This design comes from an exercise in tuning for small area on the open sky130 flow, not from production work.
Function was checked by simulation only, so behaviour that the tests miss may differ from the original.
The series may have gaps, and a smaller design here may also do less where the tests do not look.
No activity file was given, so power comes from the tool's default toggle rates.

==> design/flow/design.v <==
module regfile(
        addr1, addr2, addr3, data1, data2, data3, clk, wr, rst
    );
    input clk, wr, rst;
    input [1:0] addr1, addr2, addr3;
    input [32-1:0] data3;
    output [32-1:0] data1, data2;
    reg [32-1:0] register[3:0];
    assign data1 = register[addr1];
    assign data2 = register[addr2];
    always @(posedge clk) begin
        if(rst) begin
            register[0] <= 32'h12345678;
            register[1] <= 32'h9ABCDEF0;
            register[2] <= 32'hFFFFFFFF;
            register[3] <= 32'h00000001;
        end
        if(wr) begin
            register[addr3] <= data3;
        end
    end
endmodule
module ZeroExtender(
    input  wire       in,     
    output wire [31:0] out     
);
    assign out = {31'b0, in};
endmodule
module Adder(
    input  wire [31:0] A,
    input  wire [31:0] B,
    output wire [31:0] Result
);
    assign Result = A + B;
endmodule
module Subtractor(
    input  wire [31:0] A,
    input  wire [31:0] B,
    output wire [31:0] Result
);
    assign Result = A - B;
endmodule
module And32(
    input  wire [31:0] A,
    input  wire [31:0] B,
    output wire [31:0] Result
);
    assign Result = A & B;
endmodule
module Xor32(
    input  wire [31:0] A,
    input  wire [31:0] B,
    output wire [31:0] Result
);
    assign Result = A ^ B;
endmodule
module SLT(
    input  wire [31:0] A,
    input  wire [31:0] B,
    output wire [31:0] Result
);
    wire less_bit;
    assign less_bit = (A < B) ? 1'b1 : 1'b0;
    ZeroExtender ze(.in(less_bit), .out(Result));
endmodule
module ALU(
    input  wire [31:0] A,
    input  wire [31:0] B,
    input  wire [2:0]  ALUControl,
    output reg  [31:0] Result,
    output wire        Zero
);
    wire [31:0] addRes, subRes, andRes, xorRes, sltRes;
    Adder       add(.A(A), .B(B),           .Result(addRes));
    Subtractor  sub(.A(A), .B(B),           .Result(subRes));
    And32       _and(.A(A), .B(B),          .Result(andRes));
    Xor32       _xor(.A(A), .B(B),          .Result(xorRes));
    SLT         slt(.A(A), .B(B),           .Result(sltRes));
    always @(*) begin
        case (ALUControl)
            3'b000: Result = addRes;
            3'b001: Result = subRes;
            3'b010: Result = andRes;
            3'b011: Result = xorRes;
            3'b101: Result = sltRes;
            default: Result = 32'b0;
        endcase
    end
    assign Zero = (Result == 32'b0);
endmodule
module Datapath(
    input  wire           clk,
    input  wire           rst,
    input  wire           wr,
    input  wire [2:0]     ALUControl,
    input  wire [1:0]     addr1,
    input  wire [1:0]     addr2,
    input  wire [1:0]     addr3,
    output wire           Zero,
    output wire [31:0]    Result
);
    wire [31:0] data1;
    wire [31:0] data2;
    wire [31:0] alu_result;
    assign Result = alu_result;
    regfile rf (
        .addr1(addr1),
        .addr2(addr2),
        .addr3(addr3),
        .data1(data1),
        .data2(data2),
        .data3(alu_result),
        .clk(clk),
        .wr(wr),
        .rst(rst)
    );
    ALU alu_unit (
        .A(data1),
        .B(data2),
        .ALUControl(ALUControl),
        .Result(alu_result),
        .Zero(Zero)
    );
endmodule
==> design/flow/run.sh <==
#!/bin/bash
# synth_recipe.tcl (not shown) runs the flow's synth.tcl, then flattens the netlist and writes it again
# the make line also repeats each setting of config.mk as NAME=value (left out here)
make -C /OpenROAD-flow-scripts/flow DESIGN_CONFIG=/design/flow/config.mk WORK_HOME=/design/flow/orfs CLKGATE_MAP_FILE= SYNTH_SCRIPT=/design/flow/synth_recipe.tcl finish
==> design/flow/config.mk <==
export PLATFORM = sky130hd
export DESIGN_NAME = Datapath
export DESIGN_NICKNAME = Datapath
export VERILOG_FILES = /design/flow/design.v
export SDC_FILE = /design/flow/constraint.sdc
export NUM_CORES = 4
export LEC_CHECK = 0
export CAP_MARGIN = 20
export CORE_MARGIN = 2
export CORE_UTILIZATION = 40
export SLEW_MARGIN = 20
==> design/flow/constraint.sdc <==
create_clock -name core_clock -period 8.5 [get_ports {clk}]
set_input_delay 1.7000 -clock core_clock [delete_from_list [all_inputs] [get_ports {clk}]]
set_output_delay 1.7000 -clock core_clock [all_outputs]
set_load 0.01 [all_outputs]
==> run summary, run 1 <==
nets 1305; Post-Synth Adder-Cell Area 0.0756; worst slack, placed -0.0126 ns; Hold Crit Start rf.register[0][2]$_SDFFCE_PN0P_; post-CTS setup buffers 0; RSZ-0062 raised after global routing no; critical path's slowest cell or4_4; Num CTS Buffers 17; gpl congestion 0.948; WHS Endpoint rf.register[2][2]$_SDFFCE_PN1P_; launch point of the worst path addr1[0]; first-pass GRT wire length 58200 um; accumulated negative setup slack 0 ns; crit end category primary output; actual slew at the worst max-slew pin 1.19 ns; Netlist cell types 91; Buf/Inv on CP 7; Stages on worst setup path 17; clock share of power 0.270; Clock buffers and inverters, area share 0.0446; met2 usage 0.416; I/O pins 45; Post-DP Area 0.0125 mm^2; num tapcells 378; DR iter-0 viols 1216; status no timing/DRC/antenna violations; main combinational cell family by area after synthesis compound AO/OA/AOI/OAI gates; met2 WL 17300 um; crit path to Result[30]; fill count 2604; P_comb 1190 uW; post-synthesis compound-gate area fraction 0.179; max reg flops 128; FFs & Latches 128; Layout non-clock buf frac 0.0910; crit path kind in -> out; peak supply drop 136 uV; bufs w/o clock 141; most used cell, CP buf_4; Worst Clk Skew 0.0148 ns; post-synthesis simple-gate area fraction 0.171; Via Count 10000; final worst path period need 8.20 ns; LEAKAGE 0.00509 uW; Top reg by flops rf.register; Tcrit/Tclk final 0.965; CP required 6.80 ns; part of the power in registers 0.283; Largest regs rf.register: 128 flops; commonest non-fill, non-tap cell in the layout nor2_1; num rows 61; critical-path maximum fanout 9; Achievable Freq 0.122 GHz; Avg Cell Area, Syn 9.73 um^2; power consumption 2670 uW; Leading cell kind multi-input gates; GRT Resource Usage Total 0.266; Clock Path Buffers 2; Post-synth EDFFs 128; Reg clk slew, reported paths 0.05 ns; Final setup violation count 0; final core utilization 0.477; CTS root buf clkbuf_16; average wire per standard cell 23.8 um; most frequent cells in the layout nor2_1, edfxtp_1, nand2_1
Fig. 1: run 1, routed metal, one color a layer
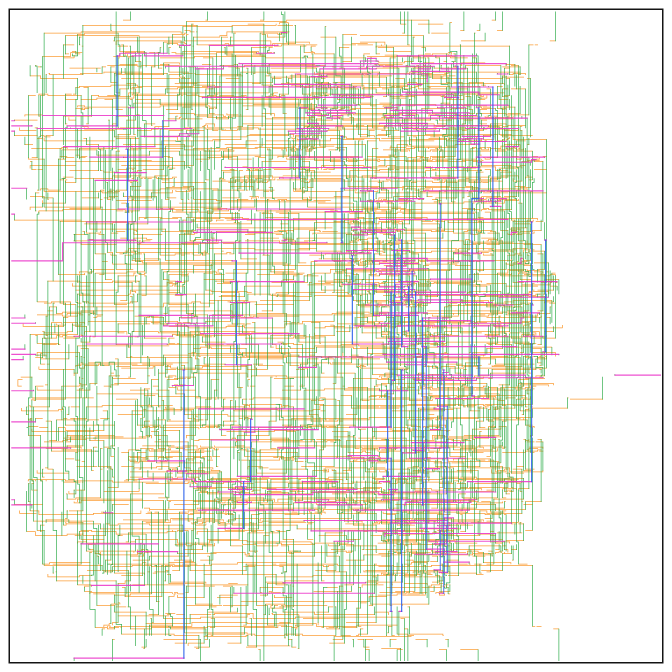
- green: metal 2 (wire length 17300 um)
- magenta: metal 3 (wire length 3480 um)
- orange: metal 1 (wire length 16700 um)
- blue: metal 4 (wire length 1090 um)

Fig. 2: run 1, congestion heat map
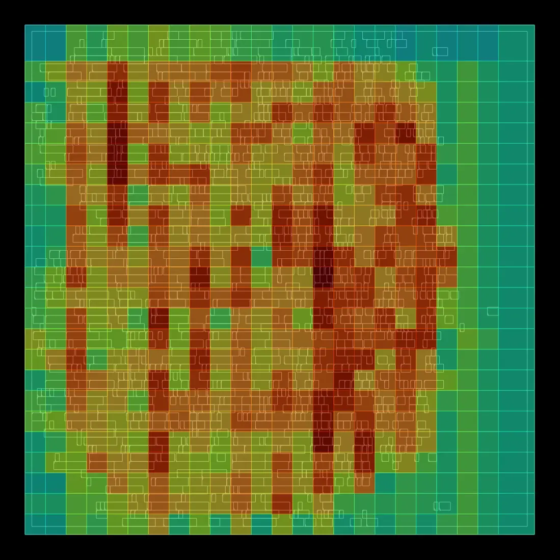
gr busiest metal: met2
M3 GR Usage: 0.0349

Fig. 3: run 1, signal routing as the flow saved it
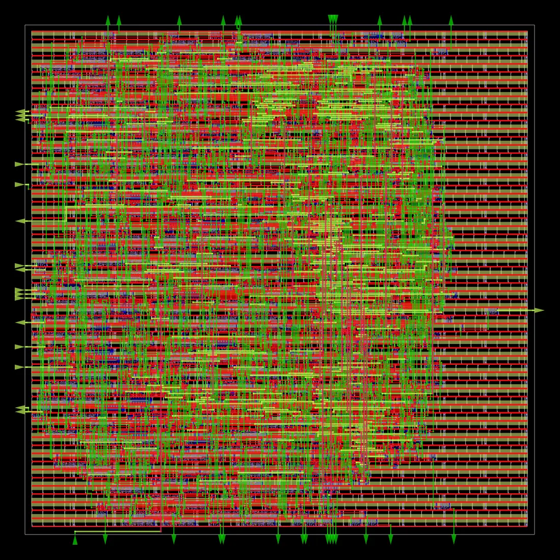
top sig layer: met4
Detailed Route WL: 38600 um

Fig. 4: run 1, I/O nets highlighted
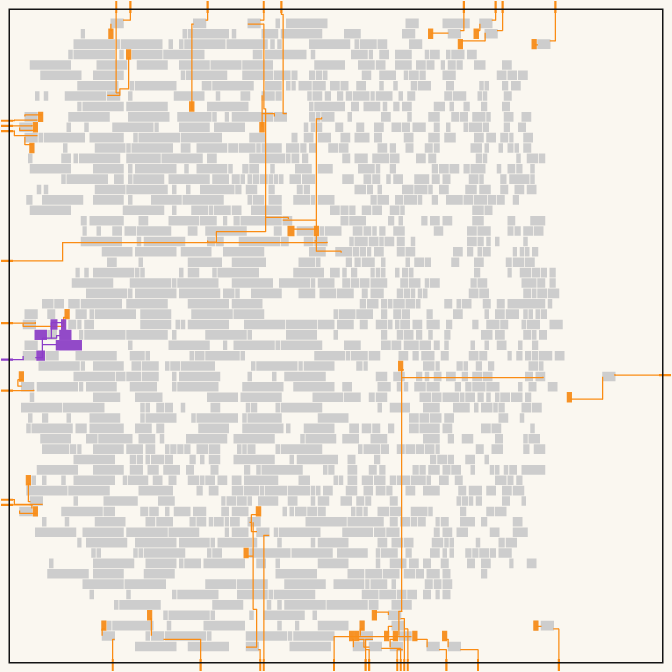
- purple: `wr` (bits 1; direction input; edge west; end cells 6; wire 26.9 um)
- orange: `Result` (bits 32; direction output; edge 14 south, 9 north, 8 west, 1 east; end cells 32; wire 841 um)

Fig. 5: run 1, PDN straps and rails
Pins as bars on the die edge. Tap cells in gray.
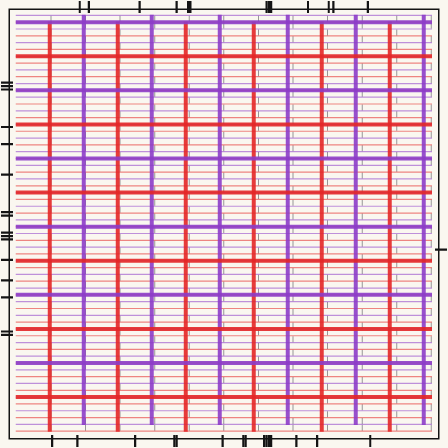

## Run 2: what changed since run 1
==> design/flow/design.v (replaced) <==
module regfile(
    input  wire        clk,
    input  wire        rst,
    input  wire        wr,
    input  wire [1:0]  addr1,
    input  wire [1:0]  addr2,
    input  wire [1:0]  addr3,
    input  wire [31:0] data3,
    output wire [31:0] data1,
    output wire [31:0] data2
);
    localparam [31:0] C0 = 32'h12345678;
    localparam [31:0] C1 = 32'h9ABCDEF0;
    localparam [31:0] C2 = 32'hFFFFFFFF;
    localparam [31:0] C3 = 32'h00000001;
    reg [31:0] register [0:3];
    wire [31:0] keep = {32{~rst}};
    wire [31:0] load = {32{rst}};
    always @(posedge clk) begin
        register[0] <= (register[0] & keep) | (C0 & load);
        register[1] <= (register[1] & keep) | (C1 & load);
        register[2] <= (register[2] & keep) | (C2 & load);
        register[3] <= (register[3] & keep) | (C3 & load);
        if (wr)
            register[addr3] <= data3;
    end
    assign data1 = register[addr1];
    assign data2 = register[addr2];
endmodule
module ALU(
    input  wire [31:0] A,
    input  wire [31:0] B,
    input  wire [2:0]  ALUControl,
    output wire [31:0] Result,
    output wire        Zero
);
    wire op_add = (ALUControl == 3'b000);
    wire op_sub = (ALUControl == 3'b001);
    wire op_and = (ALUControl == 3'b010);
    wire op_xor = (ALUControl == 3'b011);
    wire op_slt = (ALUControl == 3'b101);
    wire inv    = op_sub | op_slt;       
    wire arith  = op_add | op_sub;
    wire [31:0] bx = B ^ {32{inv}};
    wire [31:0] p  = A ^ bx;
    wire [31:0] g  = A & bx;
    wire [7:0] bg, bp;
    genvar k, j;
    generate
        for (k = 0; k < 8; k = k + 1) begin : blk
            assign bg[k] = g[4*k+3] | (p[4*k+3] & g[4*k+2]) |
                           (p[4*k+3] & p[4*k+2] & g[4*k+1]) |
                           (p[4*k+3] & p[4*k+2] & p[4*k+1] & g[4*k]);
            assign bp[k] = &p[4*k+3:4*k];
        end
    endgenerate
    wire [7:0] g0 = {bg[7:1], bg[0] | (bp[0] & inv)};
    wire [7:0] p0 = {bp[7:1], 1'b0};
    wire [7:0] g1, p1;
    wire [7:0] g2, p2;
    wire [7:0] g3, p3;
    generate
        for (k = 0; k < 8; k = k + 1) begin : l1
            if (k % 2 == 1) begin : m
                assign g1[k] = g0[k] | (p0[k] & g0[k-1]);
                assign p1[k] = p0[k] & p0[k-1];
            end else begin : n
                assign g1[k] = g0[k];
                assign p1[k] = p0[k];
            end
        end
        for (k = 0; k < 8; k = k + 1) begin : l2
            if (k % 4 >= 2) begin : m
                assign g2[k] = g1[k] | (p1[k] & g1[(k/4)*4+1]);
                assign p2[k] = p1[k] & p1[(k/4)*4+1];
            end else begin : n
                assign g2[k] = g1[k];
                assign p2[k] = p1[k];
            end
        end
        for (k = 0; k < 8; k = k + 1) begin : l3
            if (k >= 4) begin : m
                assign g3[k] = g2[k] | (p2[k] & g2[3]);
                assign p3[k] = p2[k] & p2[3];
            end else begin : n
                assign g3[k] = g2[k];
                assign p3[k] = p2[k];
            end
        end
    endgenerate
    wire [32:0] c;
    assign c[0] = inv;
    generate
        for (k = 0; k < 8; k = k + 1) begin : bc
            if (k > 0) begin : cin
                assign c[4*k] = g3[k-1];
            end
            for (j = 1; j < 4; j = j + 1) begin : rip
                assign c[4*k+j] = g[4*k+j-1] | (p[4*k+j-1] & c[4*k+j-1]);
            end
        end
    endgenerate
    assign c[32] = g3[7];
    wire [31:0] sum = p ^ c[31:0];
    wire less = ~c[32];                  
    assign Result = ({32{arith}} & sum) | ({32{op_and}} & g) |
                    ({32{op_xor}} & p) | {31'b0, op_slt & less};
    assign Zero = ~|Result;
endmodule
module Datapath(
    input  wire           clk,
    input  wire           rst,
    input  wire           wr,
    input  wire [2:0]     ALUControl,
    input  wire [1:0]     addr1,
    input  wire [1:0]     addr2,
    input  wire [1:0]     addr3,
    output wire           Zero,
    output wire [31:0]    Result
);
    wire [31:0] data1;
    wire [31:0] data2;
    regfile rf (
        .clk(clk), .rst(rst), .wr(wr),
        .addr1(addr1), .addr2(addr2), .addr3(addr3),
        .data3(Result), .data1(data1), .data2(data2)
    );
    ALU alu_unit (
        .A(data1), .B(data2), .ALUControl(ALUControl),
        .Result(Result), .Zero(Zero)
    );
endmodule
--- a/design/flow/config.mk
+++ b/design/flow/config.mk
@@ -5,6 +5,7 @@
 export SDC_FILE = /design/flow/constraint.sdc
 export NUM_CORES = 4
 export LEC_CHECK = 0
+export ABC_AREA = 1
 export CAP_MARGIN = 20
 export CORE_MARGIN = 2
 export CORE_UTILIZATION = 40
Fig. 6: run 2, PDN straps and rails
Pins as bars on the die edge. Tap cells in gray.
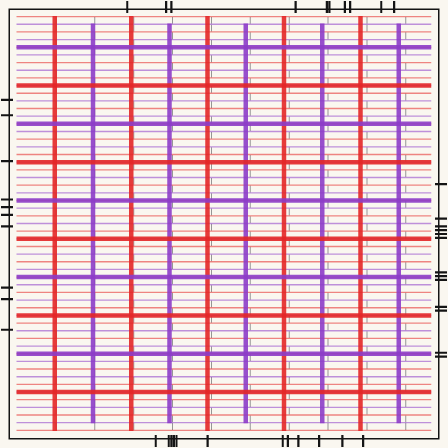
- purple: VDD
- red: VSS
- signal pins: 45
- met4 straps: 10
- rows: 54
- met5 straps: 10

Fig. 7: run 2, congestion heat map
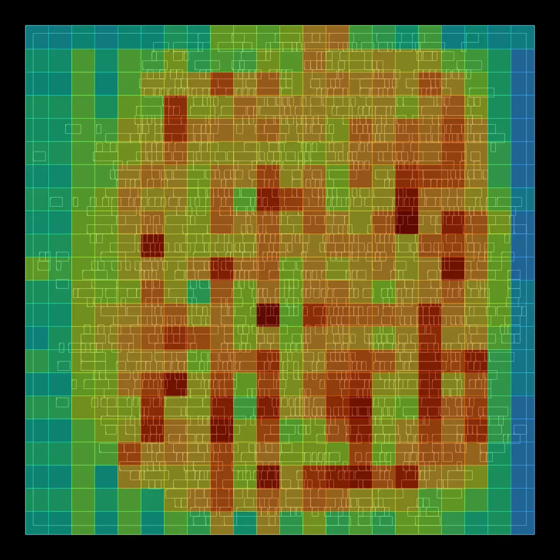
routing usage on met1: 0.358
average wire per standard cell: 17.1 um

==> run summary, run 2 <==
Overflow after GRT 0; Die H 152 um; vias per cell 5.30; critical path's slowest cell clkdlybuf4s50_1; FF-to-FF path depth 24; Hold Crit Start rf.register[1][0]$_DFF_P_; most common cell in the synthesized netlist inv_1; Post-Layout Cell Count 1694; Leading cell kind multi-input gates; register area share after synthesis 0.293; crit end category primary output; worst-skew pair later-pin latency 0.44 ns; met3 WL 1870 um; initial antenna violation count 0; DR iter-0 viols 750 (-38%); fin worst setup slack 0.207 ns; Tcrit/Tclk final 0.976 (+0.0104); commonest non-fill, non-tap cell in the layout inv_1; final hold vios 0; top sig layer met4; initial core utilization 0.405; Clock buffers and inverters, area share 0.0565 (+0.0119); Stages on worst setup path 27 (+10); crit path kind in -> out; register-to-register setup slack 3.98 ns; Via Count 8970 (-10%); Post-DP Area 0.0102 mm^2 (-18%); launch point of the worst path addr2[1]; RR Endpoint rf.register[2][31]$_DFF_P_; Main synth FF type dfxtp_1; finished layout cell area 0.0109 mm^2; worst hold path stage count 2; clock buffer count 23; Layout non-clock buf frac 0.130 (+0.0390); nets 1467 (+12%); peak supply drop 99.7 uV (-27%); P_seq 680 uW; main combinational cell family by area after synthesis compound AO/OA/AOI/OAI gates; switching share of power 0.349; I/O pins 45 (unchanged); CTS root buf clkbuf_16; Detailed Route WL 29000 um (-25%); LEAKAGE 0.00553 uW (+8.7%); first-pass GRT wire length 47100 um (-19%); FFs & Latches 128 (unchanged); synthesized flop and latch total 128; Num CTS Buffers 17 (unchanged); Avg Cell Area, Syn 6.78 um^2 (-30%); drt pass-1 iters 5; RSZ-0062 raised after global routing yes; FF+latch area 0.00256 mm^2; Seq/total area 0.234; Die X 152 um; accumulated negative setup slack 0 ns (unchanged); multi-input combinational area share 0.458; antenna-violating nets left 0; worst slack, placed -0.271 ns (-0.258 ns); DIE AREA 0.0231 mm^2; Achievable Freq 0.121 GHz (-1.1%); fill count 2162 (-17%); Reg clk slew, reported paths 0.06 ns (about the same); Buf/Inv on CP 6 (-1); CP arrival 6.59 ns; Top Family by Delay on Critical Path adder cells; placed cell count 1656; #MultiIn Comb 832; Worst Clk Skew 0.0180 ns (+0.00322 ns); gr busiest metal met2; Max Slew Vio Count 0; num tapcells 280 (-26%); post-cts resize count 6; # diodes 1; clock group total power 775 uW; crit path to Zero; CP required 6.80 ns (about the same); Max-cap violations 0; bufs w/o clock 160 (+13%); clock share of power 0.329 (+0.059); most frequent cells in the layout inv_1, nand2_1, dfxtp_1; part of the power in registers 0.289 (+0.006); Worst slew margin 0.352; power consumption 2350 uW (-12%); cell area after synthesis 0.00875 mm^2; Pint 1530 uW; Largest regs rf.register: 128 flops; status no timing/DRC/antenna violations; final core utilization 0.506 (+0.0295); synth cell count leaders inv_1, nand2_1, dfxtp_1, nor2_1, o21ai_0; xor/xnor cell area share of the yosys netlist 0.0350; Netlist cell types 34 (-63%); synth top area cells dfxtp_1, inv_1, nand2_1; P_comb 898 uW (-25%); num rows 54 (-11%); Final setup violation count 0 (unchanged); Gate power share 0.381; GRT Resource Usage Total 0.255 (-0.0112); Post-synth EDFFs 0 (-100%); inverters 261; Post-Synth Adder-Cell Area 0.0983 (+0.0228); YS warnings 1; actual slew at the worst max-slew pin 0.970 ns (-0.215 ns); core area 0.0216 mm^2; final worst path period need 8.29 ns (+0.0885 ns); power density over cell area 215 mW/mm^2; Max H-tree Level 4; Synth async-reset ratio 0; post-synthesis compound-gate area fraction 0.241 (+0.0623); M3 GR Usage 0.0425 (+0.00757); Metal-1 WL 13600 um; Largest stage delay, worst path 0.50 ns; switching power 821 uW; mux share of post-synthesis cell area 0; IO Port Bufs 44; cell taking the most area after synthesis dfxtp_1; Gate Count Post-Synth 1291; Area Overhead vs Synth 25.1%; gpl congestion 0.926 (-2.3%); hpwl dp 19800 um; share of layout cells above drive strength 1 0.139; Top reg by flops rf.register; met2 WL 12900 um (-26%); Multi-input gate area 0.00501 mm^2; post-CTS setup buffers 2 (+2); critical-path maximum fanout 10 (+1); Yosys top cell area share 0.293; DRC Markers 0; pin count of the biggest net entering global routing 54; Clock Path Buffers 2 (unchanged); WHS 0.475 ns; Worst Setup Start Kind input port; CTS tree built; Main power group combinational cells; met2 usage 0.397 (-0.0185); RR Startpoint rf.register[1][0]$_DFF_P_; CTS Hold Bufs 0; post-synthesis simple-gate area fraction 0.189 (+0.0173); vias in the first global route 8700; Hold WC Path Type reg -> reg; max reg flops 128 (unchanged); WHS Endpoint rf.register[1][0]$_DFF_P_
Fig. 8: run 2, I/O nets highlighted
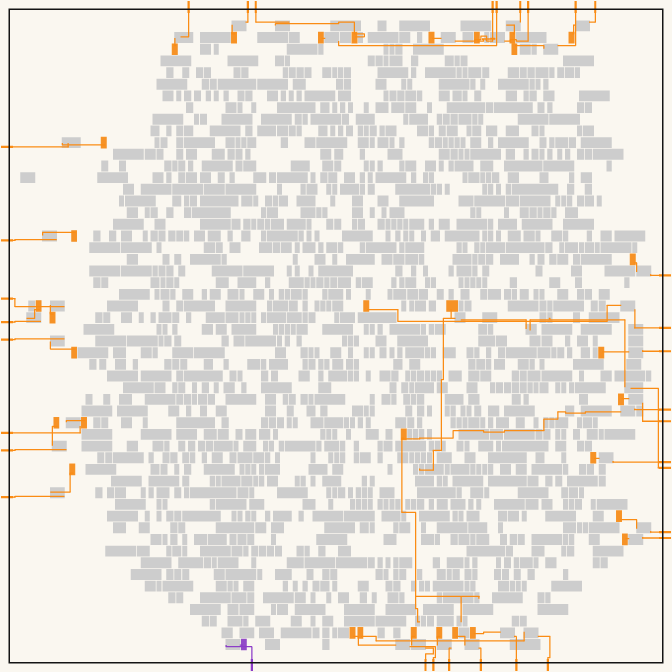

## Run 3: what changed since run 2
--- a/design/flow/design.v
+++ b/design/flow/design.v
@@ -24,8 +24,16 @@
         if (wr)
             register[addr3] <= data3;
     end
-    assign data1 = register[addr1];
-    assign data2 = register[addr2];
+    wire [3:0] s1 = 4'b0001 << addr1;
+    wire [3:0] s2 = 4'b0001 << addr2;
+    wire [31:0] r0 = register[0];
+    wire [31:0] r1 = register[1];
+    wire [31:0] r2 = register[2];
+    wire [31:0] r3 = register[3];
+    assign data1 = ({32{s1[0]}} & r0) | ({32{s1[1]}} & r1) |
+                   ({32{s1[2]}} & r2) | ({32{s1[3]}} & r3);
+    assign data2 = ({32{s2[0]}} & r0) | ({32{s2[1]}} & r1) |
+                   ({32{s2[2]}} & r2) | ({32{s2[3]}} & r3);
 endmodule
 module ALU(
     input  wire [31:0] A,
@@ -41,9 +49,9 @@
     wire op_slt = (ALUControl == 3'b101);
     wire inv    = op_sub | op_slt;       
     wire arith  = op_add | op_sub;
-    wire [31:0] bx = B ^ {32{inv}};
-    wire [31:0] p  = A ^ bx;
-    wire [31:0] g  = A & bx;
+    wire en_s   = arith | op_xor;       
+    wire [31:0] p  = A ^ B ^ {32{inv}};
+    wire [31:0] g  = A & ~p & {32{~op_xor}};
     wire [7:0] bg, bp;
     genvar k, j;
     generate
@@ -103,8 +111,8 @@
     assign c[32] = g3[7];
     wire [31:0] sum = p ^ c[31:0];
     wire less = ~c[32];                  
-    assign Result = ({32{arith}} & sum) | ({32{op_and}} & g) |
-                    ({32{op_xor}} & p) | {31'b0, op_slt & less};
+    assign Result = ({32{en_s}} & sum) | ({32{op_and}} & g) |
+                    {31'b0, op_slt & less};
     assign Zero = ~|Result;
 endmodule
 module Datapath(
==> design/flow/flow/run.sh (new file) <==
#!/bin/bash
# Own flow: the standard synthesis, then its combinational logic re-mapped
# by ABC with an area-oriented script (flip-flops untouched), then the
# standard layout steps from floorplan to finish.
set -euo pipefail
W=$PWD
R=$W/orfs/results/$FLOW_PLATFORM/Datapath/base
LIB=$FLOW_HOME/platforms/$FLOW_PLATFORM/lib/sky130_fd_sc_hd__tt_025C_1v80.lib

bash standard.sh synth > $W/synth_standard.log 2>&1
cp $R/1_2_yosys.v $W/synth_standard.v

DONTUSE=$(sed -n '/DONT_USE_CELLS +=/,/^#/p' $FLOW_HOME/platforms/$FLOW_PLATFORM/config.mk \
    | grep -o 'sky130_fd_sc_hd__[a-z0-9_]*' | sed 's/^/-dont_use /' | tr '\n' ' ')
sed -e "s#@IN@#$W/synth_standard.v#" -e "s#@OUT@#$W/synth_remap.v#" -e "s#@LIB@#$LIB#g" \
    -e "s#@ABC@#$W/flow/remap.abc#" -e "s#@DONTUSE@#$DONTUSE#" $W/flow/remap.ys > $W/remap_run.ys
yosys -q -l $W/remap.log $W/remap_run.ys > /dev/null 2>&1

cp $W/synth_remap.v $R/1_2_yosys.v
rm -f $R/1_synth.odb
bash standard.sh synth > $W/synth_odb.log 2>&1
bash standard.sh "BUFFER_PORTS_ARGS=-buffer_cell sky130_fd_sc_hd__buf_1" finish > $W/layout.log 2>&1
==> design/flow/flow/remap.abc (new file) <==
strash
&get -n
&dch -f
&nf -R 1000
&put
topo
stime -c
==> design/flow/flow/remap.ys (new file) <==
# Re-map the combinational logic of the standard synthesis netlist with a
# different ABC script; the flip-flops (kept as black boxes) and their
# names are left exactly as the standard synthesis made them.
read_verilog @IN@
read_liberty -overwrite -ignore_miss_func @LIB@
setattr -mod -set blackbox 1 sky130_fd_sc_hd__df* sky130_fd_sc_hd__edf* sky130_fd_sc_hd__sdf* sky130_fd_sc_hd__sedf*
hierarchy -top Datapath
flatten
opt_clean -purge
abc -liberty @LIB@ @DONTUSE@ -script @ABC@
read_liberty -lib -overwrite -ignore_miss_func @LIB@
opt_clean -purge
splitnets
opt_clean -purge
hilomap -singleton -hicell sky130_fd_sc_hd__conb_1 HI -locell sky130_fd_sc_hd__conb_1 LO
insbuf -buf sky130_fd_sc_hd__buf_4 A X
check -assert
stat -liberty @LIB@
select Datapath
write_verilog -noattr -nohex -nodec -selected @OUT@
==> design/flow/standard.sh (new file) <==
#!/bin/bash
# synth_recipe.tcl (not shown) runs the flow's synth.tcl, then flattens the netlist and writes it again
# the make line also repeats each setting of config.mk as NAME=value (left out here)
make -C /OpenROAD-flow-scripts/flow DESIGN_CONFIG=/design/flow/config.mk WORK_HOME=/design/flow/orfs CLKGATE_MAP_FILE= SYNTH_SCRIPT=/design/flow/synth_recipe.tcl "${@:-finish}"
--- a/design/flow/config.mk
+++ b/design/flow/config.mk
@@ -9,4 +9,6 @@
 export CAP_MARGIN = 20
 export CORE_MARGIN = 2
 export CORE_UTILIZATION = 40
+export CTS_BUF_LIST = sky130_fd_sc_hd__clkbuf_8
+export GPL_TIMING_DRIVEN = 0
 export SLEW_MARGIN = 20
removed: design/flow/run.sh
Fig. 9: run 3, I/O nets highlighted
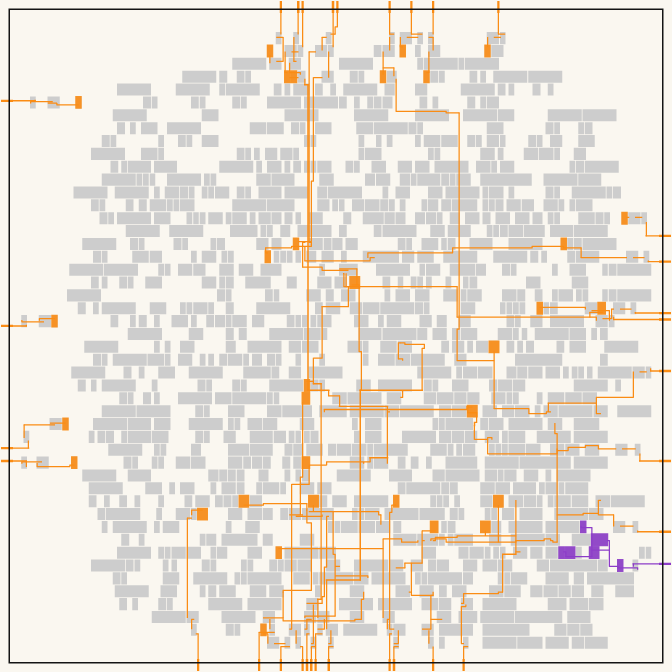
- purple: `wr` (bits 1; direction input; edge east; end cells 6; wire 38.3 um)
- orange: `Result` (bits 32; direction output; edge 12 south, 9 north, 7 east, 4 west; end cells 32; wire 1660 um)

==> run summary, run 3 <==
average wire per standard cell 21.4 um (+25%); FFs & Latches 128 (unchanged); Largest regs rf.register: 128 flops; WHS Endpoint rf.register[3][5]$_DFF_P_; top sig layer met4; Clock buffers and inverters, area share 0.0441 (-0.0123); Via Count 7718 (-14%); Detailed Route WL 27300 um (-6.0%); clock share of power 0.252 (-0.077); Hold Crit Start rf.register[3][5]$_DFF_P_; initial core utilization 0.412 (+0.00665); Worst Clk Skew 0.0119 ns (-0.00603 ns); Max Slew Vio Count 0 (unchanged); first-pass GRT wire length 40500 um (-14%); Seq/total area 0.288 (+0.0539); WHS 0.482 ns (+0.00676 ns); Stages on worst setup path 26 (-3.7%); Tcrit/Tclk final 0.976 (about the same); Num CTS Buffers 17 (unchanged); power consumption 2100 uW (-11%); critical-path maximum fanout 7 (-3); Post-DP Area 0.00790 mm^2 (-23%); finished layout cell area 0.00890 mm^2 (-19%); gr busiest metal met2; Top reg by flops rf.register; inverters 32 (-88%); CTS Sinks 128; fin worst setup slack 0.200 ns (-0.00676 ns); Layout non-clock buf frac 0.103 (-0.0270); Multi-input gate area 0.00462 mm^2 (-7.7%); vias per cell 6.05 (+14%); launch point of the worst path addr2[1]; multi-input combinational area share 0.519 (+0.0619); LEAKAGE 0.00337 uW (-39%); part of the power in registers 0.336 (+0.047); GRT Resource Usage Total 0.288 (+0.0329); #MultiIn Comb 735 (-12%); switching power 799 uW (-2.6%); met3 WL 2700 um (+44%); met2 WL 12400 um (-3.8%); DIE AREA 0.0190 mm^2 (-18%); CTS root buf clkbuf_8; YS warnings 1 (unchanged); antenna-violating nets left 0 (unchanged); CTS tree built; num rows 48 (-11%); worst slack, placed -1.93 ns (-1.66 ns); FF-to-FF path depth 24 (unchanged); P_comb 866 uW (-3.6%); clock group total power 530 uW (-32%); commonest non-fill, non-tap cell in the layout nand2_1; Top Family by Delay on Critical Path simple AND/OR/NAND/NOR gates; Area Overhead vs Synth 24.2%; # diodes 0 (-1); peak supply drop 126 uV (+27%); clock buffer count 20 (-13%); cell area after synthesis 0.00717 mm^2 (-18%); Achievable Freq 0.120 GHz (about the same); crit path kind in -> out; RSZ-0062 raised after global routing yes; placed cell count 1198 (-28%); nets 1050 (-28%); IO Port Bufs 44 (unchanged); final worst path period need 8.30 ns (+0.00676 ns); Die H 138 um (-9.3%); Worst slew margin 0.198 (-0.153); num tapcells 225 (-20%); RR Startpoint rf.register[0][0]$_DFF_P_; worst hold path stage count 2 (unchanged); DRC Markers 0 (unchanged); Overflow after GRT 0 (unchanged); Gate Count Post-Synth 921 (-29%); I/O pins 45 (unchanged); Max-cap violations 0 (unchanged); M3 GR Usage 0.0720 (+0.0295); Post-Layout Cell Count 1276 (-25%); drt pass-1 iters 10 (+5); Hold WC Path Type reg -> reg; critical path's slowest cell or4_4; CP arrival 6.60 ns (about the same); Largest stage delay, worst path 0.45 ns (-0.05 ns); pin count of the biggest net entering global routing 23 (-57%); Gate power share 0.412 (+0.031); Reg clk slew, reported paths 0.07 ns (about the same); FF+latch area 0.00256 mm^2 (unchanged); vias in the first global route 6859 (-21%); crit path to Zero; switching share of power 0.380 (+0.0313); core area 0.0174 mm^2 (-19%); Metal-1 WL 11200 um (-18%); DR iter-0 viols 1040 (+39%); RR Endpoint rf.register[0][31]$_DFF_P_; status no timing/DRC/antenna violations; bufs w/o clock 124 (-23%); gpl congestion 0.867 (-6.4%); CTS Hold Bufs 0 (unchanged); Clock Path Buffers 2 (unchanged); post-CTS setup buffers 25 (+23); initial antenna violation count 0 (unchanged); fill count 1704 (-21%); most frequent cells in the layout nand2_1, dfxtp_1, nor2_1; Worst Setup Start Kind input port; hpwl dp 15400 um (-22%); post-cts resize count 35 (+29); Final setup violation count 0 (unchanged); final hold vios 0 (unchanged); Pint 1300 uW (-15%)
Fig. 10: run 3, congestion heat map
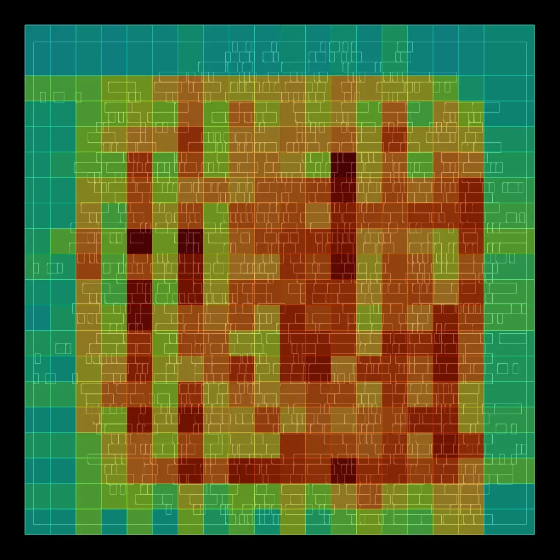
routing usage on met1: 0.367
met2 usage: 0.462
final core utilization: 0.511

Fig. 11: run 3, signal routing as the flow saved it
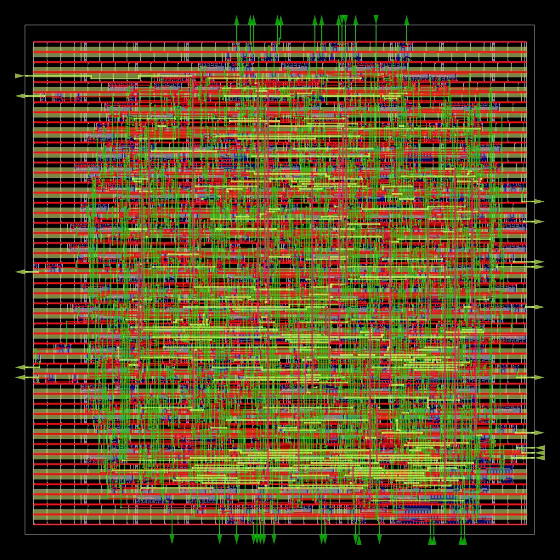

## Run 4: what changed since run 3
--- a/design/flow/flow/run.sh
+++ b/design/flow/flow/run.sh
@@ -19,4 +19,7 @@
 cp $W/synth_remap.v $R/1_2_yosys.v
 rm -f $R/1_synth.odb
 bash standard.sh synth > $W/synth_odb.log 2>&1
-bash standard.sh "BUFFER_PORTS_ARGS=-buffer_cell sky130_fd_sc_hd__buf_1" finish > $W/layout.log 2>&1
+bash standard.sh REMOVE_ABC_BUFFERS=1 \
+    "BUFFER_PORTS_ARGS=-buffer_cell sky130_fd_sc_hd__buf_1" \
+    "CTS_ARGS=-sink_clustering_enable -repair_clock_nets -buf_list sky130_fd_sc_hd__clkbuf_8 -sink_clustering_size 24 -sink_clustering_max_diameter 80 -dont_use_dummy_load" \
+    finish > $W/layout.log 2>&1
--- a/design/flow/config.mk
+++ b/design/flow/config.mk
@@ -9,6 +9,4 @@
 export CAP_MARGIN = 20
 export CORE_MARGIN = 2
 export CORE_UTILIZATION = 40
-export CTS_BUF_LIST = sky130_fd_sc_hd__clkbuf_8
-export GPL_TIMING_DRIVEN = 0
 export SLEW_MARGIN = 20
Fig. 12: run 4, signal routing as the flow saved it
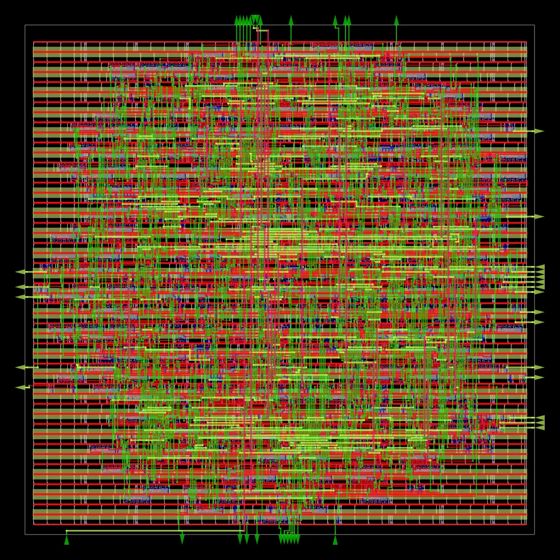
average wire per standard cell: 21.4 um
met3 WL: 2690 um
met2 WL: 11400 um
Via Count: 7599
Detailed Route WL: 26700 um

Fig. 13: run 4, I/O nets highlighted
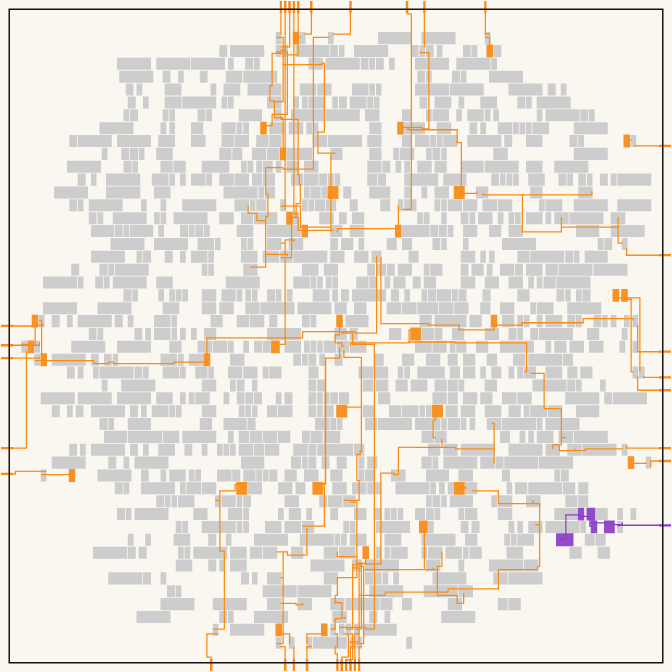
IO Port Bufs: 44
I/O pins: 45

==> run summary, run 4 <==
Post-DP Area 0.00797 mm^2 (+0.95%); power consumption 1910 uW (-9.4%); FF+latch area 0.00256 mm^2 (unchanged); hpwl dp 17200 um (+11%); Clock buffers and inverters, area share 0.0280 (-0.0161); Max Slew Vio Count 0 (unchanged); peak supply drop 111 uV (-12%); GRT Resource Usage Total 0.286 (-0.00169); routing usage on met1 0.392 (+0.0255); Worst slew margin 0.394 (+0.196); placed cell count 1229 (+2.6%); clock buffer count 17 (-15%); vias in the first global route 6939 (+1.2%); Overflow after GRT 0 (unchanged); CTS Hold Bufs 0 (unchanged); multi-input combinational area share 0.525 (+0.00579); top sig layer met4; nets 1038 (-1.1%); Tcrit/Tclk final 0.973 (-0.00363); Worst Clk Skew 0.0220 ns (+0.0101 ns); num tapcells 225 (unchanged); DR iter-0 viols 1113 (+7.0%); Num CTS Buffers 17 (unchanged); Hold Crit Start rf.register[3][23]$_DFF_P_; first-pass GRT wire length 40800 um (+0.70%); gr busiest metal met2; met2 usage 0.431 (-0.0314); gpl congestion 0.930 (+7.2%); inverters 32 (unchanged); CTS root buf clkbuf_8; post-CTS setup buffers 0 (-100%); #MultiIn Comb 729 (-0.82%); vias per cell 6.07 (+0.43%); RR Startpoint rf.register[2][0]$_DFF_P_; worst slack, placed -0.111 ns (+1.82 ns); part of the power in registers 0.372 (+0.036); final hold vios 0 (unchanged); fin worst setup slack 0.231 ns (+0.0309 ns); LEAKAGE 0.00312 uW (-7.6%); Layout non-clock buf frac 0.0910 (-0.0121); Die H 138 um (unchanged); Seq/total area 0.307 (+0.0191); critical-path maximum fanout 15 (+8); Largest regs rf.register: 128 flops; YS warnings 1 (unchanged); Max-cap violations 0 (unchanged); FFs & Latches 128 (unchanged); clock share of power 0.206 (-0.046); Achievable Freq 0.121 GHz (+0.37%); RR Endpoint rf.register[0][31]$_DFF_P_; critical path's slowest cell or3_1; FF-to-FF path depth 25 (+4.2%); M3 GR Usage 0.0658 (-0.00621); cell area after synthesis 0.00717 mm^2 (unchanged); switching power 746 uW (-6.7%); Final setup violation count 0 (unchanged); P_comb 804 uW (-7.2%); WHS 0.482 ns (-0.000278 ns); finished layout cell area 0.00835 mm^2 (-6.2%); Worst Setup Start Kind input port; crit path to Zero; antenna-violating nets left 0 (unchanged); final worst path period need 8.27 ns (-0.0309 ns); Post-Layout Cell Count 1251 (-2.0%); CTS Sinks 128 (unchanged); launch point of the worst path addr1[1]; Stages on worst setup path 25 (-3.8%); post-cts resize count 3 (-91%); Clock Path Buffers 2 (unchanged); Largest stage delay, worst path 0.45 ns (about the same); Pint 1160 uW (-11%); Reg clk slew, reported paths 0.07 ns (about the same); CP arrival 6.57 ns (-0.03 ns); Top Family by Delay on Critical Path simple AND/OR/NAND/NOR gates; status no timing/DRC/antenna violations; commonest non-fill, non-tap cell in the layout nand2_1; Hold WC Path Type reg -> reg; Metal-1 WL 11600 um (+3.8%); # diodes 2 (+2); Multi-input gate area 0.00438 mm^2 (-5.2%); pin count of the biggest net entering global routing 32 (+39%); clock group total power 393 uW (-26%); Area Overhead vs Synth 16.4%; DRC Markers 0 (unchanged); core area 0.0174 mm^2 (unchanged)
Fig. 14: run 4, congestion heat map
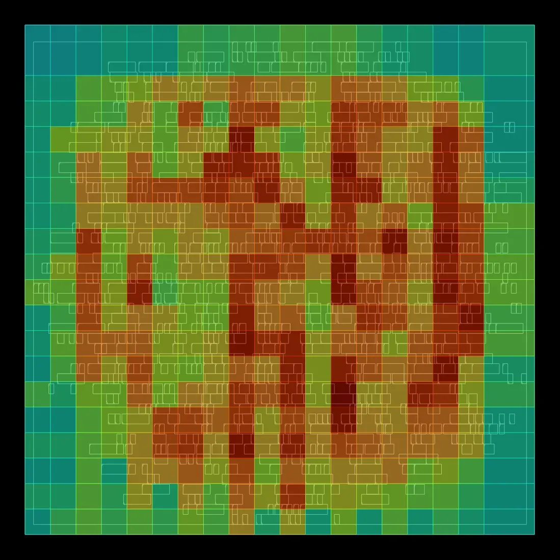

## Run 5: what changed since run 4
--- a/design/flow/flow/run.sh
+++ b/design/flow/flow/run.sh
@@ -21,5 +21,5 @@
 bash standard.sh synth > $W/synth_odb.log 2>&1
 bash standard.sh REMOVE_ABC_BUFFERS=1 \
     "BUFFER_PORTS_ARGS=-buffer_cell sky130_fd_sc_hd__buf_1" \
-    "CTS_ARGS=-sink_clustering_enable -repair_clock_nets -buf_list sky130_fd_sc_hd__clkbuf_8 -sink_clustering_size 24 -sink_clustering_max_diameter 80 -dont_use_dummy_load" \
+    "CTS_ARGS=-sink_clustering_enable -repair_clock_nets -buf_list sky130_fd_sc_hd__clkbuf_8 -dont_use_dummy_load" \
     finish > $W/layout.log 2>&1
==> design/flow/flow/remap.abc (replaced) <==
strash
&get -n
&dch -f
&nf -R 60
&put
topo
stime -c
Fig. 15: run 5, congestion heat map
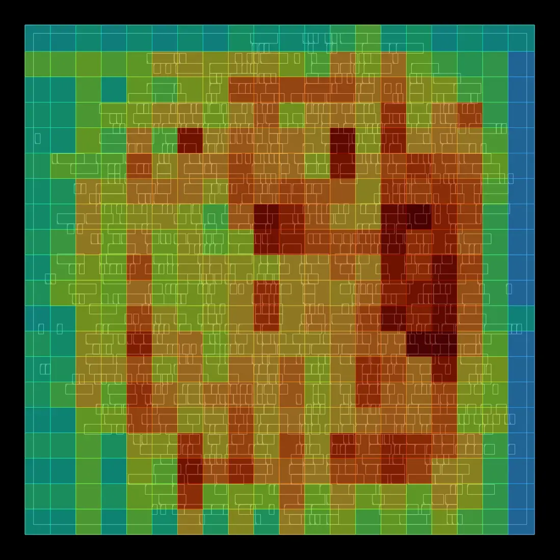
routing usage on met1: 0.354
average wire per standard cell: 20.9 um
met2 usage: 0.430
M3 GR Usage: 0.0592

==> run summary, run 5 <==
Pint 1190 uW (+2.3%); met2 WL 11800 um (+2.7%); post-CTS setup buffers 0 (unchanged); finished layout cell area 0.00850 mm^2 (+1.8%); DRC Markers 0 (unchanged); first-pass GRT wire length 40400 um (-0.86%); Seq/total area 0.302 (-0.00538); final hold vios 0 (unchanged); Detailed Route WL 26300 um (-1.8%); Max Slew Vio Count 0 (unchanged); inverters 32 (unchanged); critical-path maximum fanout 4 (-11); Hold Crit Start rf.register[3][31]$_DFF_P_; Tcrit/Tclk final 0.971 (-0.00147); Largest stage delay, worst path 0.53 ns (+0.08 ns); clock share of power 0.200 (-0.006); CTS Hold Bufs 0 (unchanged); pin count of the biggest net entering global routing 33 (+3.1%); core area 0.0178 mm^2 (+2.4%); crit path to Zero; Worst Setup Start Kind input port; FF-to-FF path depth 23 (-8.0%); met3 WL 2370 um (-12%); Post-Layout Cell Count 1255 (+0.32%); P_comb 846 uW (+5.2%); cell area after synthesis 0.00721 mm^2 (+0.59%); Overflow after GRT 0 (unchanged); Clock buffers and inverters, area share 0.0275 (-0.000491); Main power group combinational cells; commonest non-fill, non-tap cell in the layout nand2_1; final worst path period need 8.26 ns (-0.0125 ns); Achievable Freq 0.121 GHz (+0.15%); vias per cell 6.08 (+0.17%); placed cell count 1235 (+0.49%); Area Overhead vs Synth 17.8%; part of the power in registers 0.365 (-0.007); worst slack, placed 0.0465 ns (+0.157 ns); Metal-1 WL 11400 um (-1.7%); Final setup violation count 0 (unchanged); Top Family by Delay on Critical Path simple AND/OR/NAND/NOR gates; GRT Resource Usage Total 0.267 (-0.0191); launch point of the worst path addr1[1]; clock group total power 390 uW (about the same); multi-input combinational area share 0.530 (+0.00464); I/O pins 45 (unchanged); #MultiIn Comb 731 (+0.27%); critical path's slowest cell or4_1; RR Startpoint rf.register[2][1]$_DFF_P_; gpl congestion 0.945 (+1.7%); FF+latch area 0.00256 mm^2 (unchanged); Hold WC Path Type reg -> reg; DR iter-0 viols 1025 (-7.9%); FFs & Latches 128 (unchanged); Layout non-clock buf frac 0.0931 (+0.00209); hpwl dp 16800 um (-2.0%); Largest regs rf.register: 128 flops; status no timing/DRC/antenna violations; antenna-violating nets left 0 (unchanged); Clock Path Buffers 2 (unchanged); switching power 760 uW (+1.9%); nets 1040 (+0.19%); post-cts resize count 0 (-3); # diodes 0 (-2); clock buffer count 17 (unchanged); WHS 0.481 ns (-0.000230 ns); CP arrival 6.56 ns (about the same); Multi-input gate area 0.00450 mm^2 (+2.7%); fin worst setup slack 0.244 ns (+0.0125 ns); gr busiest metal met2; Reg clk slew, reported paths 0.07 ns (about the same); Worst Clk Skew 0.0259 ns (+0.00394 ns); CTS Sinks 128 (unchanged); Max-cap violations 0 (unchanged); Die H 138 um (+0.29%)
Fig. 16: run 5, PDN straps and rails
Pins as bars on the die edge. Tap cells in gray.
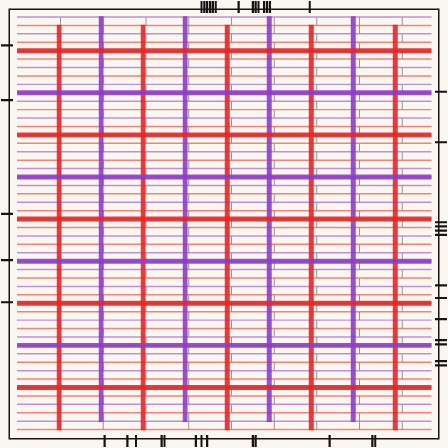
- purple: VDD
- red: VSS
- signal pins: 45
- met1 rails: 50
- tap cells: 229
- rows: 49

Fig. 17: run 5, routed metal per tile
The bar under the picture is 50 um long. 28 x 28 tiles, from black (low) to pale yellow (high), scaled to the fullest tile. Values are wire area over tile area, all layers added.
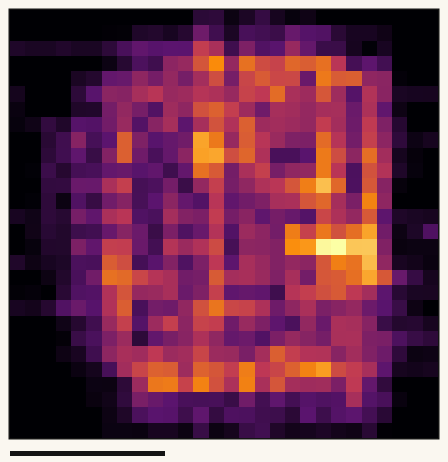

## Run 6: what changed since run 5
==> design/flow/flow/remap.abc (replaced) <==
strash
&get -n
&dch -f
&nf -R 1000
&put
topo
stime -c
Fig. 18: run 6, routed metal per tile
The bar under the picture is 50 um long. 28 x 28 tiles, from black (low) to pale yellow (high), scaled to the fullest tile. Values are wire area over tile area, all layers added.
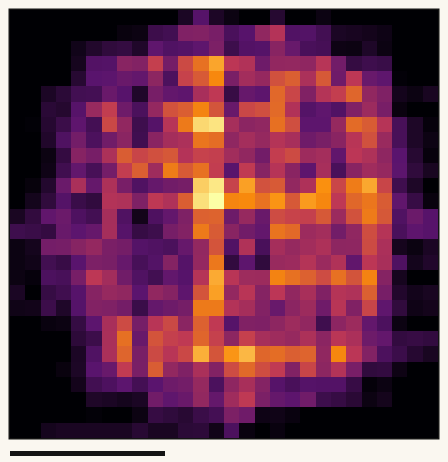
- tiles over half the peak: 18%
- mean over tiles: 0.24
- nearly empty tiles: 18%
- densest ninth of the die: center

==> run summary, run 6 <==
finished layout cell area 0.00835 mm^2 (-1.8%); crit path kind in -> out; Top Family by Delay on Critical Path simple AND/OR/NAND/NOR gates; Post-Layout Cell Count 1251 (-0.32%); Max H-tree Level 4; inverters 32 (unchanged); clock buffer count 17 (unchanged); YS warnings 1; Clock Path Buffers 2 (unchanged); Pint 1160 uW (-2.3%); power density over cell area 228 mW/mm^2; gr busiest metal met2; FFs & Latches 128 (unchanged); launch point of the worst path addr1[1]; P_comb 804 uW (-5.0%); Max-cap violations 0 (unchanged); top sig layer met4; gpl congestion 0.930 (-1.6%); Post-DP Area 0.00797 mm^2; Hold Crit Start rf.register[3][23]$_DFF_P_; GRT Resource Usage Total 0.286 (+0.0191); Main power group combinational cells; # diodes 2 (+2); CP arrival 6.57 ns (about the same); clock share of power 0.206 (+0.006); final hold vios 0 (unchanged); Tcrit/Tclk final 0.973 (+0.00147); DR iter-0 viols 1113 (+8.6%); nets 1038 (-0.19%); part of the power in registers 0.372 (+0.007); Largest stage delay, worst path 0.45 ns (-0.08 ns); CTS root buf clkbuf_8; Worst Clk Skew 0.0220 ns (-0.00394 ns); Layout non-clock buf frac 0.0910 (-0.00209); #MultiIn Comb 729 (-0.27%); worst slack, placed -0.111 ns (-0.157 ns); Clock buffers and inverters, area share 0.0280 (+0.000491); Buf/Inv on CP 5; Overflow after GRT 0 (unchanged); hpwl dp 17200 um (+2.1%); DRC Markers 0 (unchanged); CTS Sinks 128 (unchanged); Avg Cell Area, Syn 7.78 um^2; M3 GR Usage 0.0658 (+0.00656); Seq/total area 0.307 (+0.00538); FF+latch area 0.00256 mm^2 (unchanged); routing usage on met1 0.392 (+0.0383); commonest non-fill, non-tap cell in the layout nand2_1; vias per cell 6.07 (-0.17%); I/O pins 45 (unchanged); IO Port Bufs 44; placed cell count 1229 (-0.49%); initial core utilization 0.412; Max Slew Vio Count 0 (unchanged); final worst path period need 8.27 ns (+0.0125 ns); Reg clk slew, reported paths 0.07 ns (about the same); Metal-1 WL 11600 um (+1.8%); core area 0.0174 mm^2 (-2.4%); Largest regs rf.register: 128 flops; Final setup violation count 0 (unchanged); post-CTS setup buffers 0 (unchanged); WHS 0.482 ns (+0.000230 ns); met2 usage 0.431 (+0.00132); final core utilization 0.479; clock group total power 393 uW (about the same); met3 WL 2690 um (+14%); status no timing/DRC/antenna violations; CTS Hold Bufs 0 (unchanged); switching power 746 uW (-1.9%); Area Overhead vs Synth 16.4%; Gate Count Post-Synth 921; critical path's slowest cell or3_1; switching share of power 0.391; average wire per standard cell 21.4 um (+2.2%); fin worst setup slack 0.231 ns (-0.0125 ns); FF-to-FF path depth 25 (+8.7%); pin count of the biggest net entering global routing 32 (-3.0%); critical-path maximum fanout 15 (+11); met2 WL 11400 um (-2.7%); Worst Setup Start Kind input port; crit path to Zero; Detailed Route WL 26700 um (+1.9%); Multi-input gate area 0.00438 mm^2 (-2.6%); multi-input combinational area share 0.525 (-0.00464); Hold WC Path Type reg -> reg; first-pass GRT wire length 40800 um (+0.87%); Achievable Freq 0.121 GHz (-0.15%); RR Startpoint rf.register[2][0]$_DFF_P_; cell area after synthesis 0.00717 mm^2 (-0.59%); worst hold path stage count 2; post-cts resize count 3 (+3); bufs w/o clock 118; share of layout cells above drive strength 1 0.123; power consumption 1910 uW; antenna-violating nets left 0 (unchanged)
Fig. 19: run 6, PDN straps and rails
Pins as bars on the die edge. Tap cells in gray.
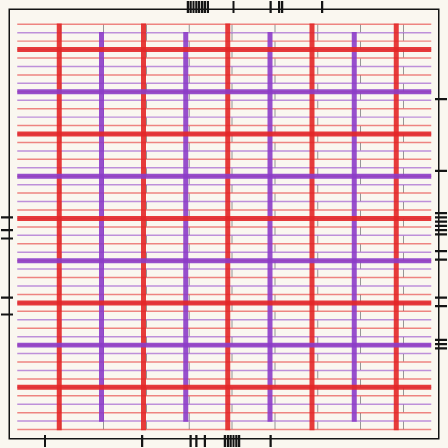
peak supply drop: 111 uV
Die H: 138 um

Fig. 20: run 6, routed metal, one color a layer
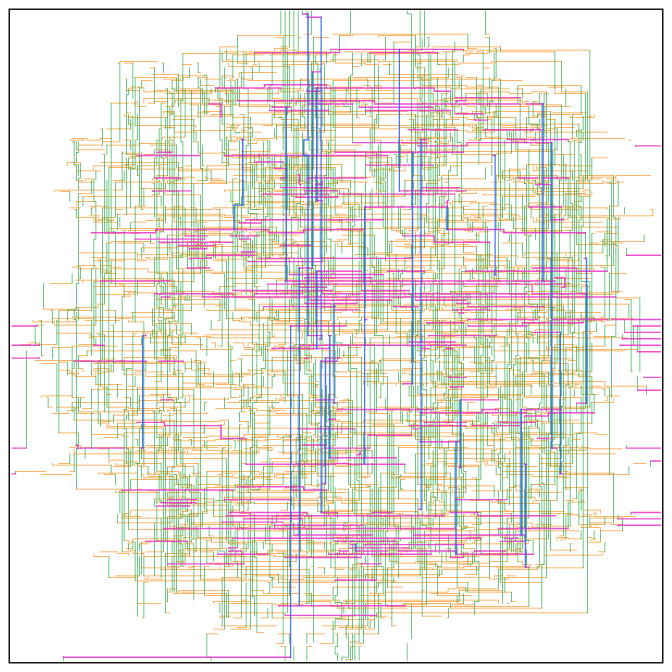

## Run 7: what changed since run 6
--- a/design/flow/config.mk
+++ b/design/flow/config.mk
@@ -8,5 +8,6 @@
 export ABC_AREA = 1
 export CAP_MARGIN = 20
 export CORE_MARGIN = 2
-export CORE_UTILIZATION = 40
+export CORE_UTILIZATION = 60
+export PLACE_DENSITY = 0.72
 export SLEW_MARGIN = 20
Fig. 21: run 7, routed metal, one color a layer
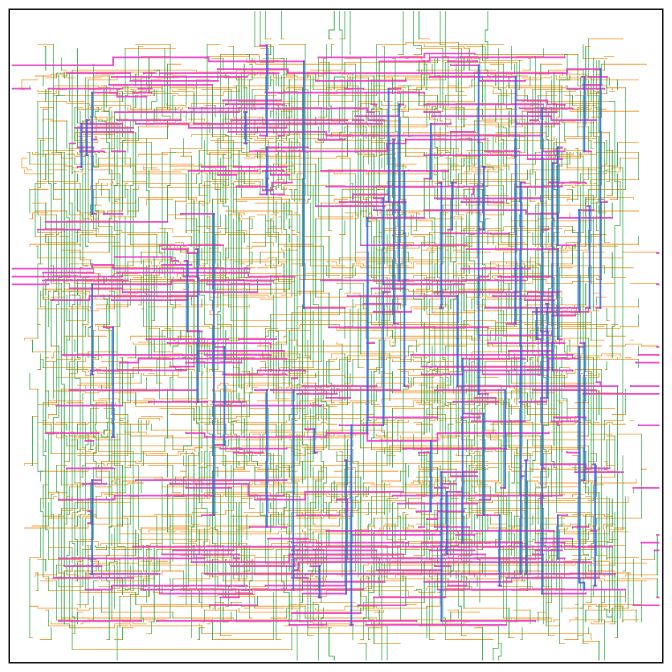
- orange: metal 1 (wire length 9690 um)
- blue: metal 4 (wire length 1330 um)
- green: metal 2 (wire length 11100 um)
- magenta: metal 3 (wire length 3540 um)

==> run summary, run 7 <==
I/O pins 45 (unchanged); core area 0.0115 mm^2 (-34%); Die H 113 um (-18%); DRC Markers 0 (unchanged); gpl congestion 0.944 (+1.5%); Max H-tree Level 4 (unchanged); Seq/total area 0.312 (+0.00534); YS warnings 1 (unchanged); Tcrit/Tclk final 0.978 (+0.00476); CTS Hold Bufs 0 (unchanged); launch point of the worst path addr2[1]; clock share of power 0.201 (-0.005); FF-to-FF path depth 25 (unchanged); DR iter-0 viols 1347 (+21%); #MultiIn Comb 729 (unchanged); Post-Layout Cell Count 1155 (-7.7%); Largest stage delay, worst path 0.55 ns (+0.10 ns); Top Family by Delay on Critical Path simple AND/OR/NAND/NOR gates; FFs & Latches 128 (unchanged); RR Startpoint rf.register[2][0]$_DFF_P_; Gate Count Post-Synth 921 (unchanged); antenna-violating nets left 0 (unchanged); inverters 32 (unchanged); critical-path maximum fanout 5 (-10); Largest regs rf.register: 128 flops; Overflow after GRT 0 (unchanged); hpwl dp 16300 um (-4.9%); # diodes 0 (-2); Final setup violation count 0 (unchanged); fin worst setup slack 0.191 ns (-0.0404 ns); Buf/Inv on CP 3 (-2); P_comb 810 uW (+0.7%); clock group total power 382 uW (-3%); Hold WC Path Type reg -> reg; worst hold path stage count 2 (unchanged); FF+latch area 0.00256 mm^2 (unchanged); Main power group combinational cells; Max-cap violations 0 (unchanged); Avg Cell Area, Syn 7.78 um^2 (unchanged); top sig layer met4; Multi-input gate area 0.00446 mm^2 (+1.6%); met3 WL 3540 um (+32%); status no timing/DRC/antenna violations; met2 usage 0.607 (+0.176); finished layout cell area 0.00820 mm^2 (-1.7%); Pint 1150 uW (-0.45%); share of layout cells above drive strength 1 0.117 (-0.00645); vias per cell 6.88 (+13%); switching power 747 uW (+0.13%); bufs w/o clock 106 (-10%); multi-input combinational area share 0.543 (+0.0178); CP arrival 6.61 ns (+0.04 ns); GRT Resource Usage Total 0.398 (+0.112); M3 GR Usage 0.116 (+0.0499); Reg clk slew, reported paths 0.07 ns (about the same); Layout non-clock buf frac 0.0796 (-0.0114); final hold vios 0 (unchanged); peak supply drop 160 uV (+45%); Achievable Freq 0.120 GHz (-0.49%); Worst Setup Start Kind input port; CTS root buf clkbuf_8; average wire per standard cell 22.2 um (+3.9%); post-cts resize count 7 (+4)
Fig. 22: run 7, signal routing as the flow saved it
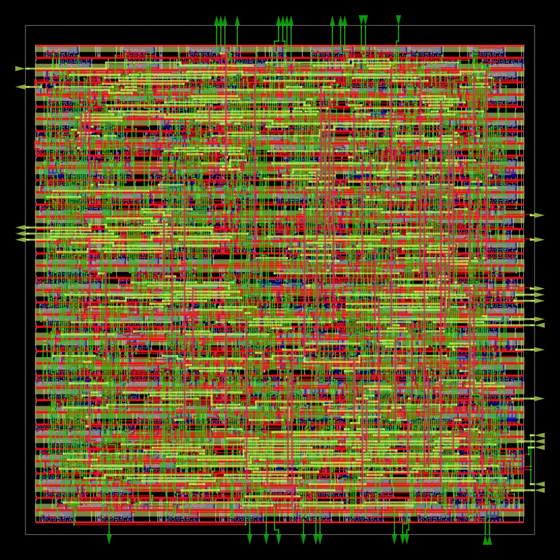
met2 WL: 11100 um
Metal-1 WL: 9690 um
Detailed Route WL: 25700 um
Via Count: 7948

Fig. 23: run 7, I/O nets highlighted
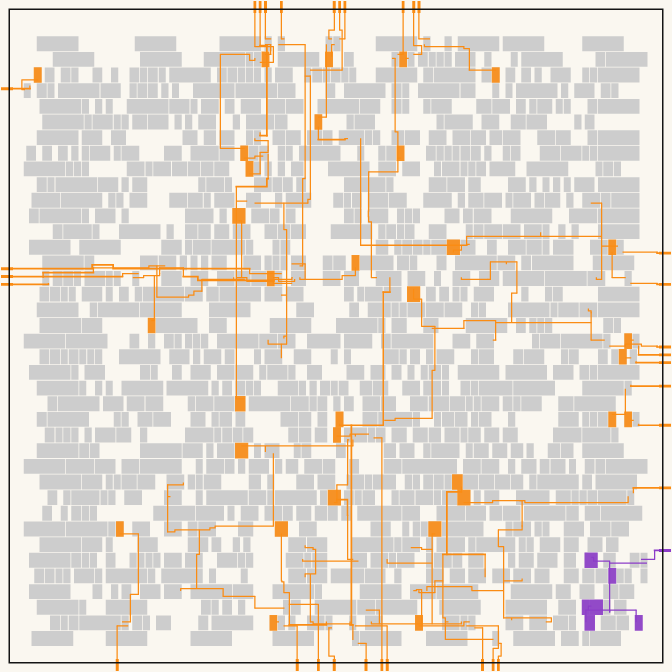

## Run 8: what changed since run 7
--- a/design/flow/flow/run.sh
+++ b/design/flow/flow/run.sh
@@ -21,5 +21,5 @@
 bash standard.sh synth > $W/synth_odb.log 2>&1
 bash standard.sh REMOVE_ABC_BUFFERS=1 \
     "BUFFER_PORTS_ARGS=-buffer_cell sky130_fd_sc_hd__buf_1" \
-    "CTS_ARGS=-sink_clustering_enable -repair_clock_nets -buf_list sky130_fd_sc_hd__clkbuf_8 -dont_use_dummy_load" \
+    "CTS_ARGS=-sink_clustering_enable -repair_clock_nets -root_buf sky130_fd_sc_hd__clkbuf_16 -buf_list sky130_fd_sc_hd__clkbuf_4 -dont_use_dummy_load" \
     finish > $W/layout.log 2>&1
--- a/design/flow/config.mk
+++ b/design/flow/config.mk
@@ -8,6 +8,5 @@
 export ABC_AREA = 1
 export CAP_MARGIN = 20
 export CORE_MARGIN = 2
-export CORE_UTILIZATION = 60
-export PLACE_DENSITY = 0.72
+export CORE_UTILIZATION = 40
 export SLEW_MARGIN = 20
Fig. 24: run 8, I/O nets highlighted
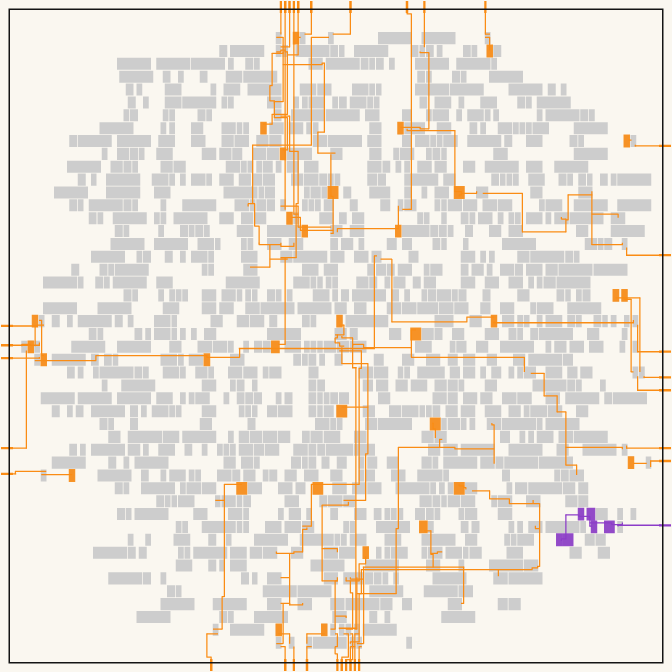
- orange: `Result` (bits 32; direction output; edge 10 north, 10 south, 7 east, 5 west; end cells 32; wire 1660 um)
- purple: `wr` (bits 1; direction input; edge east; end cells 6; wire 31.0 um)

==> run summary, run 8 <==
clock share of power 0.172 (-0.029); antenna-violating nets left 0 (unchanged); Metal-1 WL 11500 um (+19%); Stages on worst setup path 25; Num CTS Buffers 17; LEAKAGE 0.00308 uW; switching power 727 uW (-2.6%); Hold WC Path Type reg -> reg; final hold vios 0 (unchanged); final core utilization 0.474; power consumption 1820 uW; fin worst setup slack 0.206 ns (+0.0157 ns); CTS Sinks 128; CTS root buf clkbuf_16; Post-Layout Cell Count 1252 (+8.4%); Worst slew margin 0.372; Max-cap violations 0 (unchanged); # diodes 2 (+2); Multi-input gate area 0.00437 mm^2 (-2.0%); hpwl dp 17200 um (+5.1%); clock group total power 313 uW (-18%); core area 0.0174 mm^2 (+51%); post-cts resize count 2 (-5); Seq/total area 0.311 (-0.00166); vias in the first global route 6928; fill count 1795; Via Count 7566 (-4.8%); FF-to-FF path depth 25 (unchanged); Gate power share 0.439; inverters 32 (unchanged); share of layout cells above drive strength 1 0.121 (+0.00437); placed cell count 1229; finished layout cell area 0.00825 mm^2 (+0.53%); Reg clk slew, reported paths 0.08 ns (about the same); crit end category primary output; FFs & Latches 128 (unchanged); M3 GR Usage 0.0618 (-0.0539); met3 WL 2620 um (-26%); post-CTS setup buffers 0; Hold Crit Start rf.register[3][13]$_DFF_P_; clock buffer count 17; GRT Resource Usage Total 0.285 (-0.113); max reg flops 128; gpl congestion 0.930 (-1.5%); Buf/Inv on CP 5 (+2); Clock buffers and inverters, area share 0.0176; IO Port Bufs 44; I/O pins 45 (unchanged); drt pass-1 iters 9; Overflow after GRT 0 (unchanged); FF+latch area 0.00256 mm^2 (unchanged); Detailed Route WL 26500 um (+3.1%); top sig layer met4; Leading cell kind multi-input gates; RR Startpoint rf.register[2][0]$_DFF_P_; Pint 1090 uW (-5.4%); Largest regs rf.register: 128 flops; YS warnings 1 (unchanged); routing usage on met1 0.394; Final setup violation count 0 (unchanged); launch point of the worst path addr1[1]; critical-path maximum fanout 15 (+10); bufs w/o clock 119 (+12%); Largest stage delay, worst path 0.45 ns (-0.10 ns); #MultiIn Comb 729 (unchanged); CP arrival 6.59 ns (-0.02 ns); CTS Hold Bufs 0 (unchanged); Die H 138 um (+22%); Gate Count Post-Synth 921 (unchanged); average wire per standard cell 21.1 um (-4.9%); DR iter-0 viols 1214 (-9.9%); peak supply drop 101 uV (-37%); Worst Setup Start Kind input port; crit path kind in -> out; worst hold path stage count 2 (unchanged); Top Family by Delay on Critical Path simple AND/OR/NAND/NOR gates; WHS Endpoint rf.register[3][13]$_DFF_P_; DRC Markers 0 (unchanged); Post-DP Area 0.00797 mm^2; multi-input combinational area share 0.529 (-0.0137); vias per cell 6.04 (-12%); num rows 48; Layout non-clock buf frac 0.0930 (+0.0134); status no timing/DRC/antenna violations; P_seq 708 uW; Avg Cell Area, Syn 7.78 um^2 (unchanged); Max Slew Vio Count 0; Achievable Freq 0.121 GHz (+0.19%); Tcrit/Tclk final 0.976 (-0.00184); first-pass GRT wire length 40600 um; Main power group combinational cells; Max H-tree Level 4 (unchanged); P_comb 798 uW (-1%); actual slew at the worst max-slew pin 0.940 ns; cell area after synthesis 0.00717 mm^2; met2 WL 11400 um (+2.5%); met2 usage 0.430 (-0.177)
Fig. 25: run 8, routed metal, one color a layer
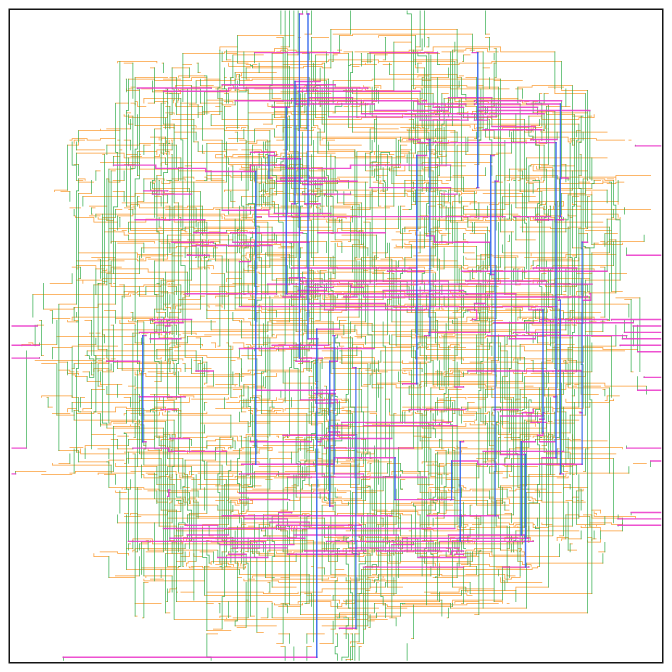
- magenta: metal 3 (wire length 2620 um)
- green: metal 2 (wire length 11400 um)
- orange: metal 1 (wire length 11500 um)
- blue: metal 4 (wire length 976 um)

Fig. 26: run 8, routed metal per tile
The bar under the picture is 50 um long. 28 x 28 tiles, from black (low) to pale yellow (high), scaled to the fullest tile. Values are wire area over tile area, all layers added.
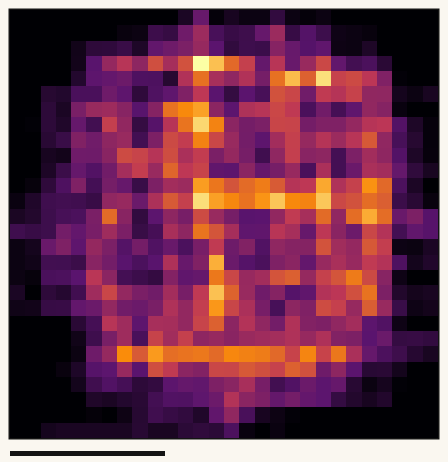

## Run 9: what changed since run 8
--- a/design/flow/flow/run.sh
+++ b/design/flow/flow/run.sh
@@ -19,7 +19,7 @@
 cp $W/synth_remap.v $R/1_2_yosys.v
 rm -f $R/1_synth.odb
 bash standard.sh synth > $W/synth_odb.log 2>&1
-bash standard.sh REMOVE_ABC_BUFFERS=1 \
+bash standard.sh REMOVE_ABC_BUFFERS=1 GPL_KEEP_OVERFLOW=0 \
     "BUFFER_PORTS_ARGS=-buffer_cell sky130_fd_sc_hd__buf_1" \
     "CTS_ARGS=-sink_clustering_enable -repair_clock_nets -root_buf sky130_fd_sc_hd__clkbuf_16 -buf_list sky130_fd_sc_hd__clkbuf_4 -dont_use_dummy_load" \
     finish > $W/layout.log 2>&1
--- a/design/flow/config.mk
+++ b/design/flow/config.mk
@@ -9,4 +9,5 @@
 export CAP_MARGIN = 20
 export CORE_MARGIN = 2
 export CORE_UTILIZATION = 40
+export SETUP_SLACK_MARGIN = 0.05
 export SLEW_MARGIN = 20
Fig. 27: run 9, routed metal per tile
The bar under the picture is 50 um long. 28 x 28 tiles, from black (low) to pale yellow (high), scaled to the fullest tile. Values are wire area over tile area, all layers added.
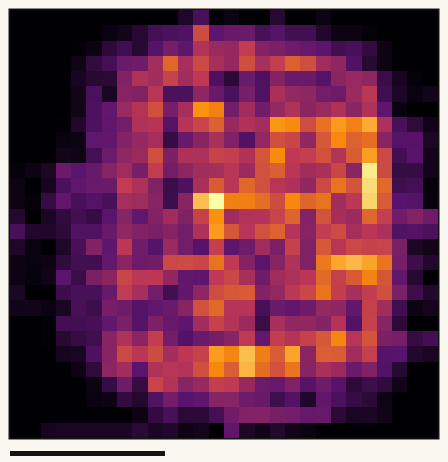
- fullest tile: 0.82
- mean over tiles: 0.23
- emptiest ninth of the die: north-west
- nearly empty tiles: 18%
- tiles over half the peak: 19%

==> run summary, run 9 <==
CTS root buf clkbuf_16; P_comb 782 uW (-2%); LEAKAGE 0.00310 uW (+0.73%); Final setup violation count 0 (unchanged); FF-to-FF path depth 21 (-16%); Max Slew Vio Count 0 (unchanged); finished layout cell area 0.00842 mm^2 (+2.1%); met2 WL 11600 um (+2.1%); I/O pins 45 (unchanged); M3 GR Usage 0.0563 (-0.00548); worst hold path stage count 2 (unchanged); Stages on worst setup path 27 (+8.0%); Layout non-clock buf frac 0.0923 (-0.000718); fill count 1735 (-3.3%); CTS Hold Bufs 0 (unchanged); max reg flops 128 (unchanged); multi-input combinational area share 0.538 (+0.00905); clock buffer count 17 (unchanged); P_seq 708 uW (about the same); inverters 32 (unchanged); cell area after synthesis 0.00717 mm^2 (unchanged); Via Count 7595 (+0.38%); top sig layer met4; Reg clk slew, reported paths 0.10 ns (+0.02 ns); peak supply drop 107 uV (+5.5%); Largest stage delay, worst path 0.50 ns (+0.05 ns); post-CTS setup buffers 10 (+10); Seq/total area 0.304 (-0.00637); critical-path maximum fanout 5 (-10); FF+latch area 0.00256 mm^2 (unchanged); drt pass-1 iters 7 (-2); Max-cap violations 0 (unchanged); share of layout cells above drive strength 1 0.130 (+0.00876); Achievable Freq 0.120 GHz (-0.65%); Die X 138 um; clock share of power 0.173 (about the same); #MultiIn Comb 730 (+0.14%); vias per cell 6.19 (+2.4%); Pint 1070 uW (-2.1%); CTS Sinks 128 (unchanged); Worst Setup Start Kind input port; status no timing/DRC/antenna violations; crit path kind in -> out; DRC Markers 0 (unchanged); fin worst setup slack 0.152 ns (-0.0545 ns); CP arrival 6.65 ns (+0.06 ns); Buf/Inv on CP 4 (-1); Top Family by Delay on Critical Path simple AND/OR/NAND/NOR gates; vias in the first global route 6848 (-1.2%); switching power 732 uW (+0.69%); RR Startpoint rf.register[2][0]$_DFF_P_; antenna-violating nets left 0 (unchanged); Main power group combinational cells; Hold Crit Start rf.register[3][20]$_DFF_P_; Post-Layout Cell Count 1227 (-2.0%); Post-DP Area 0.00774 mm^2 (-2.8%); Num CTS Buffers 17 (unchanged); met2 usage 0.414 (-0.0162); DR iter-0 viols 1136 (-6.4%); met3 WL 2520 um (-3.9%); bufs w/o clock 95 (-20%); actual slew at the worst max-slew pin 1.23 ns (+0.288 ns); Tcrit/Tclk final 0.982 (+0.00641); critical path's slowest cell or4_4; Die H 138 um (unchanged); clock group total power 311 uW (about the same); Multi-input gate area 0.00453 mm^2 (+3.8%); routing usage on met1 0.378 (-0.0160); Hold WC Path Type reg -> reg; Overflow after GRT 0 (unchanged); Gate Count Post-Synth 921 (unchanged); gpl congestion 0.886 (-4.7%); GRT Resource Usage Total 0.273 (-0.0122); final hold vios 0 (unchanged); post-cts resize count 27 (+25); placed cell count 1170 (-4.8%); final core utilization 0.483 (+0.00991); crit end category primary output; Largest regs rf.register: 128 flops; # diodes 0 (-2); Max H-tree Level 4 (unchanged); WHS Endpoint rf.register[3][20]$_DFF_P_; core area 0.0174 mm^2 (unchanged); YS warnings 1 (unchanged); Gate power share 0.434 (-0.005)
Fig. 28: run 9, routed metal, one color a layer
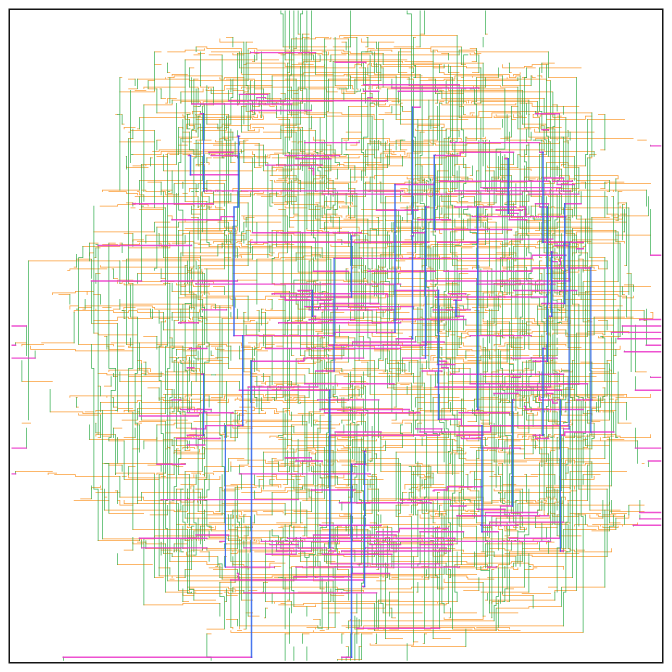
- magenta: metal 3 (wire length 2520 um)
- orange: metal 1 (wire length 11400 um)
- blue: metal 4 (wire length 801 um)
- green: metal 2 (wire length 11600 um)

Fig. 29: run 9, I/O nets highlighted
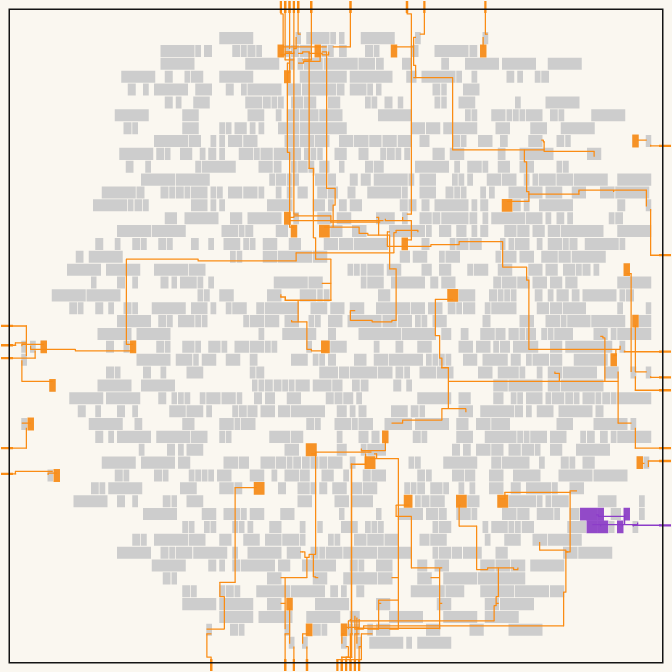

## Run 10: what changed since run 9
--- a/design/flow/flow/run.sh
+++ b/design/flow/flow/run.sh
@@ -13,13 +13,13 @@
 DONTUSE=$(sed -n '/DONT_USE_CELLS +=/,/^#/p' $FLOW_HOME/platforms/$FLOW_PLATFORM/config.mk \
     | grep -o 'sky130_fd_sc_hd__[a-z0-9_]*' | sed 's/^/-dont_use /' | tr '\n' ' ')
 sed -e "s#@IN@#$W/synth_standard.v#" -e "s#@OUT@#$W/synth_remap.v#" -e "s#@LIB@#$LIB#g" \
-    -e "s#@ABC@#$W/flow/remap.abc#" -e "s#@DONTUSE@#$DONTUSE#" $W/flow/remap.ys > $W/remap_run.ys
+    -e "s#@ABC@#$W/flow/remap.abc#" -e "s#@ZABC@#$W/flow/zero.abc#" -e "s#@DONTUSE@#$DONTUSE#" $W/flow/remap.ys > $W/remap_run.ys
 yosys -q -l $W/remap.log $W/remap_run.ys > /dev/null 2>&1
 
 cp $W/synth_remap.v $R/1_2_yosys.v
 rm -f $R/1_synth.odb
 bash standard.sh synth > $W/synth_odb.log 2>&1
-bash standard.sh REMOVE_ABC_BUFFERS=1 GPL_KEEP_OVERFLOW=0 \
+bash standard.sh REMOVE_ABC_BUFFERS=1 \
     "BUFFER_PORTS_ARGS=-buffer_cell sky130_fd_sc_hd__buf_1" \
     "CTS_ARGS=-sink_clustering_enable -repair_clock_nets -root_buf sky130_fd_sc_hd__clkbuf_16 -buf_list sky130_fd_sc_hd__clkbuf_4 -dont_use_dummy_load" \
     finish > $W/layout.log 2>&1
==> design/flow/flow/remap.abc (replaced) <==
strash
&get -n
&dch -f
&nf -R 1000 -C 32
&put
topo
stime -c
==> design/flow/flow/remap.ys (replaced) <==
# Re-map the combinational logic of the standard synthesis netlist with
# ABC; the flip-flops (kept as black boxes) and their names are left exactly
# as the standard synthesis made them. The gates that only feed the Zero
# output (the all-zero detector) are mapped on their own for delay, the
# rest for area.
read_verilog @IN@
read_liberty -overwrite -ignore_miss_func @LIB@
setattr -mod -set blackbox 1 sky130_fd_sc_hd__df* sky130_fd_sc_hd__edf* sky130_fd_sc_hd__sdf* sky130_fd_sc_hd__sedf*
hierarchy -top Datapath
flatten
opt_clean -purge
select -set zc o:Zero %ci*:-sky130_fd_sc_hd__dfxtp_1
select -set oc o:Result %ci*:-sky130_fd_sc_hd__dfxtp_1 t:sky130_fd_sc_hd__dfxtp_1 %ci1 %ci*:-sky130_fd_sc_hd__dfxtp_1 %u
select -set zonly @zc @oc %d
select -set zcells @zonly t:* %i
select -set main t:* @zcells %d
abc -liberty @LIB@ @DONTUSE@ -script @ABC@ @main
read_liberty -lib -overwrite -ignore_miss_func @LIB@
select -clear
abc -liberty @LIB@ @DONTUSE@ -script @ZABC@ @zcells
read_liberty -lib -overwrite -ignore_miss_func @LIB@
select -clear
opt_clean -purge
splitnets
opt_clean -purge
hilomap -singleton -hicell sky130_fd_sc_hd__conb_1 HI -locell sky130_fd_sc_hd__conb_1 LO
insbuf -buf sky130_fd_sc_hd__buf_4 A X
check -assert
stat -liberty @LIB@
select Datapath
write_verilog -noattr -nohex -nodec -selected @OUT@
==> design/flow/flow/zero.abc (new file) <==
strash
&get -n
&b
&nf -R 0
&put
topo
stime -c
--- a/design/flow/config.mk
+++ b/design/flow/config.mk
@@ -9,5 +9,4 @@
 export CAP_MARGIN = 20
 export CORE_MARGIN = 2
 export CORE_UTILIZATION = 40
-export SETUP_SLACK_MARGIN = 0.05
 export SLEW_MARGIN = 20
Fig. 30: run 10, I/O nets highlighted
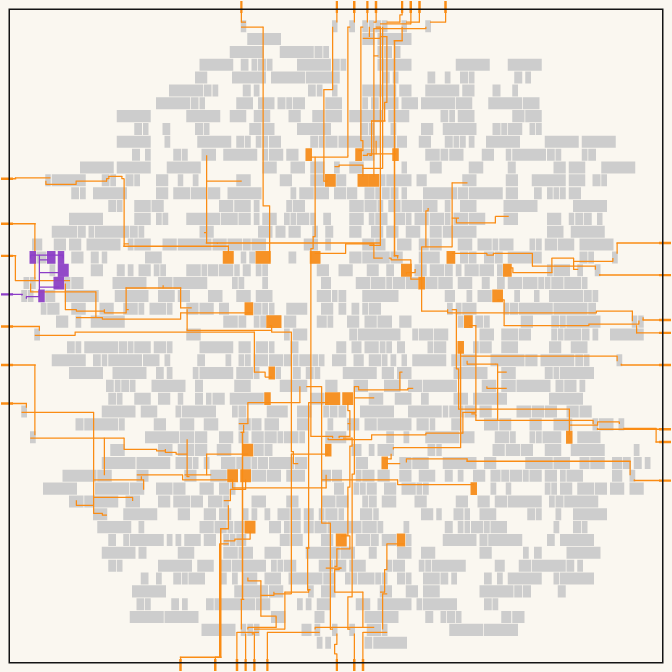
- orange: `Result` (bits 32; direction output; edge 9 south, 9 north, 8 east, 6 west; end cells 32; wire 2320 um)
- purple: `wr` (bits 1; direction input; edge west; end cells 6; wire 32.6 um)

Fig. 31: run 10, routed metal, one color a layer
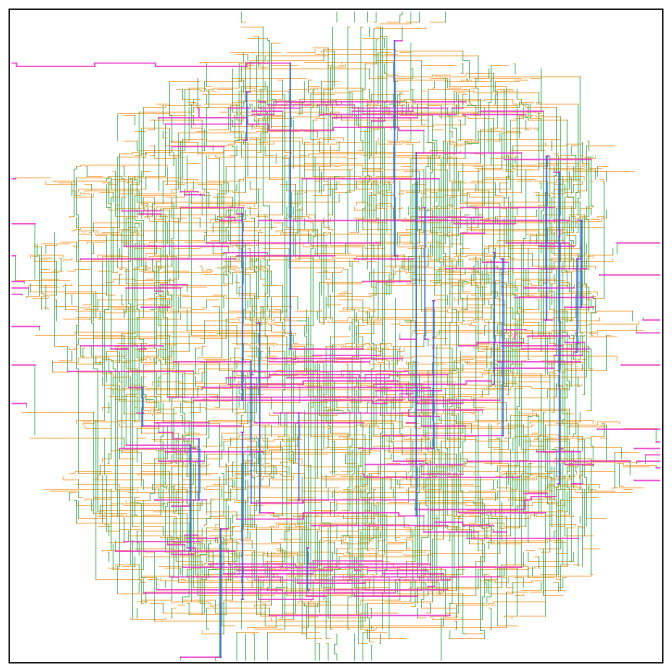
- green: metal 2 (wire length 11500 um)
- magenta: metal 3 (wire length 2690 um)
- blue: metal 4 (wire length 699 um)
- orange: metal 1 (wire length 11400 um)

==> run summary, run 10 <==
cell area after synthesis 0.00719 mm^2 (+0.31%); P_seq 708 uW (about the same); # diodes 0 (unchanged); clock buffer count 17 (unchanged); LEAKAGE 0.00306 uW (-1.3%); finished layout cell area 0.00838 mm^2 (-0.48%); I/O pins 45 (unchanged); DR iter-0 viols 1068 (-6.0%); met3 WL 2690 um (+7.0%); Multi-input gate area 0.00443 mm^2 (-2.3%); final hold vios 0 (unchanged); CTS root buf clkbuf_16; antenna-violating nets left 0 (unchanged); Top Family by Delay on Critical Path simple AND/OR/NAND/NOR gates; Achievable Freq 0.123 GHz (+2.4%); Num CTS Buffers 17 (unchanged); DIE AREA 0.0191 mm^2; final core utilization 0.471 (-0.0121); crit end category primary output; initial antenna violation count 0; Clock Path Buffers 2; Detailed Route WL 26300 um; Max H-tree Level 4 (unchanged); P_comb 865 uW (+11%); share of layout cells above drive strength 1 0.141 (+0.0113); critical path's slowest cell a21boi_0; Tcrit/Tclk final 0.959 (-0.0231); status no timing/DRC/antenna violations; accumulated negative setup slack 0 ns; #MultiIn Comb 700 (-4.1%); Buf/Inv on CP 5 (+1); Via Count 7452 (-1.9%); Post-Layout Cell Count 1236 (+0.73%); RR Endpoint rf.register[0][31]$_DFF_P_; Hold WC Path Type reg -> reg; Die X 138 um (+0.15%); met2 WL 11500 um (-0.67%); core area 0.0178 mm^2 (+2.1%); multi-input combinational area share 0.528 (-0.0101); Stages on worst setup path 23 (-15%); crit path kind in -> out; DRC Markers 0 (unchanged); inverters 32 (unchanged); CTS Sinks 128 (unchanged); Reg clk slew, reported paths 0.08 ns (-0.02 ns); part of the power in registers 0.377; RR Startpoint rf.register[2][0]$_DFF_P_; max reg flops 128 (unchanged); vias per cell 6.03 (-2.6%); Hold Crit Start rf.register[3][22]$_DFF_P_; drt pass-1 iters 10 (+3); critical-path maximum fanout 17 (+12); Pint 1140 uW (+6.4%); Metal-1 WL 11400 um; gpl congestion 0.928 (+4.8%); M3 GR Usage 0.0821 (+0.0258); Post-DP Area 0.00805 mm^2 (+3.9%); switching share of power 0.394; FF-to-FF path depth 28 (+33%); hpwl dp 17600 um; vias in the first global route 6966 (+1.7%); fin worst setup slack 0.349 ns (+0.197 ns); Overflow after GRT 0 (unchanged); Gate power share 0.460 (+0.026); Final setup violation count 0 (unchanged); Max-cap violations 0 (unchanged); post-cts resize count 6 (-78%); Main power group combinational cells; placed cell count 1213 (+3.7%); Gate Count Post-Synth 892 (-3.1%); gr busiest metal met2; clock share of power 0.163 (-0.010); post-CTS setup buffers 3 (-7); top sig layer met4; Seq/total area 0.306 (+0.00145); fill count 1807 (+4.1%); CP arrival 6.45 ns (-0.20 ns); Largest regs rf.register: 128 flops; FF+latch area 0.00256 mm^2 (unchanged); peak supply drop 93.4 uV (-12%); Largest stage delay, worst path 0.44 ns (-0.06 ns); Layout non-clock buf frac 0.100 (+0.00776); Area Overhead vs Synth 16.5%; switching power 740 uW (+1.1%); average wire per standard cell 21.3 um; worst hold path stage count 2 (unchanged); bufs w/o clock 130 (+37%); CTS Hold Bufs 0 (unchanged); Worst Setup Start Kind input port; routing usage on met1 0.369 (-0.00874); YS warnings 1 (unchanged); actual slew at the worst max-slew pin 1.17 ns (-0.0570 ns); Leading cell kind multi-input gates; clock group total power 305 uW (-2%); final worst path period need 8.15 ns; WHS Endpoint rf.register[3][22]$_DFF_P_; GRT Resource Usage Total 0.272 (-0.000308); met2 usage 0.408 (-0.00615); Max Slew Vio Count 0 (unchanged); Die H 138 um (+0.15%)
Fig. 32: run 10, signal routing as the flow saved it
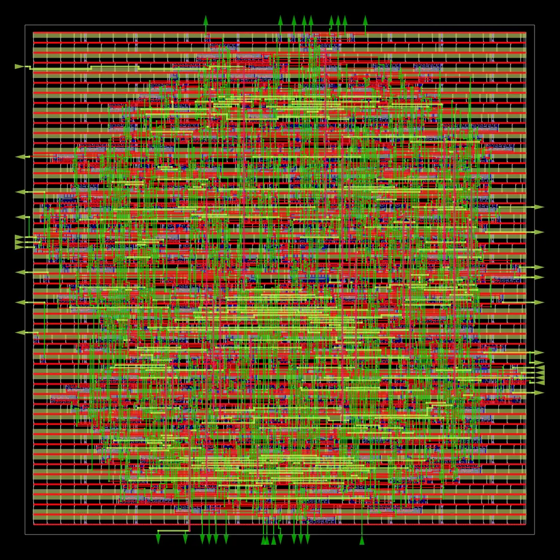

## Run 11: what changed since run 10
--- a/design/flow/design.v
+++ b/design/flow/design.v
@@ -49,66 +49,102 @@
     wire op_slt = (ALUControl == 3'b101);
     wire inv    = op_sub | op_slt;       
     wire arith  = op_add | op_sub;
-    wire en_s   = arith | op_xor;       
+    wire en_s   = arith | op_xor;        
     wire [31:0] p  = A ^ B ^ {32{inv}};
     wire [31:0] g  = A & ~p & {32{~op_xor}};
     wire [7:0] bg, bp;
-    genvar k, j;
-    generate
-        for (k = 0; k < 8; k = k + 1) begin : blk
-            assign bg[k] = g[4*k+3] | (p[4*k+3] & g[4*k+2]) |
-                           (p[4*k+3] & p[4*k+2] & g[4*k+1]) |
-                           (p[4*k+3] & p[4*k+2] & p[4*k+1] & g[4*k]);
-            assign bp[k] = &p[4*k+3:4*k];
-        end
-    endgenerate
-    wire [7:0] g0 = {bg[7:1], bg[0] | (bp[0] & inv)};
-    wire [7:0] p0 = {bp[7:1], 1'b0};
-    wire [7:0] g1, p1;
-    wire [7:0] g2, p2;
-    wire [7:0] g3, p3;
-    generate
-        for (k = 0; k < 8; k = k + 1) begin : l1
-            if (k % 2 == 1) begin : m
-                assign g1[k] = g0[k] | (p0[k] & g0[k-1]);
-                assign p1[k] = p0[k] & p0[k-1];
-            end else begin : n
-                assign g1[k] = g0[k];
-                assign p1[k] = p0[k];
-            end
-        end
-        for (k = 0; k < 8; k = k + 1) begin : l2
-            if (k % 4 >= 2) begin : m
-                assign g2[k] = g1[k] | (p1[k] & g1[(k/4)*4+1]);
-                assign p2[k] = p1[k] & p1[(k/4)*4+1];
-            end else begin : n
-                assign g2[k] = g1[k];
-                assign p2[k] = p1[k];
-            end
-        end
-        for (k = 0; k < 8; k = k + 1) begin : l3
-            if (k >= 4) begin : m
-                assign g3[k] = g2[k] | (p2[k] & g2[3]);
-                assign p3[k] = p2[k] & p2[3];
-            end else begin : n
-                assign g3[k] = g2[k];
-                assign p3[k] = p2[k];
-            end
-        end
-    endgenerate
+    assign bg[0] = (g[3]) |
+                   (p[3] & g[2]) |
+                   (p[3] & p[2] & g[1]) |
+                   (p[3] & p[2] & p[1] & g[0]);
+    assign bp[0] = &p[3:0];
+    assign bg[1] = (g[7]) |
+                   (p[7] & g[6]) |
+                   (p[7] & p[6] & g[5]) |
+                   (p[7] & p[6] & p[5] & g[4]);
+    assign bp[1] = &p[7:4];
+    assign bg[2] = (g[11]) |
+                   (p[11] & g[10]) |
+                   (p[11] & p[10] & g[9]) |
+                   (p[11] & p[10] & p[9] & g[8]);
+    assign bp[2] = &p[11:8];
+    assign bg[3] = (g[15]) |
+                   (p[15] & g[14]) |
+                   (p[15] & p[14] & g[13]) |
+                   (p[15] & p[14] & p[13] & g[12]);
+    assign bp[3] = &p[15:12];
+    assign bg[4] = (g[19]) |
+                   (p[19] & g[18]) |
+                   (p[19] & p[18] & g[17]) |
+                   (p[19] & p[18] & p[17] & g[16]);
+    assign bp[4] = &p[19:16];
+    assign bg[5] = (g[23]) |
+                   (p[23] & g[22]) |
+                   (p[23] & p[22] & g[21]) |
+                   (p[23] & p[22] & p[21] & g[20]);
+    assign bp[5] = &p[23:20];
+    assign bg[6] = (g[27]) |
+                   (p[27] & g[26]) |
+                   (p[27] & p[26] & g[25]) |
+                   (p[27] & p[26] & p[25] & g[24]);
+    assign bp[6] = &p[27:24];
+    assign bg[7] = (g[31]) |
+                   (p[31] & g[30]) |
+                   (p[31] & p[30] & g[29]) |
+                   (p[31] & p[30] & p[29] & g[28]);
+    assign bp[7] = &p[31:28];
+    wire cb0 = bg[0] | (bp[0] & inv);
+    wire pg1 = bg[1] | (bp[1] & cb0);
+    wire pg2 = bg[3] | (bp[3] & bg[2]);
+    wire pp2 = bp[3] & bp[2];
+    wire pg3 = bg[5] | (bp[5] & bg[4]);
+    wire pp3 = bp[5] & bp[4];
+    wire pg4 = bg[7] | (bp[7] & bg[6]);
+    wire pp4 = bp[7] & bp[6];
+    wire pg5 = bg[2] | (bp[2] & pg1);
+    wire pg6 = pg2 | (pp2 & pg1);
+    wire pg7 = bg[6] | (bp[6] & pg3);
+    wire pp7 = bp[6] & pp3;
+    wire pg8 = pg4 | (pp4 & pg3);
+    wire pp8 = pp4 & pp3;
+    wire pg9 = bg[4] | (bp[4] & pg6);
+    wire pg10 = pg3 | (pp3 & pg6);
+    wire pg11 = pg7 | (pp7 & pg6);
+    wire pg12 = pg8 | (pp8 & pg6);
     wire [32:0] c;
     assign c[0] = inv;
-    generate
-        for (k = 0; k < 8; k = k + 1) begin : bc
-            if (k > 0) begin : cin
-                assign c[4*k] = g3[k-1];
-            end
-            for (j = 1; j < 4; j = j + 1) begin : rip
-                assign c[4*k+j] = g[4*k+j-1] | (p[4*k+j-1] & c[4*k+j-1]);
-            end
-        end
-    endgenerate
-    assign c[32] = g3[7];
+    assign c[1] = g[0] | (p[0] & c[0]);
+    assign c[2] = g[1] | (p[1] & c[1]);
+    assign c[3] = g[2] | (p[2] & c[2]);
+    assign c[4] = cb0;
+    assign c[5] = g[4] | (p[4] & c[4]);
+    assign c[6] = g[5] | (p[5] & c[5]);
+    assign c[7] = g[6] | (p[6] & c[6]);
+    assign c[8] = pg1;
+    assign c[9] = g[8] | (p[8] & c[8]);
+    assign c[10] = g[9] | (p[9] & c[9]);
+    assign c[11] = g[10] | (p[10] & c[10]);
+    assign c[12] = pg5;
+    assign c[13] = g[12] | (p[12] & c[12]);
+    assign c[14] = g[13] | (p[13] & c[13]);
+    assign c[15] = g[14] | (p[14] & c[14]);
+    assign c[16] = pg6;
+    assign c[17] = g[16] | (p[16] & c[16]);
+    assign c[18] = g[17] | (p[17] & c[17]);
+    assign c[19] = g[18] | (p[18] & c[18]);
+    assign c[20] = pg9;
+    assign c[21] = g[20] | (p[20] & c[20]);
+    assign c[22] = g[21] | (p[21] & c[21]);
+    assign c[23] = g[22] | (p[22] & c[22]);
+    assign c[24] = pg10;
+    assign c[25] = g[24] | (p[24] & c[24]);
+    assign c[26] = g[25] | (p[25] & c[25]);
+    assign c[27] = g[26] | (p[26] & c[26]);
+    assign c[28] = pg11;
+    assign c[29] = g[28] | (p[28] & c[28]);
+    assign c[30] = g[29] | (p[29] & c[29]);
+    assign c[31] = g[30] | (p[30] & c[30]);
+    assign c[32] = pg12;
     wire [31:0] sum = p ^ c[31:0];
     wire less = ~c[32];                  
     assign Result = ({32{en_s}} & sum) | ({32{op_and}} & g) |
Fig. 33: run 11, signal routing as the flow saved it
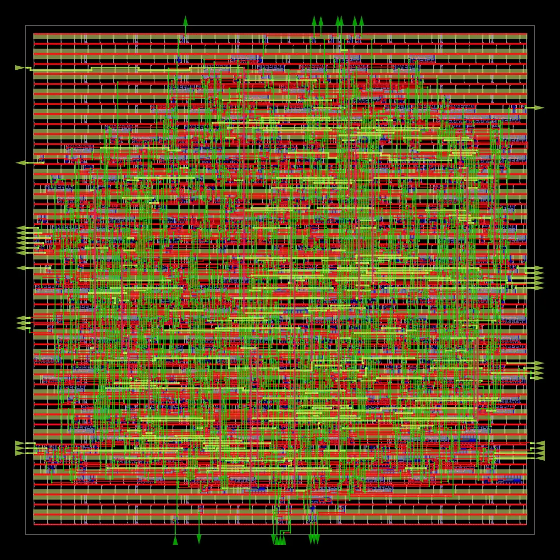
Via Count: 7613
met2 WL: 11800 um
met3 WL: 2410 um
Metal-1 WL: 11500 um
average wire per standard cell: 20.7 um

Fig. 34: run 11, I/O nets highlighted
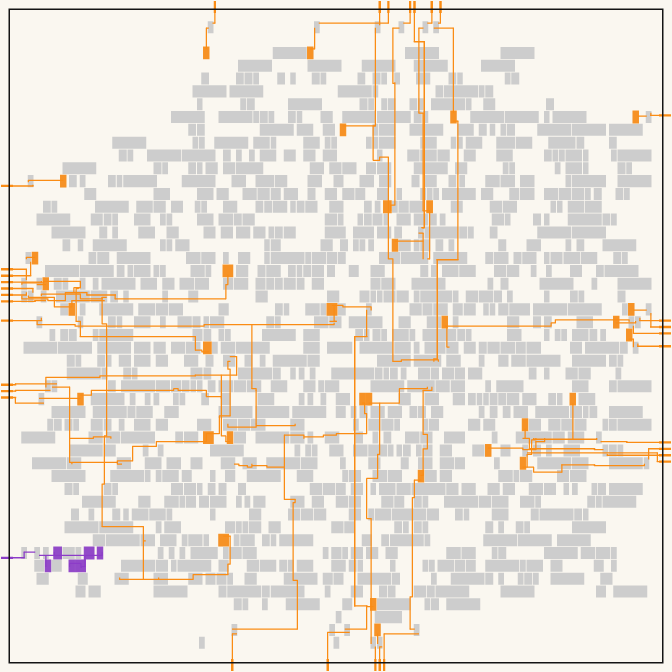
- purple: `wr` (bits 1; direction input; edge west; end cells 6; wire 30.4 um)
- orange: `Result` (bits 32; direction output; edge 11 west, 9 east, 7 north, 5 south; end cells 32; wire 1590 um)

==> run summary, run 11 <==
RR Endpoint rf.register[1][31]$_DFF_P_; fill count 1792 (-0.83%); Pint 1120 uW (-1.5%); CP arrival 6.50 ns (+0.05 ns); Max-cap violations 0 (unchanged); GRT Resource Usage Total 0.271 (-0.00156); Gate Count Post-Synth 921 (+3.3%); FF+latch area 0.00256 mm^2 (unchanged); part of the power in registers 0.382 (+0.005); clock share of power 0.164 (about the same); WHS Endpoint rf.register[1][8]$_DFF_P_; multi-input combinational area share 0.524 (-0.00432); final worst path period need 8.20 ns (+0.0458 ns); actual slew at the worst max-slew pin 0.876 ns (-0.295 ns); max reg flops 128 (unchanged); switching power 733 uW (-0.96%); Multi-input gate area 0.00444 mm^2 (+0.37%); DRC Markers 0 (unchanged); Top Family by Delay on Critical Path simple AND/OR/NAND/NOR gates; Stages on worst setup path 27 (+17%); CTS Hold Bufs 0 (unchanged); Die X 138 um (+0.16%); placed cell count 1246 (+2.7%); vias per cell 6.00 (-0.42%); routing usage on met1 0.376 (+0.00658); core area 0.0178 mm^2 (+0.34%); final hold vios 0 (unchanged); Post-Layout Cell Count 1268 (+2.6%); clock buffer count 17 (unchanged); hpwl dp 17500 um (-1.0%); fin worst setup slack 0.303 ns (-0.0458 ns); status no timing/DRC/antenna violations; critical path's slowest cell a222oi_1; CTS Sinks 128 (unchanged); finished layout cell area 0.00848 mm^2 (+1.2%); Clock Path Buffers 2 (unchanged); vias in the first global route 6972 (+0.086%); YS warnings 1 (unchanged); Leading cell kind multi-input gates; CTS root buf clkbuf_16; Die H 138 um (+0.16%); FF-to-FF path depth 27 (-3.6%); Worst Setup Start Kind input port; DIE AREA 0.0191 mm^2 (+0.33%); Gate power share 0.455 (-0.005); I/O pins 45 (unchanged); critical-path maximum fanout 12 (-5); Buf/Inv on CP 7 (+2); Seq/total area 0.302 (-0.00361); #MultiIn Comb 726 (+3.7%); cell area after synthesis 0.00721 mm^2 (+0.33%); post-cts resize count 6 (unchanged); post-CTS setup buffers 0 (-3); Post-DP Area 0.00816 mm^2 (+1.4%); Area Overhead vs Synth 17.6%; Detailed Route WL 26300 um (-0.11%); M3 GR Usage 0.0572 (-0.0249); P_seq 708 uW (about the same); Max H-tree Level 4 (unchanged); top sig layer met4; drt pass-1 iters 9 (-1); gpl congestion 0.942 (+1.5%)
Fig. 35: run 11, PDN straps and rails
Pins as bars on the die edge. Tap cells in gray.
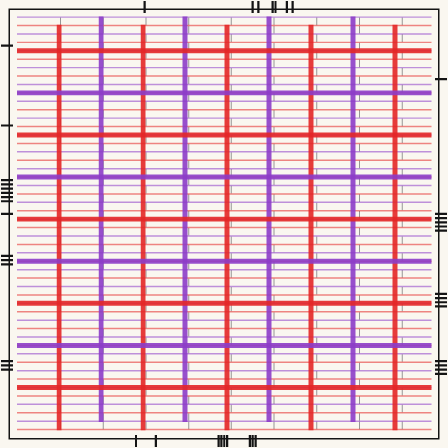

## Run 12: what changed since run 11
--- a/design/flow/flow/run.sh
+++ b/design/flow/flow/run.sh
@@ -13,7 +13,7 @@
 DONTUSE=$(sed -n '/DONT_USE_CELLS +=/,/^#/p' $FLOW_HOME/platforms/$FLOW_PLATFORM/config.mk \
     | grep -o 'sky130_fd_sc_hd__[a-z0-9_]*' | sed 's/^/-dont_use /' | tr '\n' ' ')
 sed -e "s#@IN@#$W/synth_standard.v#" -e "s#@OUT@#$W/synth_remap.v#" -e "s#@LIB@#$LIB#g" \
-    -e "s#@ABC@#$W/flow/remap.abc#" -e "s#@ZABC@#$W/flow/zero.abc#" -e "s#@DONTUSE@#$DONTUSE#" $W/flow/remap.ys > $W/remap_run.ys
+    -e "s#@ABC@#$W/flow/remap.abc#" -e "s#@DONTUSE@#$DONTUSE#" $W/flow/remap.ys > $W/remap_run.ys
 yosys -q -l $W/remap.log $W/remap_run.ys > /dev/null 2>&1
 
 cp $W/synth_remap.v $R/1_2_yosys.v
==> design/flow/flow/remap.ys (replaced) <==
# Re-map the combinational logic of the standard synthesis netlist with a
# different ABC script; the flip-flops (kept as black boxes) and their
# names are left exactly as the standard synthesis made them.
read_verilog @IN@
read_liberty -overwrite -ignore_miss_func @LIB@
setattr -mod -set blackbox 1 sky130_fd_sc_hd__df* sky130_fd_sc_hd__edf* sky130_fd_sc_hd__sdf* sky130_fd_sc_hd__sedf*
hierarchy -top Datapath
flatten
opt_clean -purge
abc -liberty @LIB@ @DONTUSE@ -script @ABC@
read_liberty -lib -overwrite -ignore_miss_func @LIB@
opt_clean -purge
splitnets
opt_clean -purge
hilomap -singleton -hicell sky130_fd_sc_hd__conb_1 HI -locell sky130_fd_sc_hd__conb_1 LO
insbuf -buf sky130_fd_sc_hd__buf_4 A X
check -assert
stat -liberty @LIB@
select Datapath
write_verilog -noattr -nohex -nodec -selected @OUT@
--- a/design/flow/config.mk
+++ b/design/flow/config.mk
@@ -9,4 +9,5 @@
 export CAP_MARGIN = 20
 export CORE_MARGIN = 2
 export CORE_UTILIZATION = 40
+export PLACE_DENSITY = 0.5
 export SLEW_MARGIN = 20
removed: design/flow/flow/zero.abc
Fig. 36: run 12, PDN straps and rails
Pins as bars on the die edge. Tap cells in gray.
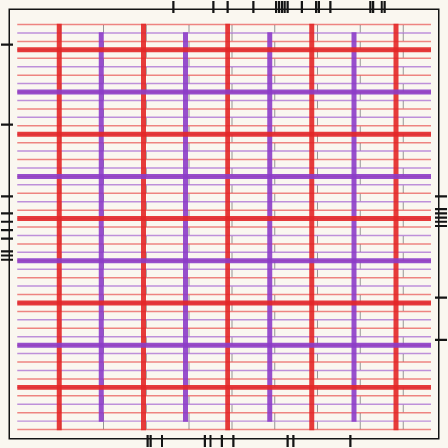
- purple: VDD
- red: VSS
- rows: 48
- met5 straps: 9
- met4 straps: 9
- signal pins: 45
- tap cells: 225

Fig. 37: run 12, routed metal, one color a layer
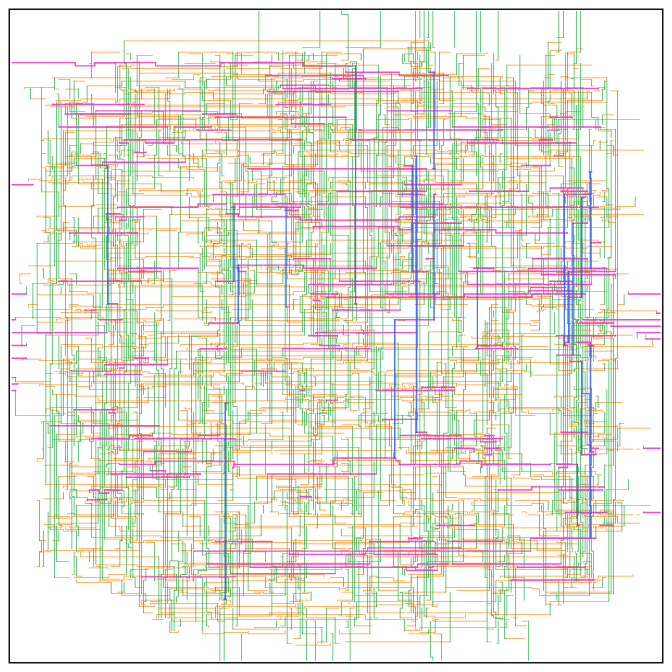
GRT Resource Usage Total: 0.296
average wire per standard cell: 22.3 um
Via Count: 7657

==> run summary, run 12 <==
FF-to-FF path depth 25 (-7.4%); FFs & Latches 128; YS warnings 1 (unchanged); Detailed Route WL 27600 um (+5.0%); Multi-input gate area 0.00444 mm^2 (about the same); worst slack, placed -0.171 ns; critical-path maximum fanout 12 (unchanged); P_seq 707 uW (about the same); switching power 740 uW (+0.98%); Final setup violation count 0; Pint 1080 uW (-3.7%); Worst Setup Start Kind input port; Die H 138 um (-0.25%); Max-cap violations 0 (unchanged); LEAKAGE 0.00302 uW; Max Slew Vio Count 0; crit end category primary output; actual slew at the worst max-slew pin 1.08 ns (+0.208 ns); Clock Path Buffers 2 (unchanged); commonest non-fill, non-tap cell in the layout nand2_1; nets 1025; I/O pins 45 (unchanged); core area 0.0174 mm^2 (-2.4%); WHS Endpoint rf.register[1][29]$_DFF_P_; fin worst setup slack 0.330 ns (+0.0270 ns); #MultiIn Comb 723 (-0.41%); Post-Layout Cell Count 1236 (-2.5%); # diodes 0; clock group total power 316 uW; Post-DP Area 0.00792 mm^2 (-2.9%); max reg flops 128 (unchanged); part of the power in registers 0.388 (+0.006); Stages on worst setup path 25 (-7.4%); Gate Count Post-Synth 917 (-0.43%); pin count of the biggest net entering global routing 32; Overflow after GRT 0; M3 GR Usage 0.0618 (+0.00462); final core utilization 0.474; met2 WL 12800 um (+8.8%); Achievable Freq 0.122 GHz; DRC Markers 0 (unchanged); Top Family by Delay on Critical Path compound AO/OA/AOI/OAI gates; fill count 1787 (-0.28%); switching share of power 0.406; crit path kind in -> out; top sig layer met4; CTS Hold Bufs 0 (unchanged); clock buffer count 17 (unchanged); clock share of power 0.174 (+0.010); critical path's slowest cell a222oi_1; CTS root buf clkbuf_16; status no timing/DRC/antenna violations; CTS Sinks 128 (unchanged); Worst Clk Skew 0.0523 ns; placed cell count 1217 (-2.3%); Clock buffers and inverters, area share 0.0176; launch point of the worst path addr1[0]; Reg clk slew, reported paths 0.06 ns; most frequent cells in the layout nand2_1, dfxtp_1, nor2_1; Max H-tree Level 4 (unchanged); Hold Crit Start rf.register[1][29]$_DFF_P_; Area Overhead vs Synth 14.9%; gpl congestion 0.940 (-0.22%); post-CTS setup buffers 1 (+1); Gate power share 0.438 (-0.017); hpwl dp 17900 um (+2.3%); initial antenna violation count 0; met3 WL 2360 um (-2.2%); Buf/Inv on CP 6 (-1); Worst slew margin 0.277; Leading cell kind multi-input gates; RR Endpoint rf.register[3][31]$_DFF_P_; final hold vios 0 (unchanged); Die X 138 um (-0.25%); CP arrival 6.47 ns (-0.03 ns); Metal-1 WL 11900 um (+4.0%); vias in the first global route 7339 (+5.3%); final worst path period need 8.17 ns (-0.0270 ns); worst-skew pair later-pin latency 0.38 ns; peak supply drop 130 uV; Layout non-clock buf frac 0.0837; finished layout cell area 0.00825 mm^2 (-2.7%); P_comb 797 uW; IO Port Bufs 44; post-cts resize count 6 (unchanged); cell area after synthesis 0.00718 mm^2 (-0.50%); routing usage on met1 0.396 (+0.0203); DIE AREA 0.0190 mm^2 (-0.49%); FF+latch area 0.00256 mm^2 (unchanged); antenna-violating nets left 0; drt pass-1 iters 6 (-3); multi-input combinational area share 0.538 (+0.0143); num tapcells 225; vias per cell 6.19 (+3.2%); Seq/total area 0.311 (+0.00853)
Fig. 38: run 12, signal routing as the flow saved it
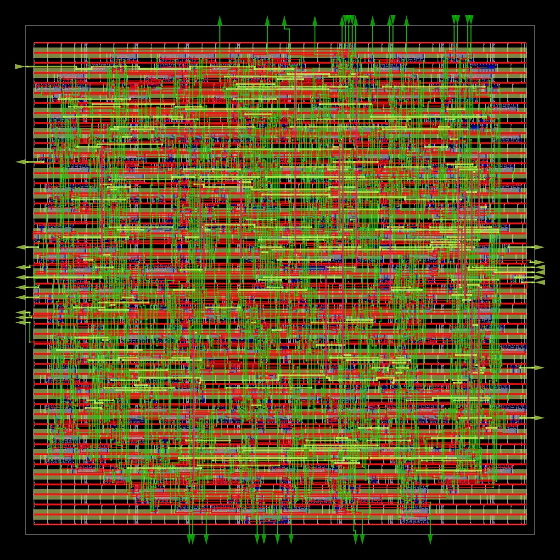

## Run 13: what changed since run 12
--- a/design/flow/config.mk
+++ b/design/flow/config.mk
@@ -9,5 +9,5 @@
 export CAP_MARGIN = 20
 export CORE_MARGIN = 2
 export CORE_UTILIZATION = 40
-export PLACE_DENSITY = 0.5
+export PLACE_DENSITY = 0.92
 export SLEW_MARGIN = 20
Fig. 39: run 13, signal routing as the flow saved it
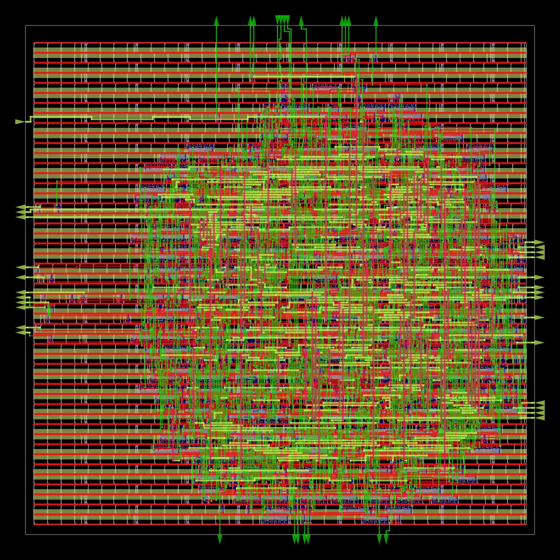
Via Count: 7893
met2 WL: 10800 um
Detailed Route WL: 24700 um

Fig. 40: run 13, routed metal, one color a layer
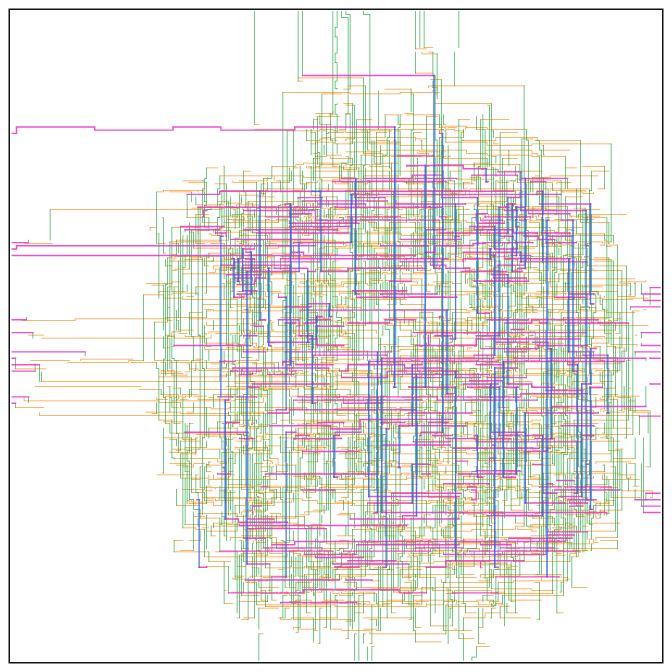
- magenta: metal 3 (wire length 3330 um)
- green: metal 2 (wire length 10800 um)
- orange: metal 1 (wire length 9120 um)
- blue: metal 4 (wire length 1540 um)

==> run summary, run 13 <==
worst slack, placed -0.190 ns (-0.0188 ns); FFs & Latches 128 (unchanged); Worst Setup Start Kind input port; clock group total power 304 uW (-4%); core area 0.0174 mm^2 (unchanged); Tcrit/Tclk final 0.981; Post-Layout Cell Count 1231 (-0.40%); clock share of power 0.167 (-0.007); routing usage on met1 0.316 (-0.0808); Layout non-clock buf frac 0.0752 (-0.00849); Max Slew Vio Count 0 (unchanged); hpwl dp 16300 um (-8.5%); switching share of power 0.406 (-0.000843); cell area after synthesis 0.00718 mm^2 (unchanged); pin count of the biggest net entering global routing 32 (unchanged); drt pass-1 iters 10 (+4); Multi-input gate area 0.00446 mm^2 (+0.54%); finished layout cell area 0.00820 mm^2 (-0.61%); max reg flops 128 (unchanged); #MultiIn Comb 723 (unchanged); Die X 138 um (unchanged); crit end category primary output; Metal-1 WL 9120 um (-23%); met3 WL 3330 um (+41%); Clock Path Buffers 2 (unchanged); post-cts resize count 7 (+1); num tapcells 225 (unchanged); CTS root buf clkbuf_16; Top Family by Delay on Critical Path simple AND/OR/NAND/NOR gates; FF+latch area 0.00256 mm^2 (unchanged); nets 1020 (-0.49%); most frequent cells in the layout nand2_1, dfxtp_1, nor2_1; worst-skew pair later-pin latency 0.39 ns (about the same); Reg clk slew, reported paths 0.08 ns (+0.02 ns); CTS Hold Bufs 0 (unchanged); Hold WC Path Type reg -> reg; IO Port Bufs 44 (unchanged); RR Endpoint rf.register[3][31]$_DFF_P_; CP arrival 6.64 ns (+0.17 ns); Gate power share 0.441 (+0.003); Hold Crit Start rf.register[0][15]$_DFF_P_; Buf/Inv on CP 5 (-1); vias in the first global route 7512 (+2.4%); status no timing/DRC/antenna violations; gpl congestion 0.982 (+4.5%); fin worst setup slack 0.162 ns (-0.168 ns); Seq/total area 0.313 (+0.00190); register-to-register setup slack 3.75 ns; final hold vios 0 (unchanged); clock buffer count 17 (unchanged); FF-to-FF path depth 25 (unchanged); final worst path period need 8.34 ns (+0.168 ns); actual slew at the worst max-slew pin 1.03 ns (-0.0566 ns); launch point of the worst path addr1[1]; multi-input combinational area share 0.545 (+0.00619); top sig layer met4; antenna-violating nets left 0 (unchanged); Die H 138 um (unchanged); Max H-tree Level 4 (unchanged); commonest non-fill, non-tap cell in the layout nand2_1; I/O pins 45 (unchanged); final core utilization 0.471 (-0.00287); DR iter-0 viols 1400; Worst slew margin 0.315 (+0.0378); post-CTS setup buffers 0 (-1); part of the power in registers 0.391 (+0.003); Max-cap violations 0 (unchanged); WHS Endpoint rf.register[0][15]$_DFF_P_; Clock buffers and inverters, area share 0.0177 (+0.000107); Worst Clk Skew 0.0411 ns (-0.0112 ns); peak supply drop 84.6 uV (-35%); fill count 1632 (-8.7%); vias per cell 6.41 (+3.5%); CP required 6.80 ns; Post-DP Area 0.00781 mm^2 (-1.3%); GRT Resource Usage Total 0.263 (-0.0330); average wire per standard cell 20.1 um (-10%); LEAKAGE 0.00299 uW (-1.1%); Pint 1080 uW (-0.21%); Gate Count Post-Synth 917 (unchanged); switching power 736 uW (-0.56%); Overflow after GRT 0 (unchanged); crit path kind in -> out; Achievable Freq 0.120 GHz (-2.0%); M3 GR Usage 0.0877 (+0.0260); YS warnings 1 (unchanged); P_seq 710 uW (about the same); P_comb 801 uW (+0.5%); initial antenna violation count 0 (unchanged); # diodes 0 (unchanged); CTS Sinks 128 (unchanged); placed cell count 1208 (-0.74%); DRC Markers 0 (unchanged); critical path's slowest cell a222oi_1; Final setup violation count 0 (unchanged); critical-path maximum fanout 4 (-8); Leading cell kind multi-input gates; DIE AREA 0.0190 mm^2 (unchanged); Area Overhead vs Synth 14.2%; Stages on worst setup path 25 (unchanged)
Fig. 41: run 13, PDN straps and rails
Pins as bars on the die edge. Tap cells in gray.
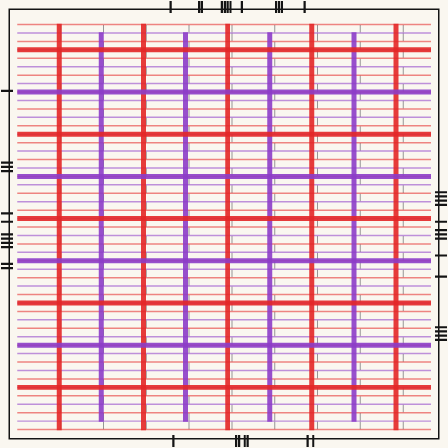

## Run 14: what changed since run 13
--- a/design/flow/config.mk
+++ b/design/flow/config.mk
@@ -9,5 +9,5 @@
 export CAP_MARGIN = 20
 export CORE_MARGIN = 2
 export CORE_UTILIZATION = 40
-export PLACE_DENSITY = 0.92
+export PLACE_DENSITY = 0.85
 export SLEW_MARGIN = 20
Fig. 42: run 14, PDN straps and rails
Pins as bars on the die edge. Tap cells in gray.
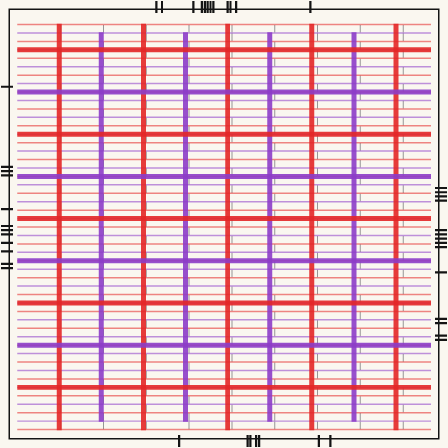
- purple: VDD
- red: VSS
- signal pins: 45
- met5 straps: 9
- met4 straps: 9

==> run summary, run 14 <==
P_seq 708 uW (about the same); Via Count 7768 (-1.6%); post-cts resize count 3 (-4); Metal-1 WL 9450 um (+3.6%); cell area after synthesis 0.00718 mm^2 (unchanged); multi-input combinational area share 0.539 (-0.00527); Tcrit/Tclk final 0.977 (-0.00374); Max Slew Vio Count 0 (unchanged); critical-path maximum fanout 7 (+3); post-CTS setup buffers 0 (unchanged); worst-skew pair later-pin latency 0.38 ns (about the same); CTS Sinks 128 (unchanged); finished layout cell area 0.00817 mm^2 (-0.38%); FF-to-FF path depth 25 (unchanged); Post-Layout Cell Count 1234 (+0.24%); DRC Markers 0 (unchanged); Pint 1070 uW (-0.35%); Layout non-clock buf frac 0.0787 (+0.00351); max reg flops 128 (unchanged); drt pass-1 iters 11 (+1); part of the power in registers 0.394 (+0.003); clock group total power 305 uW (about the same); vias per cell 6.29 (-1.8%); CTS root buf clkbuf_16; Hold Crit Start rf.register[3][9]$_DFF_P_; most frequent cells in the layout nand2_1, dfxtp_1, nor2_1; Overflow after GRT 0 (unchanged); IO Port Bufs 44 (unchanged); #MultiIn Comb 723 (unchanged); top sig layer met4; FFs & Latches 128 (unchanged); switching share of power 0.402 (-0.00415); peak supply drop 82.4 uV (-2.6%); Hold WC Path Type reg -> reg; inverters 34; FF+latch area 0.00256 mm^2 (unchanged); Gate power share 0.436 (-0.005); Seq/total area 0.314 (+0.00120); M3 GR Usage 0.0716 (-0.0161); crit end category primary output; # diodes 1 (+1); LEAKAGE 0.00300 uW (+0.11%); YS warnings 1 (unchanged); clock buffer count 17 (unchanged); RR Endpoint rf.register[3][31]$_DFF_P_; final core utilization 0.469 (-0.00180); Top Family by Delay on Critical Path simple AND/OR/NAND/NOR gates; Max H-tree Level 4 (unchanged); Leading cell kind multi-input gates; CTS Hold Bufs 0 (unchanged); met3 WL 3280 um (-1.7%); P_comb 782 uW (-2%); CP required 6.80 ns (about the same); GRT Resource Usage Total 0.262 (-0.000989); crit path kind in -> out; status no timing/DRC/antenna violations; worst hold path stage count 2; switching power 721 uW (-2.1%); Reg clk slew, reported paths 0.08 ns (about the same); core area 0.0174 mm^2 (unchanged); Achievable Freq 0.120 GHz (+0.38%); Buf/Inv on CP 5 (unchanged); DR iter-0 viols 1299 (-7.2%); actual slew at the worst max-slew pin 1.11 ns (+0.0870 ns); worst slack, placed -0.0744 ns (+0.115 ns); register-to-register setup slack 3.85 ns (+0.10 ns); DIE AREA 0.0190 mm^2 (unchanged); placed cell count 1213 (+0.41%); num tapcells 225 (unchanged); CP arrival 6.61 ns (-0.03 ns); Worst Clk Skew 0.0333 ns (-0.00779 ns); final hold vios 0 (unchanged); Worst Setup Start Kind input port; critical path's slowest cell a222oi_1; Clock Path Buffers 2 (unchanged); Multi-input gate area 0.00440 mm^2 (-1.3%); Max-cap violations 0 (unchanged); routing usage on met1 0.327 (+0.0120); gpl congestion 0.913 (-7.1%); pin count of the biggest net entering global routing 33 (+3.1%); I/O pins 45 (unchanged); clock share of power 0.170 (+0.003); Clock buffers and inverters, area share 0.0178 (+0.0000678); launch point of the worst path addr2[1]; Area Overhead vs Synth 13.8%; commonest non-fill, non-tap cell in the layout nand2_1; Stages on worst setup path 25 (unchanged); antenna-violating nets left 0 (unchanged); vias in the first global route 7576 (+0.85%); Die X 138 um (unchanged); hpwl dp 15900 um (-2.5%)
Fig. 43: run 14, signal routing as the flow saved it
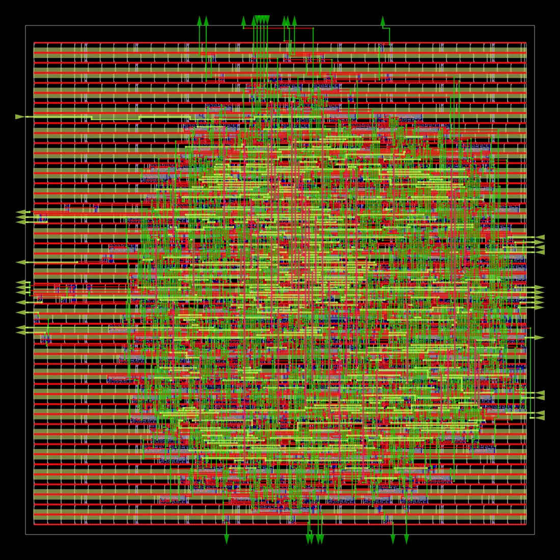
Detailed Route WL: 24800 um
met2 WL: 10900 um
average wire per standard cell: 20.1 um


## Gallery

Routed metal per tile.
panel A
The bar under the picture is 50 um long. 28 x 28 tiles, from black (low) to pale yellow (high), scaled to the fullest tile. Values are wire area over tile area, all layers added.
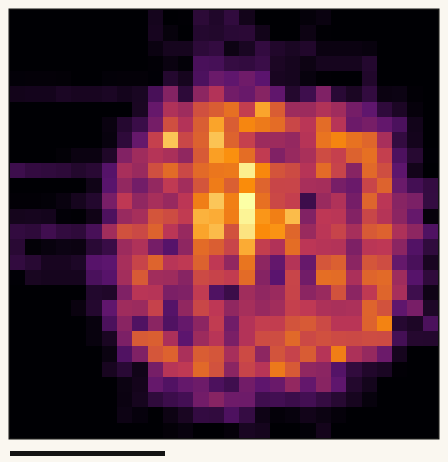
panel B
The bar under the picture is 50 um long. 28 x 28 tiles, from black (low) to pale yellow (high), scaled to the fullest tile. Values are wire area over tile area, all layers added.
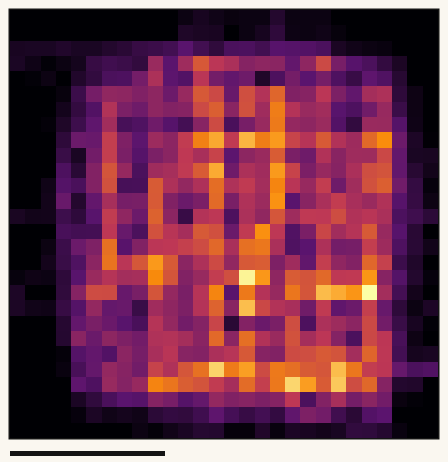
panel C
The bar under the picture is 50 um long. 28 x 28 tiles, from black (low) to pale yellow (high), scaled to the fullest tile. Values are wire area over tile area, all layers added.
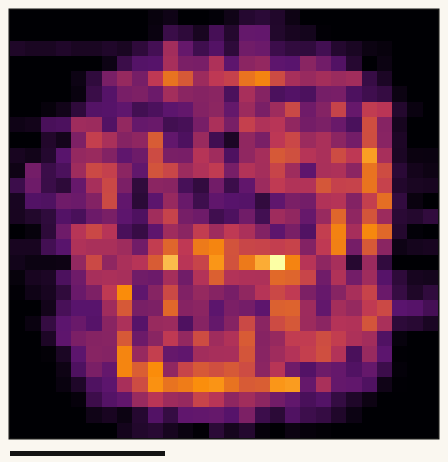
panel D
The bar under the picture is 20 um long. 23 x 23 tiles, from black (low) to pale yellow (high), scaled to the fullest tile. Values are wire area over tile area, all layers added.
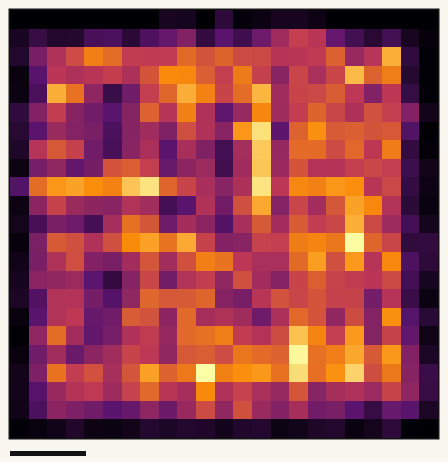
panel E
The bar under the picture is 50 um long. 28 x 28 tiles, from black (low) to pale yellow (high), scaled to the fullest tile. Values are wire area over tile area, all layers added.
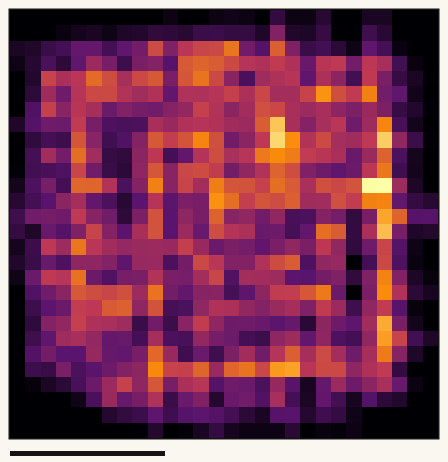
panel F
The bar under the picture is 50 um long. 28 x 28 tiles, from black (low) to pale yellow (high), scaled to the fullest tile. Values are wire area over tile area, all layers added.
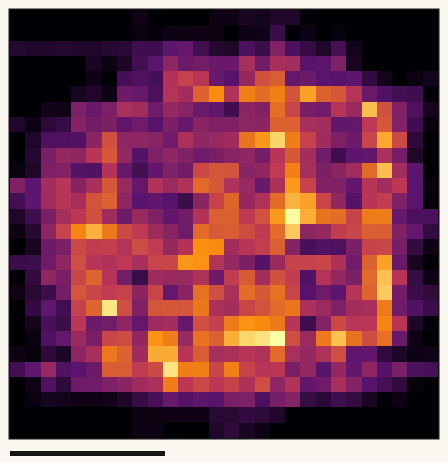
run 3: panel B
run 14: panel A
run 12: panel E
run 10: panel C
run 7: panel D
run 11: panel F

Key to panel A:
- emptiest ninth of the die: north-west
- mean over tiles: 0.23
- tiles over half the peak: 21%
- fullest tile: 0.92
- densest ninth of the die: center
- nearly empty tiles: 30%


==> notes/layouts.md <==
Pictures saved along the way, in no particular order.

I/O nets highlighted.
(a)
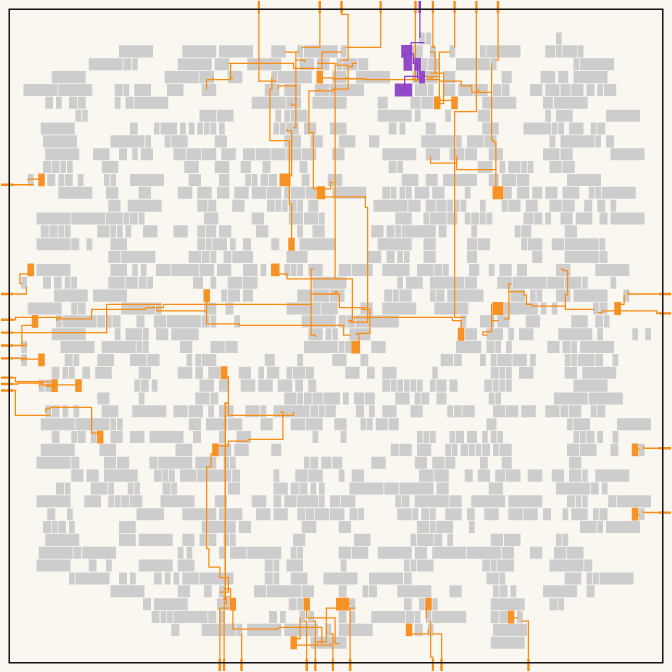
(b)
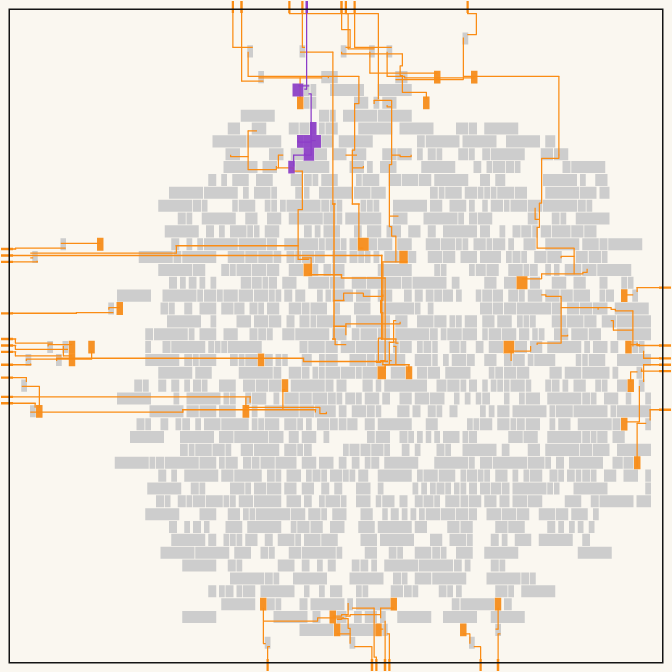
(c)
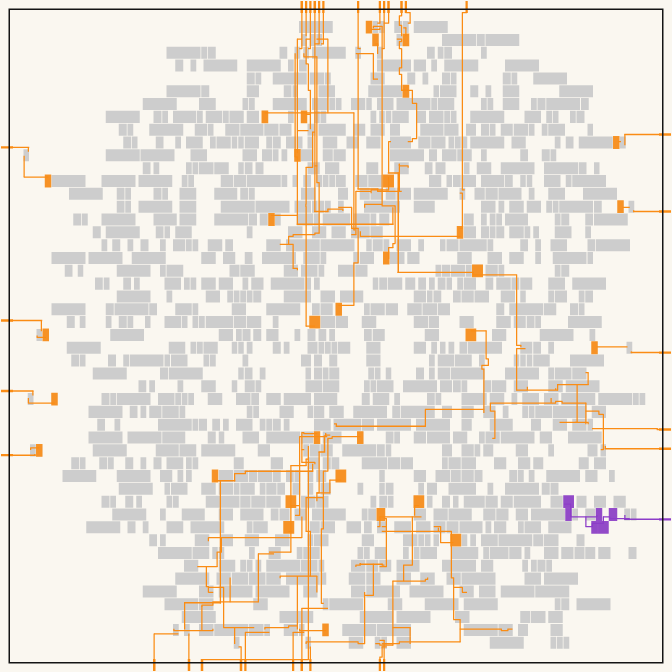
(b) comes from run 14.
(a) comes from run 12.
(c) comes from run 5.

Key to (c):
- orange: `Result` (bits 32; direction output; edge 13 north, 10 south, 5 east, 4 west; end cells 32; wire 1700 um)
- purple: `wr` (bits 1; direction input; edge east; end cells 6; wire 31.7 um)

afterwards: timing with drivers on the ports:
In the flow no input, the clock included, has a driving cell. The finished layouts below were timed again as built, in two steps. Step 1 (the two cells are an assumption about what drives the block):
set clk [get_ports {clk}]
set_driving_cell -lib_cell sky130_fd_sc_hd__clkbuf_16 $clk
set_driving_cell -lib_cell sky130_fd_sc_hd__buf_2 [delete_from_list [all_inputs] $clk]
Step 2 moves the port delays by t, midway between the first and last clock arrival at a register: inputs arrive t later, outputs are due t later. That takes back most of the time a late clock gives input paths. Slacks: no drivers / after step 1 / after step 2; pairs: no drivers / after step 1.
run	t (ns)	setup slack, ns	worst register clock-pin slew, ns
run 1	0.450	0.296 / 0.265 / 0.265	0.06 / 0.06
run 2	0.470	0.207 / 0.177 / 0.177	0.06 / 0.06
run 3	0.486	0.200 / 0.178 / 0.178	0.08 / 0.08
run 4	0.488	0.231 / 0.168 / 0.168	0.07 / 0.07
run 5	0.492	0.244 / 0.222 / 0.222	0.08 / 0.08
run 6	0.488	0.231 / 0.168 / 0.168	0.07 / 0.07
run 7	0.485	0.191 / 0.166 / 0.166	0.08 / 0.08
run 8	0.404	0.206 / 0.143 / 0.143	0.11 / 0.11
run 9	0.421	0.152 / 0.102 / 0.102	0.12 / 0.12
run 10	0.406	0.349 / 0.325 / 0.325	0.12 / 0.12
run 11	0.403	0.303 / 0.263 / 0.263	0.11 / 0.11
run 12	0.402	0.330 / 0.305 / 0.305	0.13 / 0.13
run 13	0.412	0.162 / 0.140 / 0.140	0.11 / 0.11
run 14	0.412	0.194 / 0.164 / 0.164	0.11 / 0.11
After both steps every run listed still meets setup and hold.
